This design comes from an exercise in tuning for small area on the open sky130 flow, not from production work. The RTL was checked by simulation tests, not by an equivalence proof against the original design. Power and IR drop assume default switching activity.

**design/flow/config.mk**
```make
export PLATFORM = sky130hd
export DESIGN_NAME = mips
export DESIGN_NICKNAME = mips
export VERILOG_FILES = /design/flow/design.v
export SDC_FILE = /design/flow/constraint.sdc
export NUM_CORES = 8
export LEC_CHECK = 0
export CAP_MARGIN = 20
export CORE_MARGIN = 2
export CORE_UTILIZATION = 20
export PLACE_DENSITY = 0.4
export SLEW_MARGIN = 20
```
**design/flow/constraint.sdc**
```tcl
create_clock -name core_clock -period 20.0 [get_ports {clk}]
set_input_delay 4.0000 -clock core_clock [delete_from_list [all_inputs] [get_ports {clk}]]
set_output_delay 4.0000 -clock core_clock [all_outputs]
set_load 0.01 [all_outputs]
```
**design/flow/design.v**
```verilog
module ALU(
    input [3:0] ALUControlE,
    input [31:0] SrcAE,
    input [31:0] SrcBE,
    output reg ZeroM,
    output reg [31:0] ALUOut
    );
    always @(ALUControlE,SrcAE,SrcBE)
    begin
        case(ALUControlE[3:0])
            4'b0000:
            begin
                ALUOut = SrcAE[31:0] & SrcBE[31:0]; 
            end
            4'b0001:
            begin
                ALUOut = SrcAE[31:0] | SrcBE[31:0]; 
            end 
            4'b0010:
            begin
                ALUOut = SrcAE[31:0] + SrcBE[31:0]; 
            end            
            4'b0011:
            begin
                ALUOut = SrcAE[31:0] ^ SrcBE[31:0]; 
            end            
            4'b0100:
            begin    
                ALUOut = ({1'b0,SrcAE[31:0]}<{1'b0,SrcBE[31:0]})? 32'h00000001:32'h00000000;
            end            
            4'b0101:
            begin
                ALUOut = ~(SrcAE[31:0] | SrcBE[31:0]); 
            end            
            4'b0110:
            begin
                ALUOut = (SrcAE[31:0] - SrcBE[31:0]); 
            end            
            4'b0111:
            begin
                ALUOut = ($signed(SrcAE[31:0])<$signed(SrcBE[31:0]))? 32'h00000001:32'h00000000; 
            end
            4'b1000:     
            begin
                ALUOut[31:16] = SrcBE[15:0];
                ALUOut[15:0] = 16'h0000; 
            end
            4'b1010:     
            begin
                ALUOut = SrcAE[31:0] + {16'h0000,SrcBE[15:0]}; 
            end			
            4'b1011:     
            begin
				ALUOut = (SrcAE[31:0]<{16'h0000,SrcBE[15:0]})? 32'h11111111:32'h00000000; 
            end		
            4'b1001:     
            begin
				ALUOut = (SrcAE[31:0]&{16'h0000,SrcBE[15:0]}); 
            end				
            4'b1100:     
            begin
				ALUOut = (SrcAE[31:0]|{16'h0000,SrcBE[15:0]}); 
            end				
            4'b1101:     
            begin
				ALUOut = (SrcAE[31:0]^{16'h0000,SrcBE[15:0]}); 
            end				
			4'b1110:     
            begin
				ALUOut = (SrcAE[31:0]==SrcBE[31:0])? 0:1; 
            end	
            4'b1111:     
            begin
				ALUOut = (SrcAE[31:0]==SrcBE[31:0])? 1:0; 
            end				
            default:
                ALUOut = 32'h00000000;            
        endcase
        ZeroM = |(ALUOut[31:0]);
    end
endmodule
module CU(
input [5:0] op,
input [5:0] funct,
output reg[4:0]RSOP
);
    always@(*)
    begin        
       case (op)
		6'b000000: 
		begin   
			case(funct)
				6'b100000:begin  
						RSOP=5'b00010;
				end
				6'b100001:begin  
						RSOP=5'b00010;                                   
				end
				6'b100010:begin  
						RSOP=5'b00111;                               
				end
				6'b100011:begin  
						RSOP=5'b00111;                                  
				end
				6'b100100:begin  
						RSOP=5'b00000;                                      
				end
				6'b100101:begin  
						RSOP=5'b00001;                                    
				end
				6'b100110:begin  
					RSOP=5'b00011;
				end
				6'b100111:begin  
					RSOP=5'b00101;                                  
				end
				6'b101010:begin  
					RSOP=5'b00111;                                  
				end
				6'b101011:begin  
					RSOP=5'b00100;      
				end
				default: begin   
					RSOP=5'b01000;                              
				end
			endcase
		end
		6'b001000: begin   
			RSOP=5'b10010;             
		end      
		6'b001001: begin   
			RSOP=5'b11010;                
		end
		6'b001010: begin   
			RSOP=5'b10111;                   
		end     
		6'b001011: begin   
			RSOP=5'b11011;
		end     
		6'b001100: begin   
			RSOP=5'b11001;
		end     
		6'b001101: begin   
			RSOP=5'b11100;
		end      
		6'b001110: begin   
			RSOP=5'b11101;
		end     
		6'b001111: begin   
			RSOP=5'b11000;
		end         
		6'b000100: begin   
			RSOP=5'b11110;		 
		end
		6'b000101: begin   
			RSOP=5'b11111;     
		end      
		6'b100011: begin   
			RSOP=5'b10010;
		end
		6'b101011: begin   
			RSOP=5'b10010;
		end                                                                                                                                                       
		default  : begin   
			RSOP=5'b11000;     
		end	
	endcase
	end
endmodule 
module IF(
input clk,
input reset,
input flush,
input [31:0]Iin1,
input Iin1Valid,
input [31:0]Iin2,
input Iin2Valid,
input [31:0]Iin3,
input Iin3Valid,
input [31:0]Iin4,
input Iin4Valid,
input [2:0]out_read_count,
output  [31:0]Iout1,
output  Iout1Valid,
output  [31:0]Iout2,
output  Iout2Valid,
output  [31:0]Iout3,
output  Iout3Valid,
output  [31:0]Iout4,
output  Iout4Valid,
output  [2:0]in_count,
output  [2:0]empty_count
);
	parameter BUFF_DEPTH = 4;
	reg [BUFF_DEPTH-1:0]VALID;
	reg [31:0]INSTR[BUFF_DEPTH-1:0];
	integer i;
	always@(posedge clk)
	begin
		if(!reset)
		begin
			VALID[BUFF_DEPTH-1:0] <= 0;
			for(i=0;i<BUFF_DEPTH;i=i+1)
				INSTR[i] <= 0;
		end
		else
		begin
			if(flush)
			begin
				VALID[BUFF_DEPTH-1:0] <= 0;
				for(i=0;i<BUFF_DEPTH;i=i+1)
					INSTR[i] <= 0;
			end
			else if(out_read_count==4)
			begin
				INSTR[0] <= Iin1;
				INSTR[1] <= Iin2;
				INSTR[2] <= Iin3;
				INSTR[3] <= Iin4;
				VALID[0] <= Iin1Valid;
				VALID[1] <= Iin2Valid;
				VALID[2] <= Iin3Valid;
				VALID[3] <= Iin4Valid;
			end
			else if(out_read_count==3)
			begin
				if(VALID[3]==1'b1)
				begin
					INSTR[0] <= INSTR[3];
					INSTR[1] <= Iin1;
					INSTR[2] <= Iin2;
					INSTR[3] <= Iin3;
					VALID[0] <= 1'b1;
					VALID[1] <= Iin1Valid;
					VALID[2] <= Iin2Valid;
					VALID[3] <= Iin3Valid;					
				end
				else
				begin
					INSTR[0] <= Iin1;
					INSTR[1] <= Iin2;
					INSTR[2] <= Iin3;
					INSTR[3] <= Iin4;
					VALID[0] <= Iin1Valid;
					VALID[1] <= Iin2Valid;
					VALID[2] <= Iin3Valid;
					VALID[3] <= Iin4Valid;					
				end
			end
			else if(out_read_count==2)
			begin
				if(VALID[3]==1'b1 && VALID[2]==1'b1)
				begin
					INSTR[0] <= INSTR[2];
					INSTR[1] <= INSTR[3];
					INSTR[2] <= Iin1;
					INSTR[3] <= Iin2;
					VALID[0] <= 1'b1;
					VALID[1] <= 1'b1;
					VALID[2] <= Iin1Valid;
					VALID[3] <= Iin2Valid;					
				end
				else if(VALID[3]==1'b0 && VALID[2]==1'b1)
				begin
					INSTR[0] <= INSTR[2];
					INSTR[1] <= Iin1;
					INSTR[2] <= Iin2;
					INSTR[3] <= Iin3;
					VALID[0] <= 1'b1;
					VALID[1] <= Iin1Valid;
					VALID[2] <= Iin2Valid;
					VALID[3] <= Iin3Valid;					
				end
				else
				begin
					INSTR[0] <= Iin1;
					INSTR[1] <= Iin2;
					INSTR[2] <= Iin3;
					INSTR[3] <= Iin4;
					VALID[0] <= Iin1Valid;
					VALID[1] <= Iin2Valid;
					VALID[2] <= Iin3Valid;
					VALID[3] <= Iin4Valid;					
				end
			end		
			else if(out_read_count==1)
			begin
				if(VALID[3]==1'b1 && VALID[2]==1'b1 && VALID[1]==1'b1)
				begin
					INSTR[0] <= INSTR[1];
					INSTR[1] <= INSTR[2];
					INSTR[2] <= INSTR[3];
					INSTR[3] <= Iin1;
					VALID[0] <= 1'b1;
					VALID[1] <= 1'b1;
					VALID[2] <= 1'b1;
					VALID[3] <= Iin1Valid;					
				end	
				else if(VALID[3]==1'b0 && VALID[2]==1'b1 && VALID[1]==1'b1)
				begin
					INSTR[0] <= INSTR[1];
					INSTR[1] <= INSTR[2];
					INSTR[2] <= Iin1;
					INSTR[3] <= Iin2;
					VALID[0] <= 1'b1;
					VALID[1] <= 1'b1;
					VALID[2] <= Iin1Valid;
					VALID[3] <= Iin2Valid;					
				end	
				else if(VALID[3]==1'b0 && VALID[2]==1'b0 && VALID[1]==1'b1)
				begin
					INSTR[0] <= INSTR[1];
					INSTR[1] <= Iin1;
					INSTR[2] <= Iin2;
					INSTR[3] <= Iin3;
					VALID[0] <= 1'b1;
					VALID[1] <= Iin1Valid;
					VALID[2] <= Iin2Valid;
					VALID[3] <= Iin3Valid;					
				end	
				else
				begin
					INSTR[0] <= INSTR[1];
					INSTR[1] <= Iin1;
					INSTR[2] <= Iin2;
					INSTR[3] <= Iin3;
					VALID[0] <= 1'b1;
					VALID[1] <= Iin1Valid;
					VALID[2] <= Iin2Valid;
					VALID[3] <= Iin3Valid;					
				end	
			end		
			else if(out_read_count==0)
			begin
				if(VALID[3]==1'b1 && VALID[2]==1'b1 && VALID[1]==1'b1 && VALID[0]==1'b1)
				begin
					INSTR[0] <= INSTR[0];
					INSTR[1] <= INSTR[1];
					INSTR[2] <= INSTR[2];
					INSTR[3] <= INSTR[3];
					VALID[0] <= 1'b1;
					VALID[1] <= 1'b1;
					VALID[2] <= 1'b1;
					VALID[3] <= 1'b1;
				end	
				else if(VALID[3]==1'b0 && VALID[2]==1'b1 && VALID[1]==1'b1 && VALID[0]==1'b1)
				begin
					INSTR[0] <= INSTR[0];
					INSTR[1] <= INSTR[1];
					INSTR[2] <= INSTR[2];
					INSTR[3] <= Iin1;
					VALID[0] <= 1'b1;
					VALID[1] <= 1'b1;
					VALID[2] <= 1'b1;
					VALID[3] <= Iin1Valid;					
				end	
				else if(VALID[3]==1'b0 && VALID[2]==1'b0 && VALID[1]==1'b1 && VALID[0]==1'b1)
				begin
					INSTR[0] <= INSTR[0];
					INSTR[1] <= INSTR[1];
					INSTR[2] <= Iin1;
					INSTR[3] <= Iin2;
					VALID[0] <= 1'b1;
					VALID[1] <= 1'b1;
					VALID[2] <= Iin1Valid;
					VALID[3] <= Iin2Valid;					
				end	
				else if(VALID[3]==1'b0 && VALID[2]==1'b0 && VALID[1]==1'b0 && VALID[0]==1'b1)
				begin
					INSTR[0] <= INSTR[0];
					INSTR[1] <= Iin1;
					INSTR[2] <= Iin2;
					INSTR[3] <= Iin3;
					VALID[0] <= 1'b1;
					VALID[1] <= Iin1Valid;
					VALID[2] <= Iin2Valid;
					VALID[3] <= Iin3Valid;					
				end					
				else
				begin
					INSTR[0] <= Iin1;
					INSTR[1] <= Iin2;
					INSTR[2] <= Iin3;
					INSTR[3] <= Iin4;
					VALID[0] <= Iin1Valid;
					VALID[1] <= Iin2Valid;
					VALID[2] <= Iin3Valid;
					VALID[3] <= Iin4Valid;					
				end				
			end
			else if(VALID== 4'b0000)
			begin
					INSTR[0] <= Iin1;
					INSTR[1] <= Iin2;
					INSTR[2] <= Iin3;
					INSTR[3] <= Iin4;
					VALID[0] <= Iin1Valid;
					VALID[1] <= Iin2Valid;
					VALID[2] <= Iin3Valid;
					VALID[3] <= Iin4Valid;	
			end
		end
	end
	assign Iout1 = INSTR[0];
	assign Iout2 = INSTR[1];
	assign Iout3 = INSTR[2];
	assign Iout4 = INSTR[3];
	assign Iout1Valid = VALID[0];
	assign Iout2Valid = VALID[1];
	assign Iout3Valid = VALID[2];
	assign Iout4Valid = VALID[3];
	assign empty_count = !VALID[0]+!VALID[1]+!VALID[2]+!VALID[3];
	assign in_count = ((out_read_count + empty_count)<5)? (out_read_count + empty_count):4;
endmodule 
module RF(
   input clk,
   input reset,
   input flush,
   input write1,
   input [4:0] WR1,
   input [5:0]Writer1Tag,
   input [31:0] WD1,
   input write2,
   input [4:0] WR2,
   input [5:0]Writer2Tag,
   input [31:0] WD2,  
   input [2:0]reader1Address,
   input [2:0]reader2Address,
   input [2:0]reader3Address,
   input [2:0]reader4Address,
   input [4:0] RR1,
   input [4:0] RR2,
   output  reg[31:0] RD1,
   output reg[5:0] RD1Tag,
   output reg[31:0] RD2,
   output reg[5:0] RD2Tag,   
   input [4:0] RR3,
   input [4:0] RR4,
   output reg[31:0] RD3,
   output reg[5:0] RD3Tag,
   output reg[31:0] RD4,
   output reg[5:0] RD4Tag,
   input [4:0] RR5,
   output reg[31:0] RD5,
   output reg[5:0] RD5Tag,   
   input [4:0] RR6,
   output reg[31:0] RD6,
   output reg[5:0] RD6Tag,   
   input [4:0] RR7,
   output reg[31:0] RD7,
   output reg[5:0] RD7Tag,   
   input [4:0] RR8,
   output reg[31:0] RD8,
   output reg[5:0] RD8Tag,   
   input [4:0]RT1,
   input tag1,
   input [5:0]T1,
   input [4:0]RT2,
   input tag2,
   input [5:0]T2,   
   input [4:0]RT3,
   input tag3,
   input [5:0]T3,
   input [4:0]RT4,
   input tag4,
   input [5:0]T4
);
	reg [31:0] rf_data [0:31];
	reg [5:0] rf_tags [0:31];
	wire [31:0]RB_data1;
	wire [31:0]RB_data2;    
	wire [31:0]RB_data3;
	wire [31:0]RB_data4;
	wire [31:0]RB_data5;
	wire [31:0]RB_data6;    
	wire [31:0]RB_data7;
	wire [31:0]RB_data8;
	assign RB_data1 = rf_data[ RR1 ];
	assign RB_data2 = rf_data[ RR2 ];
	assign RB_data3 = rf_data[ RR3 ];
	assign RB_data4 = rf_data[ RR4 ];
	assign RB_data5 = rf_data[ RR5 ];
	assign RB_data6 = rf_data[ RR6 ];
	assign RB_data7 = rf_data[ RR7 ];
	assign RB_data8 = rf_data[ RR8 ];		
	always@(*)
	begin
		RD1 = (rf_tags[ RR1 ]==0)? rf_data[ RR1 ]:
					(write1==1'b1 && RR1==WR1)? WD1:
					(write2==1'b1 && RR1==WR2)? WD2:rf_data[ RR1 ];
		RD2 = (rf_tags[ RR2 ]==0)? rf_data[ RR2 ]:
					(write1==1'b1 && RR2==WR1)? WD1:
					(write2==1'b1 && RR2==WR2)? WD2:rf_data[ RR2 ];
		RD3 = (rf_tags[ RR3 ]==0)? rf_data[ RR3 ]:
					(write1==1'b1 && RR3==WR1)? WD1:
					(write2==1'b1 && RR3==WR2)? WD2:rf_data[ RR3 ];
		RD4 = (rf_tags[ RR4 ]==0)? rf_data[ RR4 ]:
					(write1==1'b1 && RR4==WR1)? WD1:
					(write2==1'b1 && RR4==WR2)? WD2:rf_data[ RR4 ];
		RD5 = (rf_tags[ RR5 ]==0)? rf_data[ RR5 ]:
					(write1==1'b1 && RR5==WR1)? WD1:
					(write2==1'b1 && RR5==WR2)? WD2:rf_data[ RR5 ];
		RD6 = (rf_tags[ RR6 ]==0)? rf_data[ RR6 ]:
					(write1==1'b1 && RR6==WR1)? WD1:
					(write2==1'b1 && RR6==WR2)? WD2:rf_data[ RR6 ];
		RD7 = (rf_tags[ RR7 ]==0)? rf_data[ RR7 ]:
					(write1==1'b1 && RR7==WR1)? WD1:
					(write2==1'b1 && RR7==WR2)? WD2:rf_data[ RR7 ];
		RD8 = (rf_tags[ RR8 ]==0)? rf_data[ RR8 ]:
					(write1==1'b1 && RR8==WR1)? WD1:
					(write2==1'b1 && RR8==WR2)? WD2:rf_data[ RR8 ];
		if(tag3&&RT3==RR1&&reader1Address>3'b011)
			RD1Tag = T3;
		else if(tag2&&RT2==RR1&&reader1Address>3'b010)
			RD1Tag = T2;
		else if(tag1&&RT1==RR1&&reader1Address>3'b001)
			RD1Tag = T1;
		else
			RD1Tag =( rf_tags[ RR1 ]==0)? rf_tags[ RR1 ]:
					(write1==1'b1 && RR1==WR1)? 0:
					(write2==1'b1 && RR1==WR2)? 0:rf_tags[ RR1 ];
		if(tag3&&RT3==RR2&&reader1Address>3'b011)
			RD2Tag = T3;
		else if(tag2&&RT2==RR2&&reader1Address>3'b010)
			RD2Tag = T2;
		else if(tag1&&RT1==RR2&&reader1Address>3'b001)
			RD2Tag = T1;
		else
			RD2Tag = (rf_tags[ RR2 ]==0)? rf_tags[ RR2 ]:
					(write1==1'b1 && RR2==WR1)? 0:
					(write2==1'b1 && RR2==WR2)? 0:rf_tags[ RR2 ];		
		if(tag3&&RT3==RR3&&reader2Address>3'b011)
			RD3Tag = T3;
		else if(tag2&&RT2==RR3&&reader2Address>3'b010)
			RD3Tag = T2;
		else if(tag1&&RT1==RR3&&reader2Address>3'b001)
			RD3Tag = T1;
		else
			RD3Tag = (rf_tags[ RR3 ]==0)? rf_tags[ RR3 ]:
					(write1==1'b1 && RR3==WR1)? 0:
					(write2==1'b1 && RR3==WR2)? 0:rf_tags[ RR3 ];	
		if(tag3&&RT3==RR4&&reader2Address>3'b011)
			RD4Tag = T3;
		else if(tag2&&RT2==RR4&&reader2Address>3'b010)
			RD4Tag = T2;
		else if(tag1&&RT1==RR4&&reader2Address>3'b001)
			RD4Tag = T1;
		else
			RD4Tag = (rf_tags[ RR4 ]==0)? rf_tags[ RR4 ]:
					(write1==1'b1 && RR4==WR1)? 0:
					(write2==1'b1 && RR4==WR2)? 0:rf_tags[ RR4 ];		
		if(tag3&&RT3==RR5&&reader3Address>3'b011)
			RD5Tag = T3;
		else if(tag2&&RT2==RR5&&reader3Address>3'b010)
			RD5Tag = T2;
		else if(tag1&&RT1==RR5&&reader3Address>3'b001)
			RD5Tag = T1;
		else
			RD5Tag = (rf_tags[ RR5 ]==0)? rf_tags[ RR5 ]:
					(write1==1'b1 && RR5==WR1)? 0:
					(write2==1'b1 && RR5==WR2)? 0:rf_tags[ RR5 ];	
		if(tag3&&RT3==RR6&&reader3Address>3'b011)
			RD6Tag = T3;
		else if(tag2&&RT2==RR6&&reader3Address>3'b010)
			RD6Tag = T2;
		else if(tag1&&RT1==RR6&&reader3Address>3'b001)
			RD6Tag = T1;
		else
			RD6Tag = (rf_tags[ RR6 ]==0)? rf_tags[ RR6 ]:
					(write1==1'b1 && RR6==WR1)? 0:
					(write2==1'b1 && RR6==WR2)? 0:rf_tags[ RR6 ];	
		if(tag3&&RT3==RR7&&reader4Address>3'b011)
			RD7Tag = T3;
		else if(tag2&&RT2==RR7&&reader4Address>3'b010)
			RD7Tag = T2;
		else if(tag1&&RT1==RR7&&reader4Address>3'b001)
			RD7Tag = T1;
		else
			RD7Tag = (rf_tags[ RR7 ]==0)? rf_tags[ RR7 ]:
					(write1==1'b1 && RR7==WR1)? 0:
					(write2==1'b1 && RR7==WR2)? 0:rf_tags[ RR7 ];					
		if(tag3&&RT3==RR8&&reader4Address>3'b011)
			RD8Tag = T3;
		else if(tag2&&RT2==RR8&&reader4Address>3'b010)
			RD8Tag = T2;
		else if(tag1&&RT1==RR8&&reader4Address>3'b001)
			RD8Tag = T1;
		else
			RD8Tag = (rf_tags[ RR8 ]==0)? rf_tags[ RR8 ]:
					(write1==1'b1 && RR8==WR1)? 0:
					(write2==1'b1 && RR8==WR2)? 0:rf_tags[ RR8 ];					
	end
   integer i;
   always @(posedge clk) begin
	  if(!reset) begin
		for(i=0;i<32;i=i+1)
		begin
			rf_data[ i ] <= 0;
			rf_tags[ i ] <= 0;
		end
	  end
	  else begin 
		if(write1) begin
			rf_data[ WR1 ] <= WD1;
			if(Writer1Tag == rf_tags[WR1])
				rf_tags[ WR1 ] <= 0;	 
		  end
		  if(write2) begin
			rf_data[ WR2 ] <= WD2;
			if(Writer2Tag==rf_tags[WR2])
				rf_tags[ WR2 ] <= 0;	 
		  end
		  if(flush)
		  begin
			for(i=0;i<32;i=i+1)
			begin
				rf_tags[ i ] <= 0;
			end
		  end
		  else begin
				  if(tag1) begin
					rf_tags [RT1] <= T1;
				  end
				  if(tag2) begin
					rf_tags [RT2] <= T2;
				  end
				  if(tag3) begin
					rf_tags [RT3] <= T3;
				  end
				  if(tag4) begin
					rf_tags [RT4] <= T4;
				  end
		  end
	  end
      rf_data[0] <= 32'h00000000;
   end
endmodule
module ROB(
	input clk,
	input reset,		 
	input [2:0]InInst1Type,
	input [31:0]InInst1Dest,	 
	input [31:0]InInst1Val,	 
	input InInst1Ready,
	input InInst1DataValid,
	input [2:0]InInst2Type,
	input [31:0]InInst2Dest,	 
	input [31:0]InInst2Val,	 
	input InInst2Ready,
	input InInst2DataValid,
	input [2:0]InInst3Type,
	input [31:0]InInst3Dest,	 
	input [31:0]InInst3Val,	 
	input InInst3Ready,
	input InInst3DataValid,
	input [2:0]InInst4Type,
	input [31:0]InInst4Dest,	 
	input [31:0]InInst4Val,	 
	input InInst4Ready,
	input InInst4DataValid,
	input [31:0]CDB1_data,
	input CDB1_ready,
	input [5:0]CDB1_tag,
	input [31:0]CDB2_data,
	input CDB2_ready,
	input [5:0]CDB2_tag,	
	input [31:0]CDB3_data,
	input CDB3_ready,
	input [5:0]CDB3_tag,
	input [31:0]LAddress,
	input [31:0]CDB4_data,
	input [31:0]CDB4_address,
	input CDB4_ready,
	input [5:0]CDB4_tag,
	input check_same,
	output reg check_not_same,
	output reg [31:0] BTarget,
	output reg [4:0]empty_counter,	 
	output reg [2:0]empty_head,	 
	output reg [31:0] RFData1,		 
	output reg [4:0] RFData1Address,
	output reg RFData1Valid,		 
	output reg [5:0]RF1WriterTag,
	output reg [31:0] RFData2,		 
	output reg [4:0] RFData2Address,
	output reg RFData2Valid,		 
	output reg [5:0]RF2WriterTag,
	output reg MemWe,				 
	output reg [31:0]MemAddress,	 
	output reg [31:0]MemData,		 
	output reg flush,
	output END
);
	assign END = 1'b0;
	parameter ROB_DEPTH = 8;
	parameter ITYPE_ARITHMETIC = 0;
	parameter ITYPE_BRANCH = 1;
	parameter ITYPE_STORE = 2;
	reg [ROB_DEPTH-1:0]READY;
	reg [ROB_DEPTH-1:0]VALID;
	reg [31:0]DEST[ROB_DEPTH-1:0];
	reg [31:0]VAL[ROB_DEPTH-1:0];
	reg [2:0]ITYPE[ROB_DEPTH-1:0];	
	reg [3:0]instruction_read;
	reg [3:0]instruction_write;
	reg [2:0]head_pointer;
	reg [2:0]regwrite;
	reg [2:0]memwrite;
	reg [2:0]regwrite_enable;
	reg [2:0]memwrite_enable;	
	integer i;
	wire [2:0]empty_head_p1;
	wire [2:0]empty_head_p2;
	wire [2:0]empty_head_p3;
	wire [2:0]empty_head_p4;
	assign empty_head_p1 = (empty_head<7)? (empty_head+1):(empty_head-7);
	assign empty_head_p2 = (empty_head<6)? (empty_head+2):(empty_head-6);
	assign empty_head_p3 = (empty_head<5)? (empty_head+3):(empty_head-5);
	assign empty_head_p4 = (empty_head<4)? (empty_head+4):(empty_head-4);
	wire [2:0]head_pointer_p1;
	wire [2:0]head_pointer_p2;
	wire [2:0]head_pointer_p3;
	wire [2:0]head_pointer_p4;
	assign head_pointer_p1 = (head_pointer<7)? (head_pointer+1):(head_pointer-7);
	assign head_pointer_p2 = (head_pointer<6)? (head_pointer+2):(head_pointer-6);
	assign head_pointer_p3 = (head_pointer<5)? (head_pointer+3):(head_pointer-5);
	assign head_pointer_p4 = (head_pointer<4)? (head_pointer+4):(head_pointer-4);	
	wire [3:0]head_pointer_p1_tag;
	wire [3:0]head_pointer_p2_tag;
	wire [3:0]head_pointer_p3_tag;
	wire [3:0]head_pointer_p4_tag;
	assign head_pointer_p1_tag = head_pointer + 1;
	assign head_pointer_p2_tag = (head_pointer<7)? (head_pointer+2):(head_pointer-6);
	assign head_pointer_p3_tag = (head_pointer<6)? (head_pointer+3):(head_pointer-5);
	assign head_pointer_p4_tag = (head_pointer<5)? (head_pointer+4):(head_pointer-4);		
	always@(posedge clk)
	begin
		if(!reset || flush)
		begin
			READY<= 0;
			VALID<=0;
			for(i=0;i<ROB_DEPTH;i=i+1)
			begin
				DEST[i] <= 0;
				VAL[i] <= 0;
				ITYPE[i] <=0;
			end
			head_pointer <= 0;
			empty_head <= 0;
			RFData1Valid <= 0;
			RFData2Valid <= 0;
			MemWe <= 0;
			flush <= 0;
		end
		else
		begin
			if(empty_counter>0 && InInst1DataValid)
			begin
				READY[empty_head] <= InInst1Ready;	 
				VALID[empty_head] <= 1'b1;
				ITYPE[empty_head][2:0] <= InInst1Type[2:0];
				DEST[empty_head] <= InInst1Dest;
				VAL[empty_head] <= InInst1Val;
				empty_head <= empty_head_p1;	 
				if(empty_counter>1 && InInst2DataValid)
				begin
					READY[empty_head_p1] <= InInst2Ready;	 
					VALID[empty_head_p1] <= 1'b1;
					ITYPE[empty_head_p1] <= InInst2Type;
					DEST[empty_head_p1] <= InInst2Dest;
					VAL[empty_head_p1] <= InInst2Val;
					empty_head <= empty_head_p2;	 
					if(empty_counter>2 && InInst3DataValid)
					begin
						READY[empty_head_p2] <= InInst3Ready;	 
						VALID[empty_head_p2] <= 1'b1;
						ITYPE[empty_head_p2] <= InInst3Type;
						DEST[empty_head_p2] <= InInst3Dest;
						VAL[empty_head_p2] <= InInst3Val;
						empty_head <= empty_head_p3;	 
						if(empty_counter>3 && InInst4DataValid)
						begin
							READY[empty_head_p3] <= InInst4Ready;	 
							VALID[empty_head_p3] <= 1'b1;
							ITYPE[empty_head_p3] <= InInst4Type;
							DEST[empty_head_p3] <= InInst4Dest;
							VAL[empty_head_p3] <= InInst4Val;
							empty_head <= empty_head_p4;	 
						end
					end
				end
			end
			for(i=0;i<ROB_DEPTH;i=i+1)
			begin
				if(CDB1_tag==i+1 && CDB1_ready==1'b1)
				begin
					if(ITYPE[i]==ITYPE_ARITHMETIC || ITYPE[i]==ITYPE_BRANCH)
					begin
						READY[i] <= 1'b1;
						VAL[i] <= CDB1_data;
					end
				end
				if(CDB2_tag==i+1 && CDB2_ready==1'b1)
				begin
					if(ITYPE[i]==ITYPE_ARITHMETIC || ITYPE[i]==ITYPE_BRANCH)
					begin
						READY[i] <= 1'b1;
						VAL[i] <= CDB2_data;
					end
				end
				if(CDB3_tag==i+1 && CDB3_ready==1'b1)
				begin
					if(ITYPE[i]==ITYPE_ARITHMETIC || ITYPE[i]==ITYPE_BRANCH)
					begin
						READY[i] <= 1'b1;
						VAL[i] <= CDB3_data;
					end
				end				
				if(CDB4_tag==i+1 && CDB4_ready==1'b1)
				begin
					if(ITYPE[i]==ITYPE_STORE)
					begin
						READY[i] <= 1'b1;
						VAL[i] <= CDB4_data;
						DEST[i] <= CDB4_address;
					end
				end				
			end
			RFData1Valid <= 1'b0;
			RFData2Valid <= 1'b0;
			MemWe <= 1'b0;
			flush <= 1'b0;	
			if(READY[head_pointer]==1'b1 && VALID[head_pointer]==1'b1)
			begin
				if(ITYPE[head_pointer]==ITYPE_BRANCH && VAL[head_pointer]==0)	 
				begin
					READY<= 0;
					VALID<=0;
					for(i=0;i<ROB_DEPTH;i=i+1)
					begin
						DEST[i] <= 0;
						VAL[i] <= 0;
						ITYPE[i] <=0;
						READY <= 0;
						VALID <= 0;
					end
					head_pointer <= 0;
					empty_head <= 0;
					flush <= 1'b1;
					BTarget <= DEST[head_pointer];
				end
				else	 
				begin
					head_pointer <= head_pointer_p1;
					if(ITYPE[head_pointer]==ITYPE_BRANCH)	 
					begin
						VALID[head_pointer]<=1'b0;
						READY[head_pointer] <= 1'b0;
					end
					else if(ITYPE[head_pointer]==ITYPE_STORE)
					begin
						VALID[head_pointer]<=1'b0;
						MemData <= VAL[head_pointer];
						MemWe <= 1'b1;
						MemAddress <= DEST[head_pointer];
						READY[head_pointer] <= 1'b0;
					end
					else if(ITYPE[head_pointer]==ITYPE_ARITHMETIC)
					begin
						VALID[head_pointer]<=1'b0;
						RFData1 <= VAL[head_pointer];
						RFData1Valid <= 1'b1;
						RF1WriterTag <= head_pointer_p1_tag;
						RFData1Address <= DEST[head_pointer][4:0];
						READY[head_pointer] <= 1'b0;
					end
					if(READY[head_pointer_p1]==1'b1 && VALID[head_pointer_p1]==1'b1)
					begin
						if(ITYPE[head_pointer_p1]==ITYPE_BRANCH && VAL[head_pointer_p1]==0) 
						begin
							READY<= 0;
							VALID<=0;
							for(i=0;i<ROB_DEPTH;i=i+1)
							begin
								DEST[i] <= 0;
								VAL[i] <= 0;
								ITYPE[i] <=0;
							end
							head_pointer <= 0;
							empty_head <= 0;
							flush <= 1'b1;
							BTarget <= DEST[head_pointer_p1];
						end
						else 
						begin
							head_pointer <= head_pointer_p2;
							if(ITYPE[head_pointer_p1]==ITYPE_BRANCH)	 
							begin
								VALID[head_pointer_p1]<=1'b0;
								READY[head_pointer_p1] <= 1'b0;
							end
							else if(ITYPE[head_pointer_p1]==ITYPE_STORE && memwrite_enable[1])
							begin
								VALID[head_pointer_p1]<=1'b0;
								MemData <= VAL[head_pointer_p1];
								MemWe <= 1'b1;
								MemAddress <= DEST[head_pointer_p1];
								READY[head_pointer_p1] <= 1'b0;
							end
							else if(ITYPE[head_pointer_p1]==ITYPE_ARITHMETIC && regwrite_enable[1])
							begin
								if(regwrite[0])
								begin
									VALID[head_pointer_p1]<=1'b0;
									RFData2 <= VAL[head_pointer_p1];
									RFData2Valid <= 1'b1;
									RFData2Address <= DEST[head_pointer_p1][4:0];
									READY[head_pointer_p1] <= 1'b0;
									RF2WriterTag <= head_pointer_p2_tag;
								end
								else
								begin
									VALID[head_pointer_p1]<=1'b0;
									RFData1 <= VAL[head_pointer_p1];
									RFData1Valid <= 1'b1;
									RFData1Address <= DEST[head_pointer_p1][4:0];
									READY[head_pointer_p1] <= 1'b0;
									RF1WriterTag <= head_pointer_p2_tag;
								end
							end
							if(READY[head_pointer_p2]==1'b1 && VALID[head_pointer_p2]==1'b1)
							begin
								if(ITYPE[head_pointer_p2]==ITYPE_BRANCH && VAL[head_pointer_p2]==0)  
								begin
									READY<= 0;
									VALID<=0;
									for(i=0;i<ROB_DEPTH;i=i+1)
									begin
										DEST[i] <= 0;
										VAL[i] <= 0;
										ITYPE[i] <=0;
									end
									head_pointer <= 0;
									empty_head <= 0;
									BTarget <= DEST[head_pointer_p2];
									flush <= 1'b1;
								end
								else
								begin
									head_pointer <= head_pointer_p3;
									if(ITYPE[head_pointer_p2]==ITYPE_BRANCH)	 
									begin
										VALID[head_pointer_p2]<=1'b0;
										READY[head_pointer_p2] <= 1'b0;
									end
									else if(ITYPE[head_pointer_p2]==ITYPE_STORE && memwrite_enable[2])
									begin
										VALID[head_pointer_p2]<=1'b0;
										MemData <= VAL[head_pointer_p2];
										MemWe <= 1'b1;
										MemAddress <= DEST[head_pointer_p2];
										READY[head_pointer_p2] <= 1'b0;
									end
									else if(ITYPE[head_pointer_p2]==ITYPE_ARITHMETIC && regwrite_enable[2])
									begin
										if(regwrite[0] || regwrite[1])
										begin
											VALID[head_pointer_p2]<=1'b0;
											RFData2 <= VAL[head_pointer_p2];
											RFData2Valid <= 1'b1;
											RFData2Address <= DEST[head_pointer_p2][4:0];
											READY[head_pointer_p2] <= 1'b0;
											RF2WriterTag <= head_pointer_p3_tag;
										end
										else
										begin
											VALID[head_pointer_p2]<=1'b0;
											RFData1 <= VAL[head_pointer_p2];
											RFData1Valid <= 1'b1;
											RFData1Address <= DEST[head_pointer_p2][4:0];
											READY[head_pointer_p2] <= 1'b0;
											RF1WriterTag <= head_pointer_p3_tag;
										end
									end
								end
							end
						end 
					end
				end
			end
		end
	end
	always@(*)
	begin
		check_not_same = 1;
		for(i=0;i<ROB_DEPTH;i=i+1)
		begin
			if(ITYPE[i]==ITYPE_STORE && DEST[i]==LAddress && i+1<CDB3_tag && VALID[i]==1'b1)	 
				check_not_same = 0;
		end
		empty_counter = !VALID[0]+!VALID[1]+!VALID[2]+!VALID[3]+!VALID[4]+!VALID[5]+!VALID[6]+!VALID[7];
		regwrite[0] = (ITYPE[head_pointer]==ITYPE_ARITHMETIC)&&(VALID[head_pointer]==1'b1)&&(READY[head_pointer]==1'b1);
		regwrite[1] = (ITYPE[head_pointer_p1]==ITYPE_ARITHMETIC)&&(VALID[head_pointer_p1]==1'b1)&&(READY[head_pointer_p1]==1'b1);
		regwrite[2] = (ITYPE[head_pointer_p2]==ITYPE_ARITHMETIC)&&(VALID[head_pointer_p2]==1'b1)&&(READY[head_pointer_p2]==1'b1);
		memwrite[0] = (ITYPE[head_pointer]==ITYPE_STORE)&&(VALID[head_pointer]==1'b1)&&(READY[head_pointer]==1'b1);
		memwrite[1] = (ITYPE[head_pointer_p1]==ITYPE_STORE)&&(VALID[head_pointer_p1]==1'b1)&&(READY[head_pointer_p1]==1'b1);
		memwrite[2] = (ITYPE[head_pointer_p2]==ITYPE_STORE)&&(VALID[head_pointer_p2]==1'b1)&&(READY[head_pointer_p2]==1'b1);
		regwrite_enable[0] = 1'b1;
		regwrite_enable[1] = 1'b1;
		regwrite_enable[2] = !(regwrite[0] & regwrite[1]);
		memwrite_enable[0] = 1'b1;
		memwrite_enable[1] = !(regwrite[0]);
		memwrite_enable[2] = !(regwrite[0] | regwrite[1]);
	end
endmodule 
module RS(
	input clk,
	input reset,	 
	input flush,
	input [31:0]Vj,
	input [5:0]Qj,
	input [31:0]Vk,
	input [5:0]Qk,
	input [4:0]op,
	input [15:0]A,
	input [5:0] in_tag,
	input in_busy,	 
	input [31:0]CDB1_data,
	input CDB1_ready,
	input [5:0]CDB1_tag,
	input [31:0]CDB2_data,
	input CDB2_ready,
	input [5:0]CDB2_tag,	
	input [31:0]CDB3_data,
	input CDB3_ready,
	input [5:0]CDB3_tag,
	output reg READY,
	output reg [5:0]out_TAG,
	output reg [31:0]out_DATA,	 
	output reg busy
);
	reg [31:0]Vj_reg;
	reg [5:0]Qj_reg;
	reg [31:0]Vk_reg;
	reg [5:0]Qk_reg;
	reg [4:0]op_reg;
	reg [31:0]A_reg;
	reg [5:0] TAG_reg;
	wire operands_fetched;
	wire [31:0]alu_out;
	reg load_s1_passed;
	assign operands_fetched =(op_reg[4])? !(Qj_reg[5:0]):!(Qj_reg[5:0] | Qk_reg[5:0]);	 
	always @(posedge clk)
	begin
		if(!reset || flush)
		begin
			Vj_reg <= 0;
			Qj_reg <= 0;
			Vk_reg <= 0;
			Qk_reg <= 0;
			op_reg <= 0;
			A_reg <= 0;
			READY <= 1'b0;
			TAG_reg <= 0;
			load_s1_passed <= 0;
			out_TAG <= 0;
			busy <= 0;
		end else begin
			if(in_busy)
			begin
				busy <= in_busy;
				Vj_reg <= Vj;
				Qj_reg <= Qj;
				Vk_reg <= Vk;
				READY <= 1'b0;
				Qk_reg <= Qk;
				op_reg <= op;
				A_reg <= A;
				TAG_reg <= in_tag;
				load_s1_passed <= 0;
				out_TAG <= 0;
				if(CDB1_tag == Qj && CDB1_ready==1 && Qj!=0)
				begin
					Qj_reg <= 0;
					Vj_reg <= CDB1_data;
				end
				if(CDB2_tag == Qj && CDB2_ready==1 && Qj!=0)
				begin
					Qj_reg <= 0;
					Vj_reg <= CDB2_data;
				end
				if(CDB3_tag == Qj && CDB3_ready==1 && Qj!=0)
				begin
					Qj_reg <= 0;
					Vj_reg <= CDB3_data;
				end				
				if(CDB1_tag == Qk && CDB1_ready==1 && Qk!=0)
				begin
					Qk_reg <= 0;
					Vk_reg <= CDB1_data;
				end
				if(CDB2_tag == Qk && CDB2_ready==1 && Qk!=0)
				begin
					Qk_reg <= 0;
					Vk_reg <= CDB2_data;
				end		
				if(CDB3_tag == Qk && CDB3_ready==1 && Qk!=0)
				begin
					Qk_reg <= 0;
					Vk_reg <= CDB3_data;
				end					
			end else 
			begin
				if(Qj_reg!=0 || Qk_reg!=0)	 
				begin
					if(CDB1_tag == Qj_reg && CDB1_ready==1)
					begin
						Qj_reg <= 0;
						Vj_reg <= CDB1_data;
					end
					if(CDB2_tag == Qj_reg && CDB2_ready==1)
					begin
						Qj_reg <= 0;
						Vj_reg <= CDB2_data;
					end
					if(CDB3_tag == Qj_reg && CDB3_ready==1)
					begin
						Qj_reg <= 0;
						Vj_reg <= CDB3_data;
					end					
					if(CDB1_tag == Qk_reg && CDB1_ready==1)
					begin
						Qk_reg <= 0;
						Vk_reg <= CDB1_data;
					end
					if(CDB2_tag == Qk_reg && CDB2_ready==1)
					begin
						Qk_reg <= 0;
						Vk_reg <= CDB2_data;
					end
					if(CDB3_tag == Qk_reg && CDB3_ready==1)
					begin
						Qk_reg <= 0;
						Vk_reg <= CDB3_data;
					end					
				end
				if(operands_fetched)
				begin
					READY <= 1'b1;
					busy  <= 1'b0;
					if(op_reg==5'b11110)	 
					begin
						out_DATA <=(Vk_reg[31:0]==Vj_reg[31:0])? 0:1; 
					end
					else if(op_reg==5'b11111)	 
					begin
						out_DATA <=(Vk_reg[31:0]==Vj_reg[31:0])? 1:0; 
					end
					else
						out_DATA <= alu_out;
					out_TAG  <= TAG_reg;
				end else
				begin
					if(busy)
					out_TAG <= 0;
					READY <= 1'b0;
				end
				if(!busy)
				begin
					out_TAG <= 0;
					READY <= 1'b0;					
				end
			end
		end
	end
	wire [31:0]srcBE;
	assign srcBE = (op_reg[4]==1'b1)?{{16{A_reg[15]}},A_reg[15:0]}:Vk_reg;
	ALU alu(
    .ALUControlE(op_reg[3:0]),
    .SrcAE(Vj_reg),
    .SrcBE(srcBE),
    .ALUOut(alu_out)
    );
endmodule 
module RS_load(
	input clk,
	input reset,	 
	input flush,
	input [31:0]Vj,
	input [5:0]Qj,
	input [31:0]Vk,
	input [5:0]Qk,
	input [4:0]op,
	input [15:0]A,
	input [5:0] in_tag,
	input address_neq_stores,
	input in_busy,	 
	input [31:0]CDB1_data,
	input CDB1_ready,
	input [5:0]CDB1_tag,
	input [31:0]CDB2_data,
	input CDB2_ready,
	input [5:0]CDB2_tag,			
	output reg READY,
	output reg address_check,
	output reg [5:0]out_TAG,
	output reg [31:0]out_DATA,	 
	output reg busy
);
	reg [31:0]Vj_reg;
	reg [5:0]Qj_reg;
	reg [31:0]Vk_reg;
	reg [5:0]Qk_reg;
	reg [5:0]op_reg;
	reg [31:0]A_reg;
	reg [5:0] TAG_reg;
	wire operands_fetched;
	wire [31:0]alu_out;
	reg load_s1_passed;
	assign operands_fetched = !(Qj_reg[5:0] | Qk_reg[5:0]);	 
	always @(posedge clk)
	begin
		if(!reset || flush)
		begin
			Vj_reg <= 0;
			Qj_reg <= 0;
			Vk_reg <= 0;
			Qk_reg <= 0;
			op_reg <= 0;
			A_reg <= 0;
			READY <= 1'b0;
			TAG_reg <= 0;
			load_s1_passed <= 0;
			address_check <= 0;
			out_TAG <= 0;
			out_DATA <= 0;
			busy <= 0;
		end else begin
			if(in_busy)
			begin
				busy <= in_busy;
				Vj_reg <= Vj;
				Qj_reg <= Qj;
				Vk_reg <= Vk;
				READY <= 1'b0;
				Qk_reg <= Qk;
				op_reg <= op;
				A_reg <= A;
				TAG_reg <= in_tag;
				load_s1_passed <= 0;
				out_TAG <= 0;
				address_check <= 0;
				if(CDB1_tag == Qj && CDB1_ready==1 && Qj!=0)
				begin
					Qj_reg <= 0;
					Vj_reg <= CDB1_data;
				end
				if(CDB2_tag == Qj && CDB2_ready==1 && Qj!=0)
				begin
					Qj_reg <= 0;
					Vj_reg <= CDB2_data;
				end
				if(CDB1_tag == Qk && CDB1_ready==1 && Qk!=0)
				begin
					Qk_reg <= 0;
					Vk_reg <= CDB1_data;
				end
				if(CDB2_tag == Qk && CDB2_ready==1 && Qk!=0)
				begin
					Qk_reg <= 0;
					Vk_reg <= CDB2_data;
				end				
			end else 
			begin
				if(Qj_reg!=0 || Qk_reg!=0)	 
				begin
					if(CDB1_tag == Qj_reg && CDB1_ready==1 && Qj_reg!=0)
					begin
						Qj_reg <= 0;
						Vj_reg <= CDB1_data;
					end
					if(CDB2_tag == Qj_reg && CDB2_ready==1 && Qj_reg!=0)
					begin
						Qj_reg <= 0;
						Vj_reg <= CDB2_data;
					end
					if(CDB1_tag == Qk_reg && CDB1_ready==1 && Qk_reg!=0)
					begin
						Qk_reg <= 0;
						Vk_reg <= CDB1_data;
					end
					if(CDB2_tag == Qk_reg && CDB2_ready==1 && Qk_reg!=0)
					begin
						Qk_reg <= 0;
						Vk_reg <= CDB2_data;
					end
				end
				address_check <= 0;
				if(load_s1_passed ==0 && Qj_reg == 0 && busy)
				begin	
					load_s1_passed <= 1'b1;
					out_DATA <= Vj_reg + {{16{A_reg[15]}},A_reg};
					A_reg <= Vj_reg + {{16{A_reg[15]}},A_reg};
					address_check <= 1;
					out_TAG <= TAG_reg;
				end
				if(load_s1_passed && address_neq_stores && address_check==1'b0 && busy)	 
				begin
					out_TAG <= TAG_reg;
					out_DATA <= A_reg;
					READY <= 1'b1;
					busy <= 1'b0;
					address_check <= 0;
				end
				if(address_check)
					address_check <= 1'b0;
				if(!busy)
				begin
					out_TAG <= 0;
					READY <= 1'b0;	
					address_check <= 0;	
					load_s1_passed <= 1'b0;
				end
			end
		end
	end
endmodule 
module RS_store(
	input clk,
	input reset,	 
	input flush,
	input [31:0]Vj,
	input [5:0]Qj,
	input [31:0]Vk,
	input [5:0]Qk,
	input [4:0]op,
	input [15:0]A,
	input [5:0] in_tag,
	input in_busy,	 
	input [31:0]CDB1_data,
	input CDB1_ready,
	input [5:0]CDB1_tag,
	input [31:0]CDB2_data,
	input CDB2_ready,
	input [5:0]CDB2_tag,	
	input [31:0]CDB3_data,
	input CDB3_ready,
	input [5:0]CDB3_tag,	
	output reg READY,
	output reg [5:0]out_TAG,
	output reg [31:0]out_DATA,	 
	output reg [31:0]out_ADDRESS,
	output reg busy
);
	reg [31:0]Vj_reg;
	reg [5:0]Qj_reg;
	reg [31:0]Vk_reg;
	reg [5:0]Qk_reg;
	reg [5:0]op_reg;
	reg [31:0]A_reg;
	reg [5:0] TAG_reg;
	wire operands_fetched;
	wire [31:0]alu_out;
	reg store_s1_passed;
	assign operands_fetched = !(Qj_reg[5:0] | Qk_reg[5:0]);	 
	always @(posedge clk)
	begin
		if(!reset || flush)
		begin
			Vj_reg <= 0;
			Qj_reg <= 0;
			Vk_reg <= 0;
			Qk_reg <= 0;
			op_reg <= 0;
			A_reg <= 0;
			READY <= 1'b0;
			TAG_reg <= 0;
			store_s1_passed <= 0;
			out_TAG <= 0;
			busy <= 0;
		end 
		else 
		begin
			if(in_busy)
			begin
				busy <= in_busy;
				Vj_reg <= Vj;
				Qj_reg <= Qj;
				Vk_reg <= Vk;
				READY <= 1'b0;
				Qk_reg <= Qk;
				op_reg <= op;
				A_reg <= A;
				TAG_reg <= in_tag;
				store_s1_passed <= 0;
				out_TAG <= 0;
				if(Qj!=0 || Qk!=0)	 
				begin				
					if(CDB1_tag == Qj && CDB1_ready==1 && Qj!=0)
					begin
						Qj_reg <= 0;
						Vj_reg <= CDB1_data;
					end
					if(CDB2_tag == Qj && CDB2_ready==1 && Qj!=0)
					begin
						Qj_reg <= 0;
						Vj_reg <= CDB2_data;
					end
					if(CDB3_tag == Qj && CDB3_ready==1 && Qj!=0)
					begin
						Qj_reg <= 0;
						Vj_reg <= CDB3_data;
					end
					if(CDB1_tag == Qk && CDB1_ready==1 && Qk!=0)
					begin
						Qk_reg <= 0;
						Vk_reg <= CDB1_data;
					end
					if(CDB2_tag == Qk && CDB2_ready==1 && Qk!=0)
					begin
						Qk_reg <= 0;
						Vk_reg <= CDB2_data;
					end
					if(CDB3_tag == Qk && CDB3_ready==1 && Qk!=0)
					begin
						Qk_reg <= 0;
						Vk_reg <= CDB3_data;
					end	
				end
			end 
			else 
			begin
				if(Qj_reg!=0 || Qk_reg!=0)	 
				begin
					if(CDB1_tag == Qj_reg && CDB1_ready==1 && Qj_reg!=0)
					begin
						Qj_reg <= 0;
						Vj_reg <= CDB1_data;
					end
					if(CDB2_tag == Qj_reg && CDB2_ready==1 && Qj_reg!=0)
					begin
						Qj_reg <= 0;
						Vj_reg <= CDB2_data;
					end
					if(CDB3_tag == Qj_reg && CDB3_ready==1 && Qj_reg!=0)
					begin
						Qj_reg <= 0;
						Vj_reg <= CDB3_data;
					end
					if(CDB1_tag == Qk_reg && CDB1_ready==1 && Qk_reg!=0)
					begin
						Qk_reg <= 0;
						Vk_reg <= CDB1_data;
					end
					if(CDB2_tag == Qk_reg && CDB2_ready==1 && Qk_reg!=0)
					begin
						Qk_reg <= 0;
						Vk_reg <= CDB2_data;
					end
					if(CDB3_tag == Qk_reg && CDB3_ready==1 && Qk_reg!=0)
					begin
						Qk_reg <= 0;
						Vk_reg <= CDB3_data;
					end
				end
				if(store_s1_passed ==0 && Qj_reg == 0 &&busy)
				begin
					store_s1_passed <= 1'b1;
					A_reg <= Vj_reg + {{16{A_reg[15]}},A_reg};
				end
				if(store_s1_passed && Qk_reg == 0 &&busy)	 
				begin
					out_TAG <= TAG_reg;
					out_DATA <= Vk_reg;
					out_ADDRESS <= A_reg;
					READY <= 1'b1;
					busy <= 1'b0;
				end
				if(!busy)
				begin
					out_TAG <= 0;
					READY <= 1'b0;		
					store_s1_passed <= 1'b0;
				end
			end
		end
	end
endmodule 
module decode(
input [31:0] I1ib,
input [31:0] I2ib,
input [31:0] I3ib,
input [31:0] I4ib,
input I1ibValid,
input I2ibValid,
input I3ibValid,
input I4ibValid,
input [2:0]in_countib,
input [2:0]empty_countib,
input [4:0]empty_counterrob,
input [2:0]empty_head,
input rsi1Busy,
input rsi2Busy,
input rslBusy,
input rssBusy,
input [31:0]PC,
output reg rsi1INBusy,
output reg rsi2INBusy,
output reg rslINBusy,
output reg rssINBusy,
output reg [15:0]rsi1A,
output reg [15:0]rsi2A,
output reg [15:0]rslA,
output reg [15:0]rssA,
output reg [4:0]rsi1OP,
output reg [4:0]rsi2OP,
output reg [5:0]rsi1TAG,
output reg [5:0]rsi2TAG,
output reg [5:0]rslTAG,
output reg [5:0]rssTAG,
output reg [2:0]opType1rob,
output reg [2:0]opType2rob,
output reg [2:0]opType3rob,
output reg [2:0]opType4rob,
output reg [31:0]dest1rob,
output reg [31:0]dest2rob,
output reg [31:0]dest3rob,
output reg [31:0]dest4rob,
output reg instVal1rob,
output reg instVal2rob,
output reg instVal3rob,
output reg instVal4rob,
output reg [2:0]out_read_countib, 
output reg [31:0]PCNext,		 
output reg [2:0]reader1Address,
output reg [2:0]reader2Address,
output reg [2:0]reader3Address,
output reg [2:0]reader4Address,
output reg [4:0]RR1,
output reg [4:0]RR2,
output reg [4:0]RR3,
output reg [4:0]RR4,
output reg [4:0]RR5,
output reg [4:0]RR6,
output reg [4:0]RR7,
output reg [4:0]RR8,
output reg [4:0]RT1,
output reg [4:0]RT2,
output reg [4:0]RT3,
output reg [4:0]RT4,
output reg tag1,
output reg tag2,
output reg tag3,
output reg tag4,
output reg [5:0]T1,
output reg [5:0]T2,
output reg [5:0]T3,
output reg [5:0]T4,
output END
);
	parameter ITYPE_ARITHMETIC = 0;
	parameter ITYPE_BRANCH = 1;
	parameter ITYPE_STORE = 2;
	parameter ITYPE_LOAD = 3;
	wire [1:0]I1RSType;
	wire [2:0]I1Type;
	wire [1:0]I2RSType;
	wire [2:0]I2Type;
	wire [1:0]I3RSType;
	wire [2:0]I3Type;
	wire [1:0]I4RSType;
	wire [2:0]I4Type;
	reg [3:0]issue;
	reg [3:0]issuel;
	reg [3:0]issues;
	reg [3:0]issuei1;
	reg [3:0]issuei2;
	wire [4:0]RSI1OP;
	wire [4:0]RSI2OP;
	wire [4:0]RSI3OP;
	wire [4:0]RSI4OP;
	assign I1Type = (I1ib[31:26]==6'b000100 || I1ib[31:26]==6'b000101)? ITYPE_BRANCH:
					(I1ib[31:26]==6'b101011)? ITYPE_STORE:ITYPE_ARITHMETIC;
	assign I1RSType = 	(I1ib[31:26]==6'b101011)? ITYPE_STORE:
						(I1ib[31:26]==6'b100011)? ITYPE_LOAD:ITYPE_ARITHMETIC;
	assign I2Type = (I2ib[31:26]==6'b000100 || I2ib[31:26]==6'b000101)? ITYPE_BRANCH:
					(I2ib[31:26]==6'b101011)? ITYPE_STORE:ITYPE_ARITHMETIC;
	assign I2RSType = 	(I2ib[31:26]==6'b101011)? ITYPE_STORE:
						(I2ib[31:26]==6'b100011)? ITYPE_LOAD:ITYPE_ARITHMETIC;
	assign I3Type = (I3ib[31:26]==6'b000100 || I3ib[31:26]==6'b000101)? ITYPE_BRANCH:
					(I3ib[31:26]==6'b101011)? ITYPE_STORE:ITYPE_ARITHMETIC;
	assign I3RSType = 	(I3ib[31:26]==6'b101011)? ITYPE_STORE:
						(I3ib[31:26]==6'b100011)? ITYPE_LOAD:ITYPE_ARITHMETIC;
	assign I4Type = (I4ib[31:26]==6'b000100 || I4ib[31:26]==6'b000101)? ITYPE_BRANCH:
					(I4ib[31:26]==6'b101011)? ITYPE_STORE:ITYPE_ARITHMETIC;
	assign I4RSType = 	(I4ib[31:26]==6'b101011)? ITYPE_STORE:
						(I4ib[31:26]==6'b100011)? ITYPE_LOAD:ITYPE_ARITHMETIC;
	always@(*)
	begin
		issue = 4'b0000;
		issuel = 4'b0000;
		issues = 4'b0000;
		issuei1 = 4'b0000;
		issuei2 = 4'b0000;
		rslINBusy = 1'b0;
		rssINBusy = 1'b0;
		rsi1INBusy = 1'b0;
		rsi2INBusy = 1'b0;
		tag1 = 1'b0;
		tag2 = 1'b0;
		tag3 = 1'b0;
		tag4 = 1'b0;
		instVal1rob = 1'b0;
		instVal2rob = 1'b0;
		instVal3rob = 1'b0;
		instVal4rob = 1'b0;
		rsi1A = 16'd0; rsi2A = 16'd0; rslA = 16'd0; rssA = 16'd0;
		rsi1OP = 5'd0; rsi2OP = 5'd0;
		rsi1TAG = 6'd0; rsi2TAG = 6'd0; rslTAG = 6'd0; rssTAG = 6'd0;
		opType1rob = 3'd0; opType2rob = 3'd0; opType3rob = 3'd0; opType4rob = 3'd0;
		dest1rob = 32'd0; dest2rob = 32'd0; dest3rob = 32'd0; dest4rob = 32'd0;
		reader1Address = 3'd0; reader2Address = 3'd0; reader3Address = 3'd0; reader4Address = 3'd0;
		RR1 = 5'd0; RR2 = 5'd0; RR3 = 5'd0; RR4 = 5'd0; RR5 = 5'd0; RR6 = 5'd0; RR7 = 5'd0; RR8 = 5'd0;
		RT1 = 5'd0; RT2 = 5'd0; RT3 = 5'd0; RT4 = 5'd0;
		T1 = 6'd0; T2 = 6'd0; T3 = 6'd0; T4 = 6'd0;
		if(I1ibValid && empty_counterrob>0)
		begin
			if(I1RSType==ITYPE_LOAD && rslBusy==1'b0)
			begin
				issue[0] = 1'b1;				
				issuel[0] = 1'b1;
				RR5 = I1ib[25:21];
				reader3Address = 3'b001;
				rslA = I1ib[15:0];
				rslINBusy = 1'b1;
				rslTAG = empty_head+1;
				tag1 = 1'b1;
				T1 = empty_head+1;
				RT1 = I1ib[20:16];
				instVal1rob = 1'b1;
				dest1rob = {27'b000000000000000000000000000,I1ib[20:16]};
				opType1rob = I1Type;
			end
			else if(I1RSType==ITYPE_STORE && rssBusy==1'b0 )
			begin
				issue[0] = 1'b1;	
				issues[0] = 1'b1;				
				RR7 = I1ib[25:21];  
				RR8 = I1ib[20:16];  
				reader4Address = 3'b001;
				rssA = I1ib[15:0];
				rssINBusy = 1'b1;
				rssTAG = empty_head+1;
				tag1 = 1'b0;
				instVal1rob = 1'b1;
				opType1rob = I1Type;				
			end
			else if(I1RSType==ITYPE_ARITHMETIC && rsi1Busy==1'b0)
			begin
				issue[0] = 1'b1;				
				issuei1[0] = 1'b1;
				RR1 = I1ib[25:21];  
				RR2 = I1ib[20:16];  
				reader1Address = 3'b001;
				rsi1A = I1ib[15:0];
				rsi1INBusy = 1'b1;
				rsi1TAG = empty_head+1;
				rsi1OP = RSI1OP;
				instVal1rob = 1'b1;
				if(I1Type!=ITYPE_BRANCH)
				begin
					dest1rob =(RSI1OP[4])? {27'b000000000000000000000000000,I1ib[20:16]}:{27'b000000000000000000000000000,I1ib[15:11]};
					tag1 = 1'b1;
					T1 = empty_head+1;
					RT1 =(RSI1OP[4])? I1ib[20:16]:I1ib[15:11];	
				end
				else
				begin
					dest1rob = PC -12 + {{14{I1ib[15]}},I1ib[15:0],{2'b00}};
					tag1 = 1'b0;					
				end
				opType1rob = I1Type;			
			end
			else if(I1RSType==ITYPE_ARITHMETIC && rsi2Busy==1'b0)
			begin
				issue[0] = 1'b1;				
				issuei2[0] = 1'b1;
				RR3 = I1ib[25:21];  
				RR4 = I1ib[20:16];  
				reader2Address = 3'b001;
				rsi2A = I1ib[15:0];
				rsi2INBusy = 1'b1;
				rsi2TAG = empty_head+1;
				rsi2OP = RSI1OP;
				instVal1rob = 1'b1;
				if(I1Type!=ITYPE_BRANCH)
				begin
					dest1rob =(RSI1OP[4])? {27'b000000000000000000000000000,I1ib[20:16]}:{27'b000000000000000000000000000,I1ib[15:11]};
					tag1 = 1'b1;
					T1 = empty_head+1;
					RT1 =(RSI1OP[4])? I1ib[20:16]:I1ib[15:11];	
				end
				else
				begin
					dest1rob = PC-12+{{14{I1ib[15]}},I1ib[15:0],{2'b00}} ;
					tag1 = 1'b0;					
				end
				opType1rob = I1Type;
			end
		end
		if(I2ibValid && empty_counterrob>1 && issue[0]==1)
		begin
			if(I2RSType==ITYPE_LOAD && rslBusy==1'b0 && (!issuel[0]))
			begin
				issue[1] = 1'b1;				
				issuel[1] = 1'b1;
				RR5 = I2ib[25:21];
				reader3Address = 3'b010;
				rslA = I2ib[15:0];
				rslINBusy = 1'b1;
				rslTAG = ((empty_head+1)<8)? (empty_head+2):(empty_head-6) ;		 
				tag2 = 1'b1;
				T2 = ((empty_head+1)<8)? (empty_head+2):(empty_head-6) ;
				RT2 = I2ib[20:16];
				instVal2rob = 1'b1;
				dest2rob = {27'b000000000000000000000000000,I2ib[20:16]};
				opType2rob = I2Type;
			end
			else if(I2RSType==ITYPE_STORE && rssBusy==1'b0 && (!issues[0]))
			begin
				issue[1] = 1'b1;	
				issues[1] = 1'b1;				
				RR7 = I2ib[25:21];  
				RR8 = I2ib[20:16];  
				reader4Address = 3'b010;
				rssA = I2ib[15:0];
				rssINBusy = 1'b1;
				rssTAG = ((empty_head+1)<8)? (empty_head+2):(empty_head-6);
				tag2 = 1'b0;
				instVal2rob = 1'b1;
				opType2rob = I2Type;				
			end
			else if(I2RSType==ITYPE_ARITHMETIC && rsi1Busy==1'b0 && (!issuei1[0]))
			begin
				issue[1] = 1'b1;				
				issuei1[1] = 1'b1;
				RR1 = I2ib[25:21];  
				RR2 = I2ib[20:16];  
				reader1Address = 3'b010;
				rsi1A = I2ib[15:0];
				rsi1INBusy = 1'b1;
				rsi1TAG = ((empty_head+1)<8)? (empty_head+2):(empty_head-6);
				rsi1OP = RSI2OP;
				instVal2rob = 1'b1;
				if(I2Type!=ITYPE_BRANCH)
				begin
					dest2rob =(RSI2OP[4])? {27'b000000000000000000000000000,I2ib[20:16]}:{27'b000000000000000000000000000,I2ib[15:11]};
					tag2 = 1'b1;
					T2 = ((empty_head+1)<8)? (empty_head+2):(empty_head-6);
					RT2 =(RSI2OP[4])? I2ib[20:16]:I2ib[15:11];		
				end
				else
				begin
					dest2rob = PC+4-12+{{14{I2ib[15]}},I2ib[15:0],{2'b00}};
					tag2 = 1'b0;					
				end
				opType2rob = I2Type;			
			end
			else if(I2RSType==ITYPE_ARITHMETIC && rsi2Busy==1'b0 && (!issuei2[1:0]))
			begin
				issue[1] = 1'b1;				
				issuei2[1] = 1'b1;
				RR3 = I2ib[25:21];  
				RR4 = I2ib[20:16];  
				reader2Address = 3'b010;
				rsi2A = I2ib[15:0];
				rsi2INBusy = 1'b1;
				rsi2TAG = ((empty_head+1)<8)? (empty_head+2):(empty_head-6);
				rsi2OP = RSI2OP;
				instVal2rob = 1'b1;
				if(I2Type!=ITYPE_BRANCH)
				begin
					dest2rob =(RSI2OP[4])? {27'b000000000000000000000000000,I2ib[20:16]}:{27'b000000000000000000000000000,I2ib[15:11]};
					tag2 = 1'b1;
					T2 = ((empty_head+1)<8)? (empty_head+2):(empty_head-6);
					RT2 =(RSI2OP[4])? I2ib[20:16]:I2ib[15:11];		
				end
				else
				begin
					dest2rob = PC+4-12+{{14{I2ib[15]}},I2ib[15:0],{2'b00}};
					tag2 = 1'b0;					
				end
				opType2rob = I2Type;
			end
		end
		if(I3ibValid && empty_counterrob>2 && issue[1:0]==2'b11)
		begin
			if(I3RSType==ITYPE_LOAD && rslBusy==1'b0 && (!issuel[1:0]))
			begin
				issue[2] = 1'b1;				
				issuel[2] = 1'b1;
				RR5 = I3ib[25:21];
				reader3Address = 3'b011;
				rslA = I3ib[15:0];
				rslINBusy = 1'b1;
				rslTAG = ((empty_head+2)<8)? (empty_head+3):(empty_head-5) ;		 
				tag3 = 1'b1;
				T3 =  ((empty_head+2)<8)? (empty_head+3):(empty_head-5) ;		 
				RT3 = I3ib[20:16];
				instVal3rob = 1'b1;
				dest3rob = {27'b000000000000000000000000000,I3ib[20:16]};
				opType3rob = I3Type;
			end
			else if(I3RSType==ITYPE_STORE && rssBusy==1'b0 && (!issues[1:0]))
			begin
				issue[2] = 1'b1;	
				issues[2] = 1'b1;				
				RR7 = I3ib[25:21];  
				RR8 = I3ib[20:16];  
				reader4Address = 3'b011;
				rssA = I3ib[15:0];
				rssINBusy = 1'b1;
				rssTAG =  ((empty_head+2)<8)? (empty_head+3):(empty_head-5) ;		 
				tag3 = 1'b0;
				instVal3rob = 1'b1;
				opType3rob = I3Type;				
			end
			else if(I3RSType==ITYPE_ARITHMETIC && rsi1Busy==1'b0 && (!issuei1[1:0]))
			begin
				issue[2] = 1'b1;				
				issuei1[2] = 1'b1;
				RR1 = I3ib[25:21];  
				RR2 = I3ib[20:16];  
				reader1Address = 3'b011;
				rsi1A = I3ib[15:0];
				rsi1INBusy = 1'b1;
				rsi1TAG =  ((empty_head+2)<8)? (empty_head+3):(empty_head-5) ;		 
				rsi1OP = RSI3OP;
				instVal3rob = 1'b1;
				if(I3Type!=ITYPE_BRANCH)
				begin
					dest3rob =(RSI3OP[4])? {27'b000000000000000000000000000,I3ib[20:16]}:{27'b000000000000000000000000000,I3ib[15:11]};
					tag3 = 1'b1;
					T3 =  ((empty_head+2)<8)? (empty_head+3):(empty_head-5) ;		 
					RT3 =(RSI3OP[4])? I3ib[20:16]:I3ib[15:11];			
				end
				else
				begin
					dest3rob = PC+8-12+{{14{I3ib[15]}},I3ib[15:0],{2'b00}} ;
					tag3 = 1'b0;					
				end
				opType3rob = I3Type;			
			end
			else if(I3RSType==ITYPE_ARITHMETIC && rsi2Busy==1'b0 && (!issuei2[1:0]))
			begin
				issue[2] = 1'b1;				
				issuei2[2] = 1'b1;
				RR3 = I3ib[25:21];  
				RR4 = I3ib[20:16];  
				reader2Address = 3'b011;
				rsi2A = I3ib[15:0];
				rsi2INBusy = 1'b1;
				rsi2TAG =  ((empty_head+2)<8)? (empty_head+3):(empty_head-5) ;		 
				rsi2OP = RSI3OP;
				instVal3rob = 1'b1;
				if(I3Type!=ITYPE_BRANCH)
				begin
					dest3rob =(RSI3OP[4])? {27'b000000000000000000000000000,I3ib[20:16]}:{27'b000000000000000000000000000,I3ib[15:11]};
					tag3 = 1'b1;
					T3 =  ((empty_head+2)<8)? (empty_head+3):(empty_head-5) ;		 
					RT3 =(RSI3OP[4])? I3ib[20:16]:I3ib[15:11];			
				end
				else
				begin
					dest3rob = PC+8-12+{{14{I3ib[15]}},I3ib[15:0],{2'b00}} ;
					tag3 = 1'b0;					
				end
				opType3rob = I3Type;
			end
		end		
		if(I4ibValid && empty_counterrob>3 && issue[2:0]==3'b111)
		begin
			if(I4RSType==ITYPE_LOAD && rslBusy==1'b0 && (!issuel[2:0]))
			begin
				issue[3] = 1'b1;				
				issuel[3] = 1'b1;
				RR5 = I4ib[25:21];
				reader3Address = 3'b100;
				rslA = I4ib[15:0];
				rslINBusy = 1'b1;
				rslTAG = ((empty_head+3)<8)? (empty_head+4):(empty_head-4) ;		 
				tag4 = 1'b1;
				T4 =  ((empty_head+3)<8)? (empty_head+4):(empty_head-4) ;			 
				RT4 = I4ib[20:16];
				instVal4rob = 1'b1;
				dest4rob = {27'b000000000000000000000000000,I4ib[20:16]};
				opType4rob = I4Type;
			end
			else if(I4RSType==ITYPE_STORE && rssBusy==1'b0 && (!issues[2:0]))
			begin
				issue[3] = 1'b1;	
				issues[3] = 1'b1;				
				RR7 = I4ib[25:21];  
				RR8 = I4ib[20:16];  
				reader4Address = 3'b100;
				rssA = I4ib[15:0];
				rssINBusy = 1'b1;
				rssTAG =  ((empty_head+3)<8)? (empty_head+4):(empty_head-4) ;			 
				tag4 = 1'b0;
				instVal4rob = 1'b1;
				opType4rob = I4Type;				
			end
			else if(I4RSType==ITYPE_ARITHMETIC && rsi1Busy==1'b0 && (!issuei1[2:0]))
			begin
				issue[3] = 1'b1;				
				issuei1[3] = 1'b1;
				RR1 = I4ib[25:21];  
				RR2 = I4ib[20:16];  
				reader1Address = 3'b100;
				rsi1A = I4ib[15:0];
				rsi1INBusy = 1'b1;
				rsi1TAG =  ((empty_head+3)<8)? (empty_head+4):(empty_head-4) ;			 
				rsi1OP = RSI4OP;
				instVal4rob = 1'b1;
				if(I4Type!=ITYPE_BRANCH)
				begin
					dest4rob =(RSI4OP[4])? {27'b000000000000000000000000000,I4ib[20:16]}:{27'b000000000000000000000000000,I4ib[15:11]};
					tag4 = 1'b1;
					T4 =  ((empty_head+3)<8)? (empty_head+4):(empty_head-4) ;			 
					RT4 =(RSI4OP[4])? I4ib[20:16]:I4ib[15:11];					
				end
				else
				begin
					dest4rob = PC+12-12+{{14{I4ib[15]}},I4ib[15:0],{2'b00}} ;
					tag4 = 1'b0;					
				end
				opType4rob = I4Type;			
			end
			else if(I4RSType==ITYPE_ARITHMETIC && rsi2Busy==1'b0 && (!issuei2[2:0]))
			begin
				issue[3] = 1'b1;				
				issuei2[3] = 1'b1;
				RR3 = I4ib[25:21];  
				RR4 = I4ib[20:16];  
				reader2Address = 3'b100;
				rsi2A = I4ib[15:0];
				rsi2INBusy = 1'b1;
				rsi2TAG =  ((empty_head+3)<8)? (empty_head+4):(empty_head-4) ;		 
				rsi2OP = RSI4OP;
				instVal4rob = 1'b1;
				if(I4Type!=ITYPE_BRANCH)
				begin
					dest4rob =(RSI4OP[4])? {27'b000000000000000000000000000,I4ib[20:16]}:{27'b000000000000000000000000000,I4ib[15:11]};
					tag4 = 1'b1;
					T4 =  ((empty_head+3)<8)? (empty_head+4):(empty_head-4) ;			 
					RT4 =(RSI4OP[4])? I4ib[20:16]:I4ib[15:11];					
				end
				else
				begin
					dest4rob = PC+12-12+{{14{I4ib[15]}},I4ib[15:0],{2'b00}} ;
					tag4 = 1'b0;					
				end
				opType4rob = I4Type;
			end
		end				
		out_read_countib = issue[0]+issue[1]+issue[2]+issue[3];
		case(out_read_countib)
		3'b000:
			PCNext = PC;
		3'b001:
			PCNext = PC+4;
		3'b010:
			PCNext = PC+8;
		3'b011:
			PCNext = PC+12;
		3'b100:
			PCNext = PC+16;
		default:
			PCNext = PC;
		endcase
	end
	assign END = 1'b0;
	CU c1(
		.op(I1ib[31:26]),
		.funct(I1ib[5:0]),
		.RSOP(RSI1OP)
	);
	CU c2(
		.op(I2ib[31:26]),
		.funct(I2ib[5:0]),
		.RSOP(RSI2OP)	
	);
	CU c3(
		.op(I3ib[31:26]),
		.funct(I3ib[5:0]),
		.RSOP(RSI3OP)	
	);
	CU c4(
		.op(I4ib[31:26]),
		.funct(I4ib[5:0]),
		.RSOP(RSI4OP)	
	);	
endmodule 
module mips(
input clk,
input reset,
output reg [31:0]PCF,
input [31:0]imem_data1,
input [31:0]imem_data2,
input [31:0]imem_data3,
input [31:0]imem_data4,
output [31:0]dmem_raddr,
input [31:0]dmem_rdata,
output dmem_we,
output [31:0]dmem_waddr,
output [31:0]dmem_wdata
);
	wire [31:0]rsi1Vj;
	wire [5:0]rsi1Qj;
	wire [31:0]rsi1Vk;
	wire [5:0]rsi1Qk;	
	wire [4:0]rsi1Op;	
	wire [15:0]rsi1A;	
	wire [5:0]rsi1DestTag;	
	wire rsi1InBusy;
	wire RSI1BUSY;
	wire rsi1Flush;
	wire [31:0]rsi2Vj;
	wire [5:0]rsi2Qj;
	wire [31:0]rsi2Vk;
	wire [5:0]rsi2Qk;	
	wire [4:0]rsi2Op;	
	wire [15:0]rsi2A;	
	wire [5:0]rsi2DestTag;	
	wire rsi2InBusy;
	wire RSI2BUSY;	
	wire rsi2Flush;
	wire [31:0]rslVj;
	wire [5:0]rslQj;
	wire [31:0]rslVk;
	wire [5:0]rslQk;	
	wire [4:0]rslOp;	
	wire [15:0]rslA;	
	wire [5:0]rslDestTag;	
	wire rslInBusy;
	wire RSLBUSY;	
	wire rslFlush;
	wire [31:0]rssVj;
	wire [5:0]rssQj;
	wire [31:0]rssVk;
	wire [5:0]rssQk;	
	wire [4:0]rssOp;	
	wire [15:0]rssA;	
	wire [5:0]rssDestTag;	
	wire rssInBusy;
	wire RSSBUSY;	
	wire rssFlush;
	wire mrfFlush;
	wire mrfWrite1;
	wire [4:0] mrfWR1;
	wire [31:0]mrfWD1;
	wire mrfWrite2;
	wire [4:0]mrfWR2;
	wire [31:0]mrfWD2; 
	wire [4:0]mrfRR1;
	wire [4:0]mrfRR2;
	wire [31:0]mrfRD1;
	wire [5:0]mrfRD1Tag;
	wire [31:0]mrfRD2;
	wire [5:0]mrfRD2Tag;
	wire [4:0]mrfRR3;
	wire [4:0]mrfRR4;
	wire [31:0]mrfRD3;
	wire [5:0]mrfRD3Tag;
	wire [31:0]mrfRD4;
	wire [5:0]mrfRD4Tag;
	wire [4:0]mrfRR5;
	wire [31:0]mrfRD5;
	wire [5:0]mrfRD5Tag;
	wire [4:0]mrfRR6;
	wire [31:0]mrfRD6;
	wire [5:0]mrfRD6Tag;   
	wire [4:0]mrfRR7;
	wire [31:0]mrfRD7;
	wire [5:0]mrfRD7Tag;
	wire [4:0]mrfRR8;
	wire [31:0]mrfRD8;
	wire [5:0]mrfRD8Tag;
	wire [4:0]mrfRT1;
	wire mrfTag1;
	wire [5:0]mrfT1;
	wire [4:0]mrfRT2;
	wire mrfTag2;
	wire [5:0]mrfT2;
	wire [4:0]mrfRT3;
	wire mrfTag3;
	wire [5:0]mrfT3;
	wire [4:0]mrfRT4;
	wire mrfTag4;
	wire [5:0]mrfT4;
	wire [2:0]reader1Address;
	wire [2:0]reader2Address;
	wire [2:0]reader3Address;
	wire [2:0]reader4Address;
	wire [2:0]robInst1Type;
	wire [31:0]robInst1Dest;
	wire [31:0]robInst1Val;
	wire robInst1Ready;
	wire robInst1Dval;
	wire [2:0]robInst2Type;
	wire [31:0]robInst2Dest;
	wire [31:0]robInst2Val;
	wire robInst2Ready;
	wire robInst2Dval;
	wire [2:0]robInst3Type;
	wire [31:0]robInst3Dest;
	wire [31:0]robInst3Val;
	wire robInst3Ready;
	wire robInst3Dval;
	wire [2:0]robInst4Type;
	wire [31:0]robInst4Dest;	
	wire [31:0]robInst4Val;
	wire robInst4Ready;
	wire robInst4Dval;
	wire [5:0]RF1WriterTag;
	wire [5:0]RF2WriterTag;
	wire robCheckSame;
	wire robCheckNSame;
	wire [4:0]robEmptyCounter;
	wire [2:0]robEmptyHead;
	wire [31:0]robRFData1;
	wire [4:0]robRFData1Address;
	wire robRFData1Valid;
	wire [31:0]robRFData2;
	wire [4:0]robRFData2Address;
	wire robRFData2Valid;
	wire robMemWe;
	wire [31:0]robMemAddress;
	wire [31:0]robMemData;
	wire robFlush;
	wire [31:0]LAddress;
	wire ibFlush;
	wire [31:0]ibIin1;
	wire ibIin1Valid;
	wire [31:0]ibIin2;
	wire ibIin2Valid;
	wire [31:0]ibIin3;
	wire ibIin3Valid;
	wire [31:0]ibIin4;
	wire ibIin4Valid;
	wire [2:0]ibOutCount;
	wire [31:0]ibOut1;
	wire ibOut1Valid;
	wire [31:0]ibOut2;
	wire ibOut2Valid;
	wire [31:0]ibOut3;
	wire ibOut3Valid;
	wire [31:0]ibOut4;
	wire ibOut4Valid;
	wire [2:0]ibInCount;
	wire [2:0]ibEmptyCount;
	wire DmemWrite;
	wire [31:0]DmemRAddress;
	wire [31:0]DmemWAddress;
	wire [31:0]DmemWData;
	wire [31:0]DmemRData;
	wire [31:0]decPCNext;
	wire [31:0]BTarget;
	wire [31:0]CDB1_data;
	wire [5:0] CDB1_tag;
	wire CDB1_ready;
	wire [31:0]CDB2_data;
	wire [5:0] CDB2_tag;
	wire CDB2_ready;	
	wire [31:0]CDB3_data;
	wire [5:0] CDB3_tag;
	wire CDB3_ready;	
	wire [31:0]CDB4_data;
	wire [31:0]CDB4_address;
	wire [5:0] CDB4_tag;
	wire CDB4_ready;		
	wire address_neq_stores;
	wire address_check;
	wire RSreset;
	integer i;
	assign mrfWD1 = robRFData1;
	assign mrfWR1 = robRFData1Address;
	assign mrfWrite1 = robRFData1Valid;
	assign mrfWD2 = robRFData2;
	assign mrfWR2 = robRFData2Address;
	assign mrfWrite2 = robRFData2Valid;
	assign DmemWrite = robMemWe;
	assign DmemWData = robMemData;
	assign DmemWAddress = robMemAddress;
	assign rsi1Qj = mrfRD1Tag;
	assign rsi1Qk = mrfRD2Tag;
	assign rsi1Vj = mrfRD1;
	assign rsi1Vk = mrfRD2;	
	assign rsi2Qj = mrfRD3Tag;
	assign rsi2Qk = mrfRD4Tag;
	assign rsi2Vj = mrfRD3;
	assign rsi2Vk = mrfRD4;
	assign rslQj = mrfRD5Tag;
	assign rslQk = mrfRD6Tag;
	assign rslVj = mrfRD5;
	assign rslVk = mrfRD6;	
	assign rssQj = mrfRD7Tag;
	assign rssQk = mrfRD8Tag;
	assign rssVj = mrfRD7;
	assign rssVk = mrfRD8;
	assign robCheckSame = address_check;
	assign address_neq_stores = robCheckNSame;
	assign ibFlush = robFlush;
	assign mrfFlush = robFlush;
	assign RSreset = reset;
	assign rsi1Flush = robFlush;
	assign rsi2Flush = robFlush;
	assign rslFlush = robFlush;
	assign rssFlush = robFlush;
	assign robInst1Ready = 1'b0;
	assign robInst2Ready = 1'b0;
	assign robInst3Ready = 1'b0;
	assign robInst4Ready = 1'b0;
	assign robInst1Val = 0;
	assign robInst2Val = 0;
	assign robInst3Val = 0;
	assign robInst4Val = 0;
	always@(posedge clk)
	begin
		if(!reset)
			PCF <= 0;
		else if(robFlush)
			PCF <= BTarget;
		else
			PCF <= PCF+(ibInCount<<2);
	end
RS RSI1(
	.clk(clk),
	.reset(RSreset),	 
	.flush(rsi1Flush),
	.Vj(rsi1Vj),
	.Qj(rsi1Qj),
	.Vk(rsi1Vk),
	.Qk(rsi1Qk),
	.op(rsi1Op),
	.A(rsi1A),
	.in_tag(rsi1DestTag),
	.in_busy(rsi1InBusy),
	.CDB1_data(CDB2_data),
	.CDB1_ready(CDB2_ready),
	.CDB1_tag(CDB2_tag),
	.CDB2_data(CDB3_data),
	.CDB2_ready(CDB3_ready),
	.CDB2_tag(CDB3_tag),	
	.CDB3_data(CDB1_data),
	.CDB3_ready(CDB1_ready),
	.CDB3_tag(CDB1_tag),
	.READY(CDB1_ready),
	.out_TAG(CDB1_tag),
	.out_DATA(CDB1_data),	
	.busy(RSI1BUSY)
);
RS RSI2(
	.clk(clk),
	.reset(RSreset),	 
	.flush(rsi2Flush),
	.Vj(rsi2Vj),
	.Qj(rsi2Qj),
	.Vk(rsi2Vk),
	.Qk(rsi2Qk),
	.op(rsi2Op),
	.A(rsi2A),
	.in_tag(rsi2DestTag),
	.in_busy(rsi2InBusy),	
	.CDB1_data(CDB1_data),
	.CDB1_ready(CDB1_ready),
	.CDB1_tag(CDB1_tag),
	.CDB2_data(CDB3_data),
	.CDB2_ready(CDB3_ready),
	.CDB2_tag(CDB3_tag),	
	.CDB3_data(CDB2_data),
	.CDB3_ready(CDB2_ready),
	.CDB3_tag(CDB2_tag),
	.READY(CDB2_ready),
	.out_TAG(CDB2_tag),
	.out_DATA(CDB2_data),	
	.busy(RSI2BUSY)
);
RS_load RSL(
	.clk(clk),
	.reset(RSreset),	 
	.flush(rslFlush),
	.Vj(rslVj),
	.Qj(rslQj),
	.Vk(rslVk),
	.Qk(rslQk),
	.op(rslOp),
	.A(rslA),
	.in_tag(rslDestTag),
	.address_neq_stores(address_neq_stores),
	.in_busy(rslInBusy),	
	.CDB1_data(CDB1_data),
	.CDB1_ready(CDB1_ready),
	.CDB1_tag(CDB1_tag),
	.CDB2_data(CDB2_data),
	.CDB2_ready(CDB2_ready),
	.CDB2_tag(CDB2_tag),	
	.READY(CDB3_ready),
	.address_check(address_check),
	.out_TAG(CDB3_tag),
	.out_DATA(LAddress),	 
	.busy(RSLBUSY)
);
RS_store RSS(
	.clk(clk),
	.reset(RSreset),	 
	.flush(rssFlush),
	.Vj(rssVj),
	.Qj(rssQj),
	.Vk(rssVk),
	.Qk(rssQk),
	.op(rssOp),
	.A(rssA),
	.in_tag(rssDestTag),
	.in_busy(rssInBusy),	
	.CDB1_data(CDB1_data),
	.CDB1_ready(CDB1_ready),
	.CDB1_tag(CDB1_tag),
	.CDB2_data(CDB2_data),
	.CDB2_ready(CDB2_ready),
	.CDB2_tag(CDB2_tag),	
	.CDB3_data(CDB3_data),
	.CDB3_ready(CDB3_ready),
	.CDB3_tag(CDB3_tag),
	.READY(CDB4_ready),
	.out_TAG(CDB4_tag),
	.out_DATA(CDB4_data),	
	.out_ADDRESS(CDB4_address),
	.busy(RSSBUSY)
);
RF  MRF(
   .clk(clk),
   .reset(reset),
   .flush(mrfFlush),
   .write1(mrfWrite1),
   .WR1(mrfWR1),
   .Writer1Tag(RF1WriterTag),
   .WD1(mrfWD1),
   .write2(mrfWrite2),
   .WR2(mrfWR2),
   .Writer2Tag(RF2WriterTag),
   .WD2(mrfWD2),  
   .reader1Address(reader1Address),
   .reader2Address(reader2Address),
   .reader3Address(reader3Address),
   .reader4Address(reader4Address),
   .RR1(mrfRR1),
   .RR2(mrfRR2),
   .RD1(mrfRD1),
   .RD1Tag(mrfRD1Tag),
   .RD2(mrfRD2),
   .RD2Tag(mrfRD2Tag),   
   .RR3(mrfRR3),
   .RR4(mrfRR4),
   .RD3(mrfRD3),
   .RD3Tag(mrfRD3Tag),
   .RD4(mrfRD4),
   .RD4Tag(mrfRD4Tag),
   .RR5(mrfRR5),
   .RD5(mrfRD5),
   .RD5Tag(mrfRD5Tag),   
   .RR6(mrfRR6),
   .RD6(mrfRD6),
   .RD6Tag(mrfRD6Tag),   
   .RR7(mrfRR7),
   .RD7(mrfRD7),
   .RD7Tag(mrfRD7Tag),   
   .RR8(mrfRR8),
   .RD8(mrfRD8),
   .RD8Tag(mrfRD8Tag),   
   .RT1(mrfRT1),
   .tag1(mrfTag1),
   .T1(mrfT1),
   .RT2(mrfRT2),
   .tag2(mrfTag2),
   .T2(mrfT2),   
   .RT3(mrfRT3),
   .tag3(mrfTag3),
   .T3(mrfT3),
   .RT4(mrfRT4),
   .tag4(mrfTag4),
   .T4(mrfT4)
);
ROB MROB(
	.clk(clk),
	.reset(reset),	
	.InInst1Type(robInst1Type),
	.InInst1Dest(robInst1Dest),
	.InInst1Val(robInst1Val),
	.InInst1Ready(robInst1Ready),
	.InInst1DataValid(robInst1Dval),
	.InInst2Type(robInst2Type),
	.InInst2Dest(robInst2Dest),
	.InInst2Val(robInst2Val),
	.InInst2Ready(robInst2Ready),
	.InInst2DataValid(robInst2Dval),
	.InInst3Type(robInst3Type),
	.InInst3Dest(robInst3Dest),
	.InInst3Val(robInst3Val),
	.InInst3Ready(robInst3Ready),
	.InInst3DataValid(robInst3Dval),
	.InInst4Type(robInst4Type),
	.InInst4Dest(robInst4Dest),	
	.InInst4Val(robInst4Val),	
	.InInst4Ready(robInst4Ready),
	.InInst4DataValid(robInst4Dval),
	.CDB1_data(CDB1_data),
	.CDB1_ready(CDB1_ready),
	.CDB1_tag(CDB1_tag),
	.CDB2_data(CDB2_data),
	.CDB2_ready(CDB2_ready),
	.CDB2_tag(CDB2_tag),
	.CDB3_data(CDB3_data),
	.CDB3_ready(CDB3_ready),
	.CDB3_tag(CDB3_tag),
	.LAddress(LAddress),	
	.CDB4_data(CDB4_data),
	.CDB4_address(CDB4_address),
	.CDB4_ready(CDB4_ready),
	.CDB4_tag(CDB4_tag),
	.check_same(robCheckSame),
	.check_not_same(robCheckNSame),
	.empty_counter(robEmptyCounter),	
	.empty_head(robEmptyHead),
	.RFData1(robRFData1),
	.RFData1Address(robRFData1Address),
	.RFData1Valid(robRFData1Valid),
	.RF1WriterTag(RF1WriterTag),
	.RFData2(robRFData2),
	.RFData2Address(robRFData2Address),
	.RFData2Valid(robRFData2Valid),
	.RF2WriterTag(RF2WriterTag),
	.MemWe(robMemWe),	
	.MemAddress(robMemAddress),
	.MemData(robMemData),
	.flush(robFlush),
	.BTarget(BTarget)
);
IF IB(
	.clk(clk),
	.reset(reset),
	.flush(ibFlush),
	.Iin1(ibIin1),
	.Iin1Valid(ibIin1Valid),
	.Iin2(ibIin2),
	.Iin2Valid(ibIin2Valid),
	.Iin3(ibIin3),
	.Iin3Valid(ibIin3Valid),
	.Iin4(ibIin4),
	.Iin4Valid(ibIin4Valid),
	.out_read_count(ibOutCount),
	.Iout1(ibOut1),
	.Iout1Valid(ibOut1Valid),
	.Iout2(ibOut2),
	.Iout2Valid(ibOut2Valid),
	.Iout3(ibOut3),
	.Iout3Valid(ibOut3Valid),
	.Iout4(ibOut4),
	.Iout4Valid(ibOut4Valid),
	.in_count(ibInCount),
	.empty_count(ibEmptyCount)
);
assign dmem_raddr = LAddress;
assign CDB3_data = dmem_rdata;
assign dmem_we = DmemWrite;
assign dmem_waddr = DmemWAddress;
assign dmem_wdata = DmemWData;
assign ibIin1 = imem_data1;
assign ibIin2 = imem_data2;
assign ibIin3 = imem_data3;
assign ibIin4 = imem_data4;
assign ibIin1Valid = 1'b1;
assign ibIin2Valid = 1'b1;
assign ibIin3Valid = 1'b1;
assign ibIin4Valid = 1'b1;
decode dec(
.I1ib(ibOut1),
.I2ib(ibOut2),
.I3ib(ibOut3),
.I4ib(ibOut4),
.I1ibValid(ibOut1Valid),
.I2ibValid(ibOut2Valid),
.I3ibValid(ibOut3Valid),
.I4ibValid(ibOut4Valid),
.in_countib(ibInCount),
.empty_countib(ibEmptyCount),
.empty_counterrob(robEmptyCounter),
.empty_head(robEmptyHead),
.rsi1Busy(RSI1BUSY),
.rsi2Busy(RSI2BUSY),
.rslBusy(RSLBUSY),
.rssBusy(RSSBUSY),
.PC(PCF),
.rsi1INBusy(rsi1InBusy),
.rsi2INBusy(rsi2InBusy),
.rslINBusy(rslInBusy),
.rssINBusy(rssInBusy),
.rsi1A(rsi1A),
.rsi2A(rsi2A),
.rslA(rslA),
.rssA(rssA),
.rsi1OP(rsi1Op),
.rsi2OP(rsi2Op),
.rsi1TAG(rsi1DestTag),
.rsi2TAG(rsi2DestTag),
.rslTAG(rslDestTag),
.rssTAG(rssDestTag),
.opType1rob(robInst1Type),
.opType2rob(robInst2Type),
.opType3rob(robInst3Type),
.opType4rob(robInst4Type),
.dest1rob(robInst1Dest),
.dest2rob(robInst2Dest),
.dest3rob(robInst3Dest),
.dest4rob(robInst4Dest),
.instVal1rob(robInst1Dval),
.instVal2rob(robInst2Dval),
.instVal3rob(robInst3Dval),
.instVal4rob(robInst4Dval),
.out_read_countib(ibOutCount), 
.PCNext(decPCNext),		 
.reader1Address(reader1Address),
.reader2Address(reader2Address),
.reader3Address(reader3Address),
.reader4Address(reader4Address),
.RR1(mrfRR1),
.RR2(mrfRR2),
.RR3(mrfRR3),
.RR4(mrfRR4),
.RR5(mrfRR5),
.RR6(mrfRR6),
.RR7(mrfRR7),
.RR8(mrfRR8),
.RT1(mrfRT1),
.RT2(mrfRT2),
.RT3(mrfRT3),
.RT4(mrfRT4),
.tag1(mrfTag1),
.tag2(mrfTag2),
.tag3(mrfTag3),
.tag4(mrfTag4),
.T1(mrfT1),
.T2(mrfT2),
.T3(mrfT3),
.T4(mrfT4)
);
endmodule 
```
**design/flow/run.sh**
```bash
#!/bin/bash
# synth_recipe.tcl (not shown) runs the flow's synth.tcl, then flattens the netlist and writes it again
# the make line also repeats each setting of config.mk as NAME=value (left out here)
make -C /OpenROAD-flow-scripts/flow DESIGN_CONFIG=/design/flow/config.mk WORK_HOME=/design/flow/orfs CLKGATE_MAP_FILE= SYNTH_SCRIPT=/design/flow/synth_recipe.tcl finish
```
Fig. 1: register map, names as in the netlist
Other sequential cells in the stronger gray, the rest of the logic in the fainter gray.
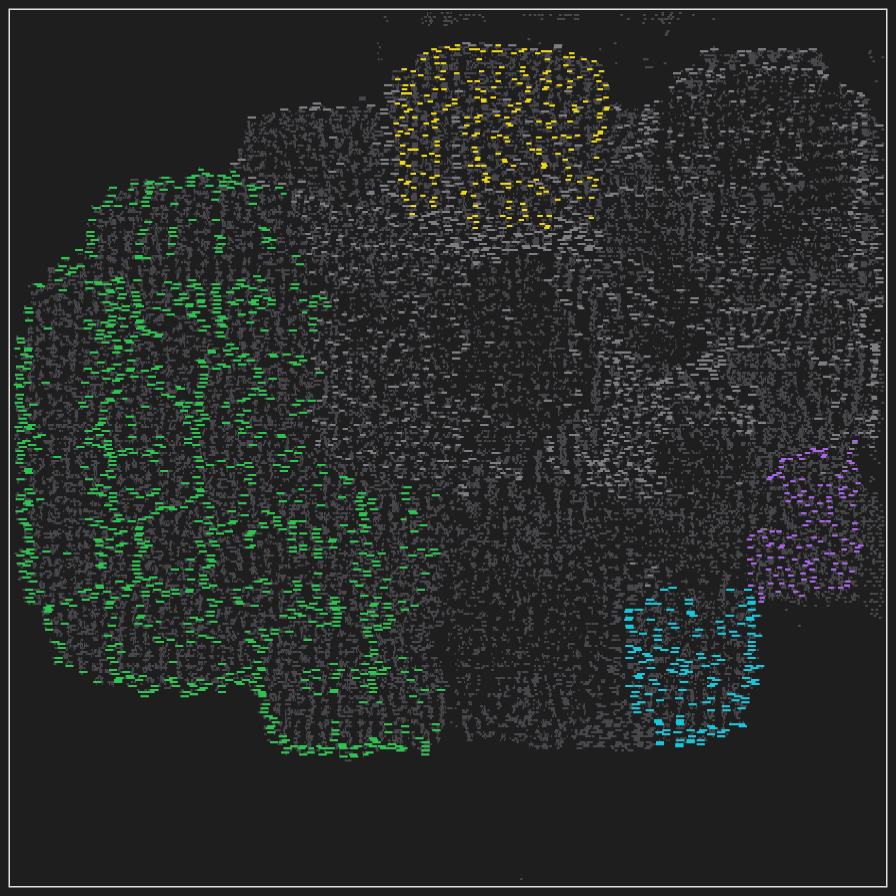
| netlist name | color | sequential cells |
|---|---|---|
| `MRF.rf_data` | green | 1,024 |
| `MRF.rf_tags` | cyan | 160 |
| `MROB.VAL` | yellow | 256 |
| `IB.INSTR` | purple | 128 |
not colored: 1,102

Fig. 2: the worst timing path
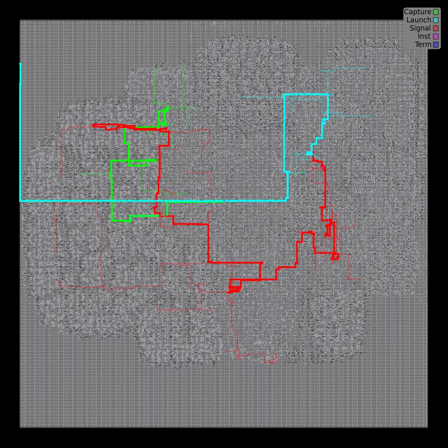
Finished Layout Cells: 56,383
final core utilization: 23.11%

Fig. 3: the metal 2 layer
Bar = 200 microns.
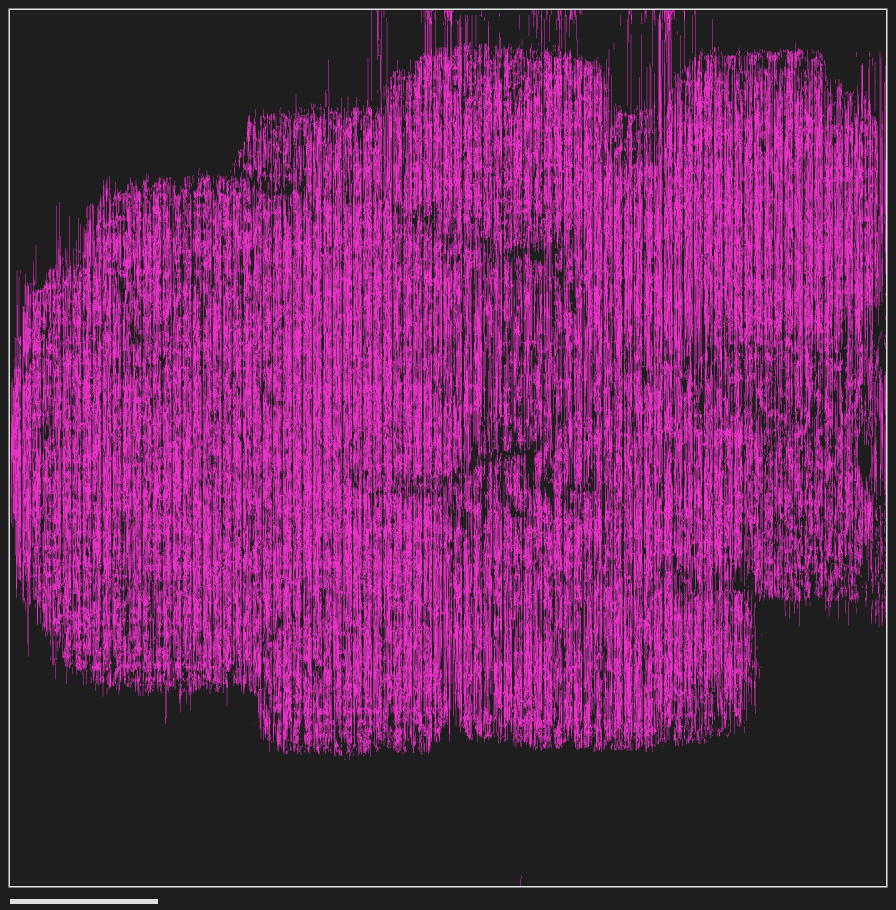
wire length on this layer: 990 mm
longest straight run: 337 microns

==> results.yml <==
timing:
  timing_max_transition_violations_final: 0
  hold_violations: 0
  final_setup_tns_ps: 0
  hold_ws_ps: 435.9
  setup-violations-final: 0
  fin_crit_ps: 15010
  unrepaired_setup_endpoints_after_global_routing: "no"
  post-route-worst-setup-slack_ps: 4994
  tightestPinTransition_ps: 1432
  final.period_utilization_pct: 75.03
  max_freq_mhz: 66.64
  finClkSkew_ps: 115.8
  max-slew-margin-rel_pct: 4.552
floorplanning:
  design.die.area_sq_mm: 1.406
  die_height_microns: 1186
  initial_utilization_pct: 20.03
  placementRows: 434
  floorplan.core_area_sq_mm: 1.394
  top_level_port_count: 291
  die_width_microns: 1186
placed_design:
  placement.cell_area_sq_mm: 0.3077
  preCtsSetupSlack_ps: 5580
  place_inst: 55299
  gp_congestion: 1.030
  dp.final_hpwl_microns: 1710000
  quantity_of_i_o_buffers_inserted_on_ports: 290
clocking:
  cts_root_buffer: "clkbuf_16"
  postCtsHoldBufs: 0
  postCtsSetupRepairBufs: 0
  numCtsBuffers: 385
  clock_sink_count: 2670
  htree_num_levels: 5
  clkLatencyLatePin_ps: 1250
  clk_pin_slew_ps: 70
  cts_tree: "yes"
  cts.path.max_buffers: 5
  cts_resized: 0
power_and_ir_drop:
  ir_drop_uv: 256.1
  leakage_nw: 115.2
  power_per_cell_area_mw_per_mm2: 158.4
  p_total_mw: 51.06
logic_synthesis:
  synth.cell_area_sq_mm: 0.2794
  synth.most_common_cell: "nand2_1"
  synth_top_area_cell: "edfxtp_1"
  synth_fa_ha_area_share_pct: 2.363
  largest_family_of_logic_cells_by_synthesized_area: "simple AND/OR/NAND/NOR gates"
  post_synth_and_or_nand_nor_area_fraction_pct: 27.64
  synth_mux_area_share_pct: 11.66
  seq_total_area_yosys_pct: 24.41
  synthXorXnorAreaFrac_pct: 2.627
  yosys-top-cells-count: "9,440 x nand2_1, 3,498 x clkbuf_1, 3,488 x nand3_1, 2,390 x nor2_1, 2,146 x a21oi_1"
  share_of_the_synthesized_area_in_compound_gates_ao_oa_aoi_oai_pct: 24.49
  synthesis.instances: 38874
  netlist.area_leader.share_pct: 15.82
  ys.flop_type: "edfxtp_1"
  yosys_warnings: 11
  synth_edf_count: 1472
  synth_area_per_cell_sq_um: 7.187
  netlist-cell-type-count: 131
  postSynth.asyncResetShare_pct: 0
  synth.area.top_cells: "edfxtp_1 16%, nand2_1 13%, dfxtp_1 8.6%"
  synth.ff_latch_count: 2670
layout:
  drive_above_1_share_pct: 11.38
  layout_top_registers: "MRF.rf_data x1024, MROB.DEST x256, MROB.VAL x256"
  regMostFlops: "MRF.rf_data"
  finalNetCount: 37850
  largest_reg_flops: 1024
  growth_of_design_area_from_synthesis_to_finish_pct: 15.36
  filler_cell_count: 154009
  mostFrequentLayoutCell: "nand2_1"
  layout.cell_area.non_filler_sq_mm: 0.3223
  regArea_sq_mm: 0.06824
  multi_input_comb_area_sq_mm: 0.1966
  layout.cells.most_common_list: "9,392 x nand2_1, 3,471 x nand3_1, 2,236 x nor2_1"
setup_path:
  crit_start: "MROB.VALID[1]"
  max_stage_delay_ps: 880
  required_ps: 21170
  worst_setup_path_end_kind: "register"
  critPathArrivalTime_ps: 16170
  worst-path-max-fanout: 46
  worstReg2RegStart: "MROB.VALID[1]"
  path_common_cell: "buf_4"
  critical_path.slowest_cell: "buf_4"
  worstSetupStartpointType: "register"
  critPathKind: "register to register"
worst_hold_path:
  min-delay-path-class: "register to register"
  worst_hold_startpoint: "RSS.Vk_reg[15]"
run_status:
  run_status: "no timing/DRC/antenna violations"
global_routing:
  grt_remaining_overflow: 0
  first_global_vias: 318260
  antenna_found_initial: 466
  maximum_number_of_pins_on_one_net_before_global_route_repair: 149
  grt_use_total_pct: 34.42
  grt_first_pass_wirelength_microns: 3277000
route:
  detail_routed_via_count_per_cell: 6.451
  avgRoutedWirePerCell_microns: 45.38
  detail_route.first_pass.iterations: 8
  remaining_drc_errors: 0
  route.final.wire_length_microns: 2558000
  drt_iter0_markers: 69553
  drtAntennaViolNets: 0
  via_count: 363723
flow_run:
  max-cap-violations: 0
layout make-up:
type | count | share of cell area, %
tap | 18530 | 7.194
clock buffer | 491 | 3.318
sequential | 2670 | 21.17
clock inverter | 214 | 0.7524
antenna | 365 | 0.2834
timing repair buffer | 2103 | 5.457
multi-input combinational | 31302 | 60.99
inverter | 708 | 0.8293
metal layers:
metal	track usage (%)	part of all wire, %	vias up
met5	0.4336	0.072	-
met4	28.26	10	166
met3	14.39	14	8656
met2	46.75	39	34431
met1	41.91	37	181040
li1	-	-	139430
power breakdown:
part,switching (mW),internal (mW)
logic,26.3,9.36
registers,1.23,6.43
clock network,3.41,4.35
path summary, 6_finish.rpt:
check	cells after the start	slack (ps)	end
max reg2reg	34	4990	RSI1.Vk_reg[19]
min	0	440	RSS.out_DATA[15]
min reg2reg	0	440	RSS.out_DATA[15]
max	34	4990	RSI1.Vk_reg[19]
worst max-delay path: cells and delay by family, from the launching register on:
family / cells / cell delay, ps
adder cells (fa/ha/maj): 6 / 2620
AO/OA/AOI/OAI: 14 / 6250
AND/OR/NAND/NOR: 6 / 2000
buffers and inverters: 8 / 3440
flip-flops: 1 / 370

[port drivers added, routing unchanged]
Ports are ideal in the flow. The routed layout listed here was re-timed in OpenROAD.
Step 1 assumes that a clkbuf_16 drives the clock port and a buf_2 every other input.
Step 2 also shifts input and output timing later by t, the mid clock arrival at the registers, as if the neighbouring blocks saw the same clock.
Slacks: no drivers / after step 1 / after step 2; pairs: no drivers / after step 1.
t, ns: 1.370
setup slack, ns: 4.994 / 4.994 / 4.994
worst slew at a driven data input, ns: 0.21
After both steps this run still meets setup and hold. For this run, drivers alone change the setup slack by 0.000 ns; drivers and shift together by 0.000 ns.
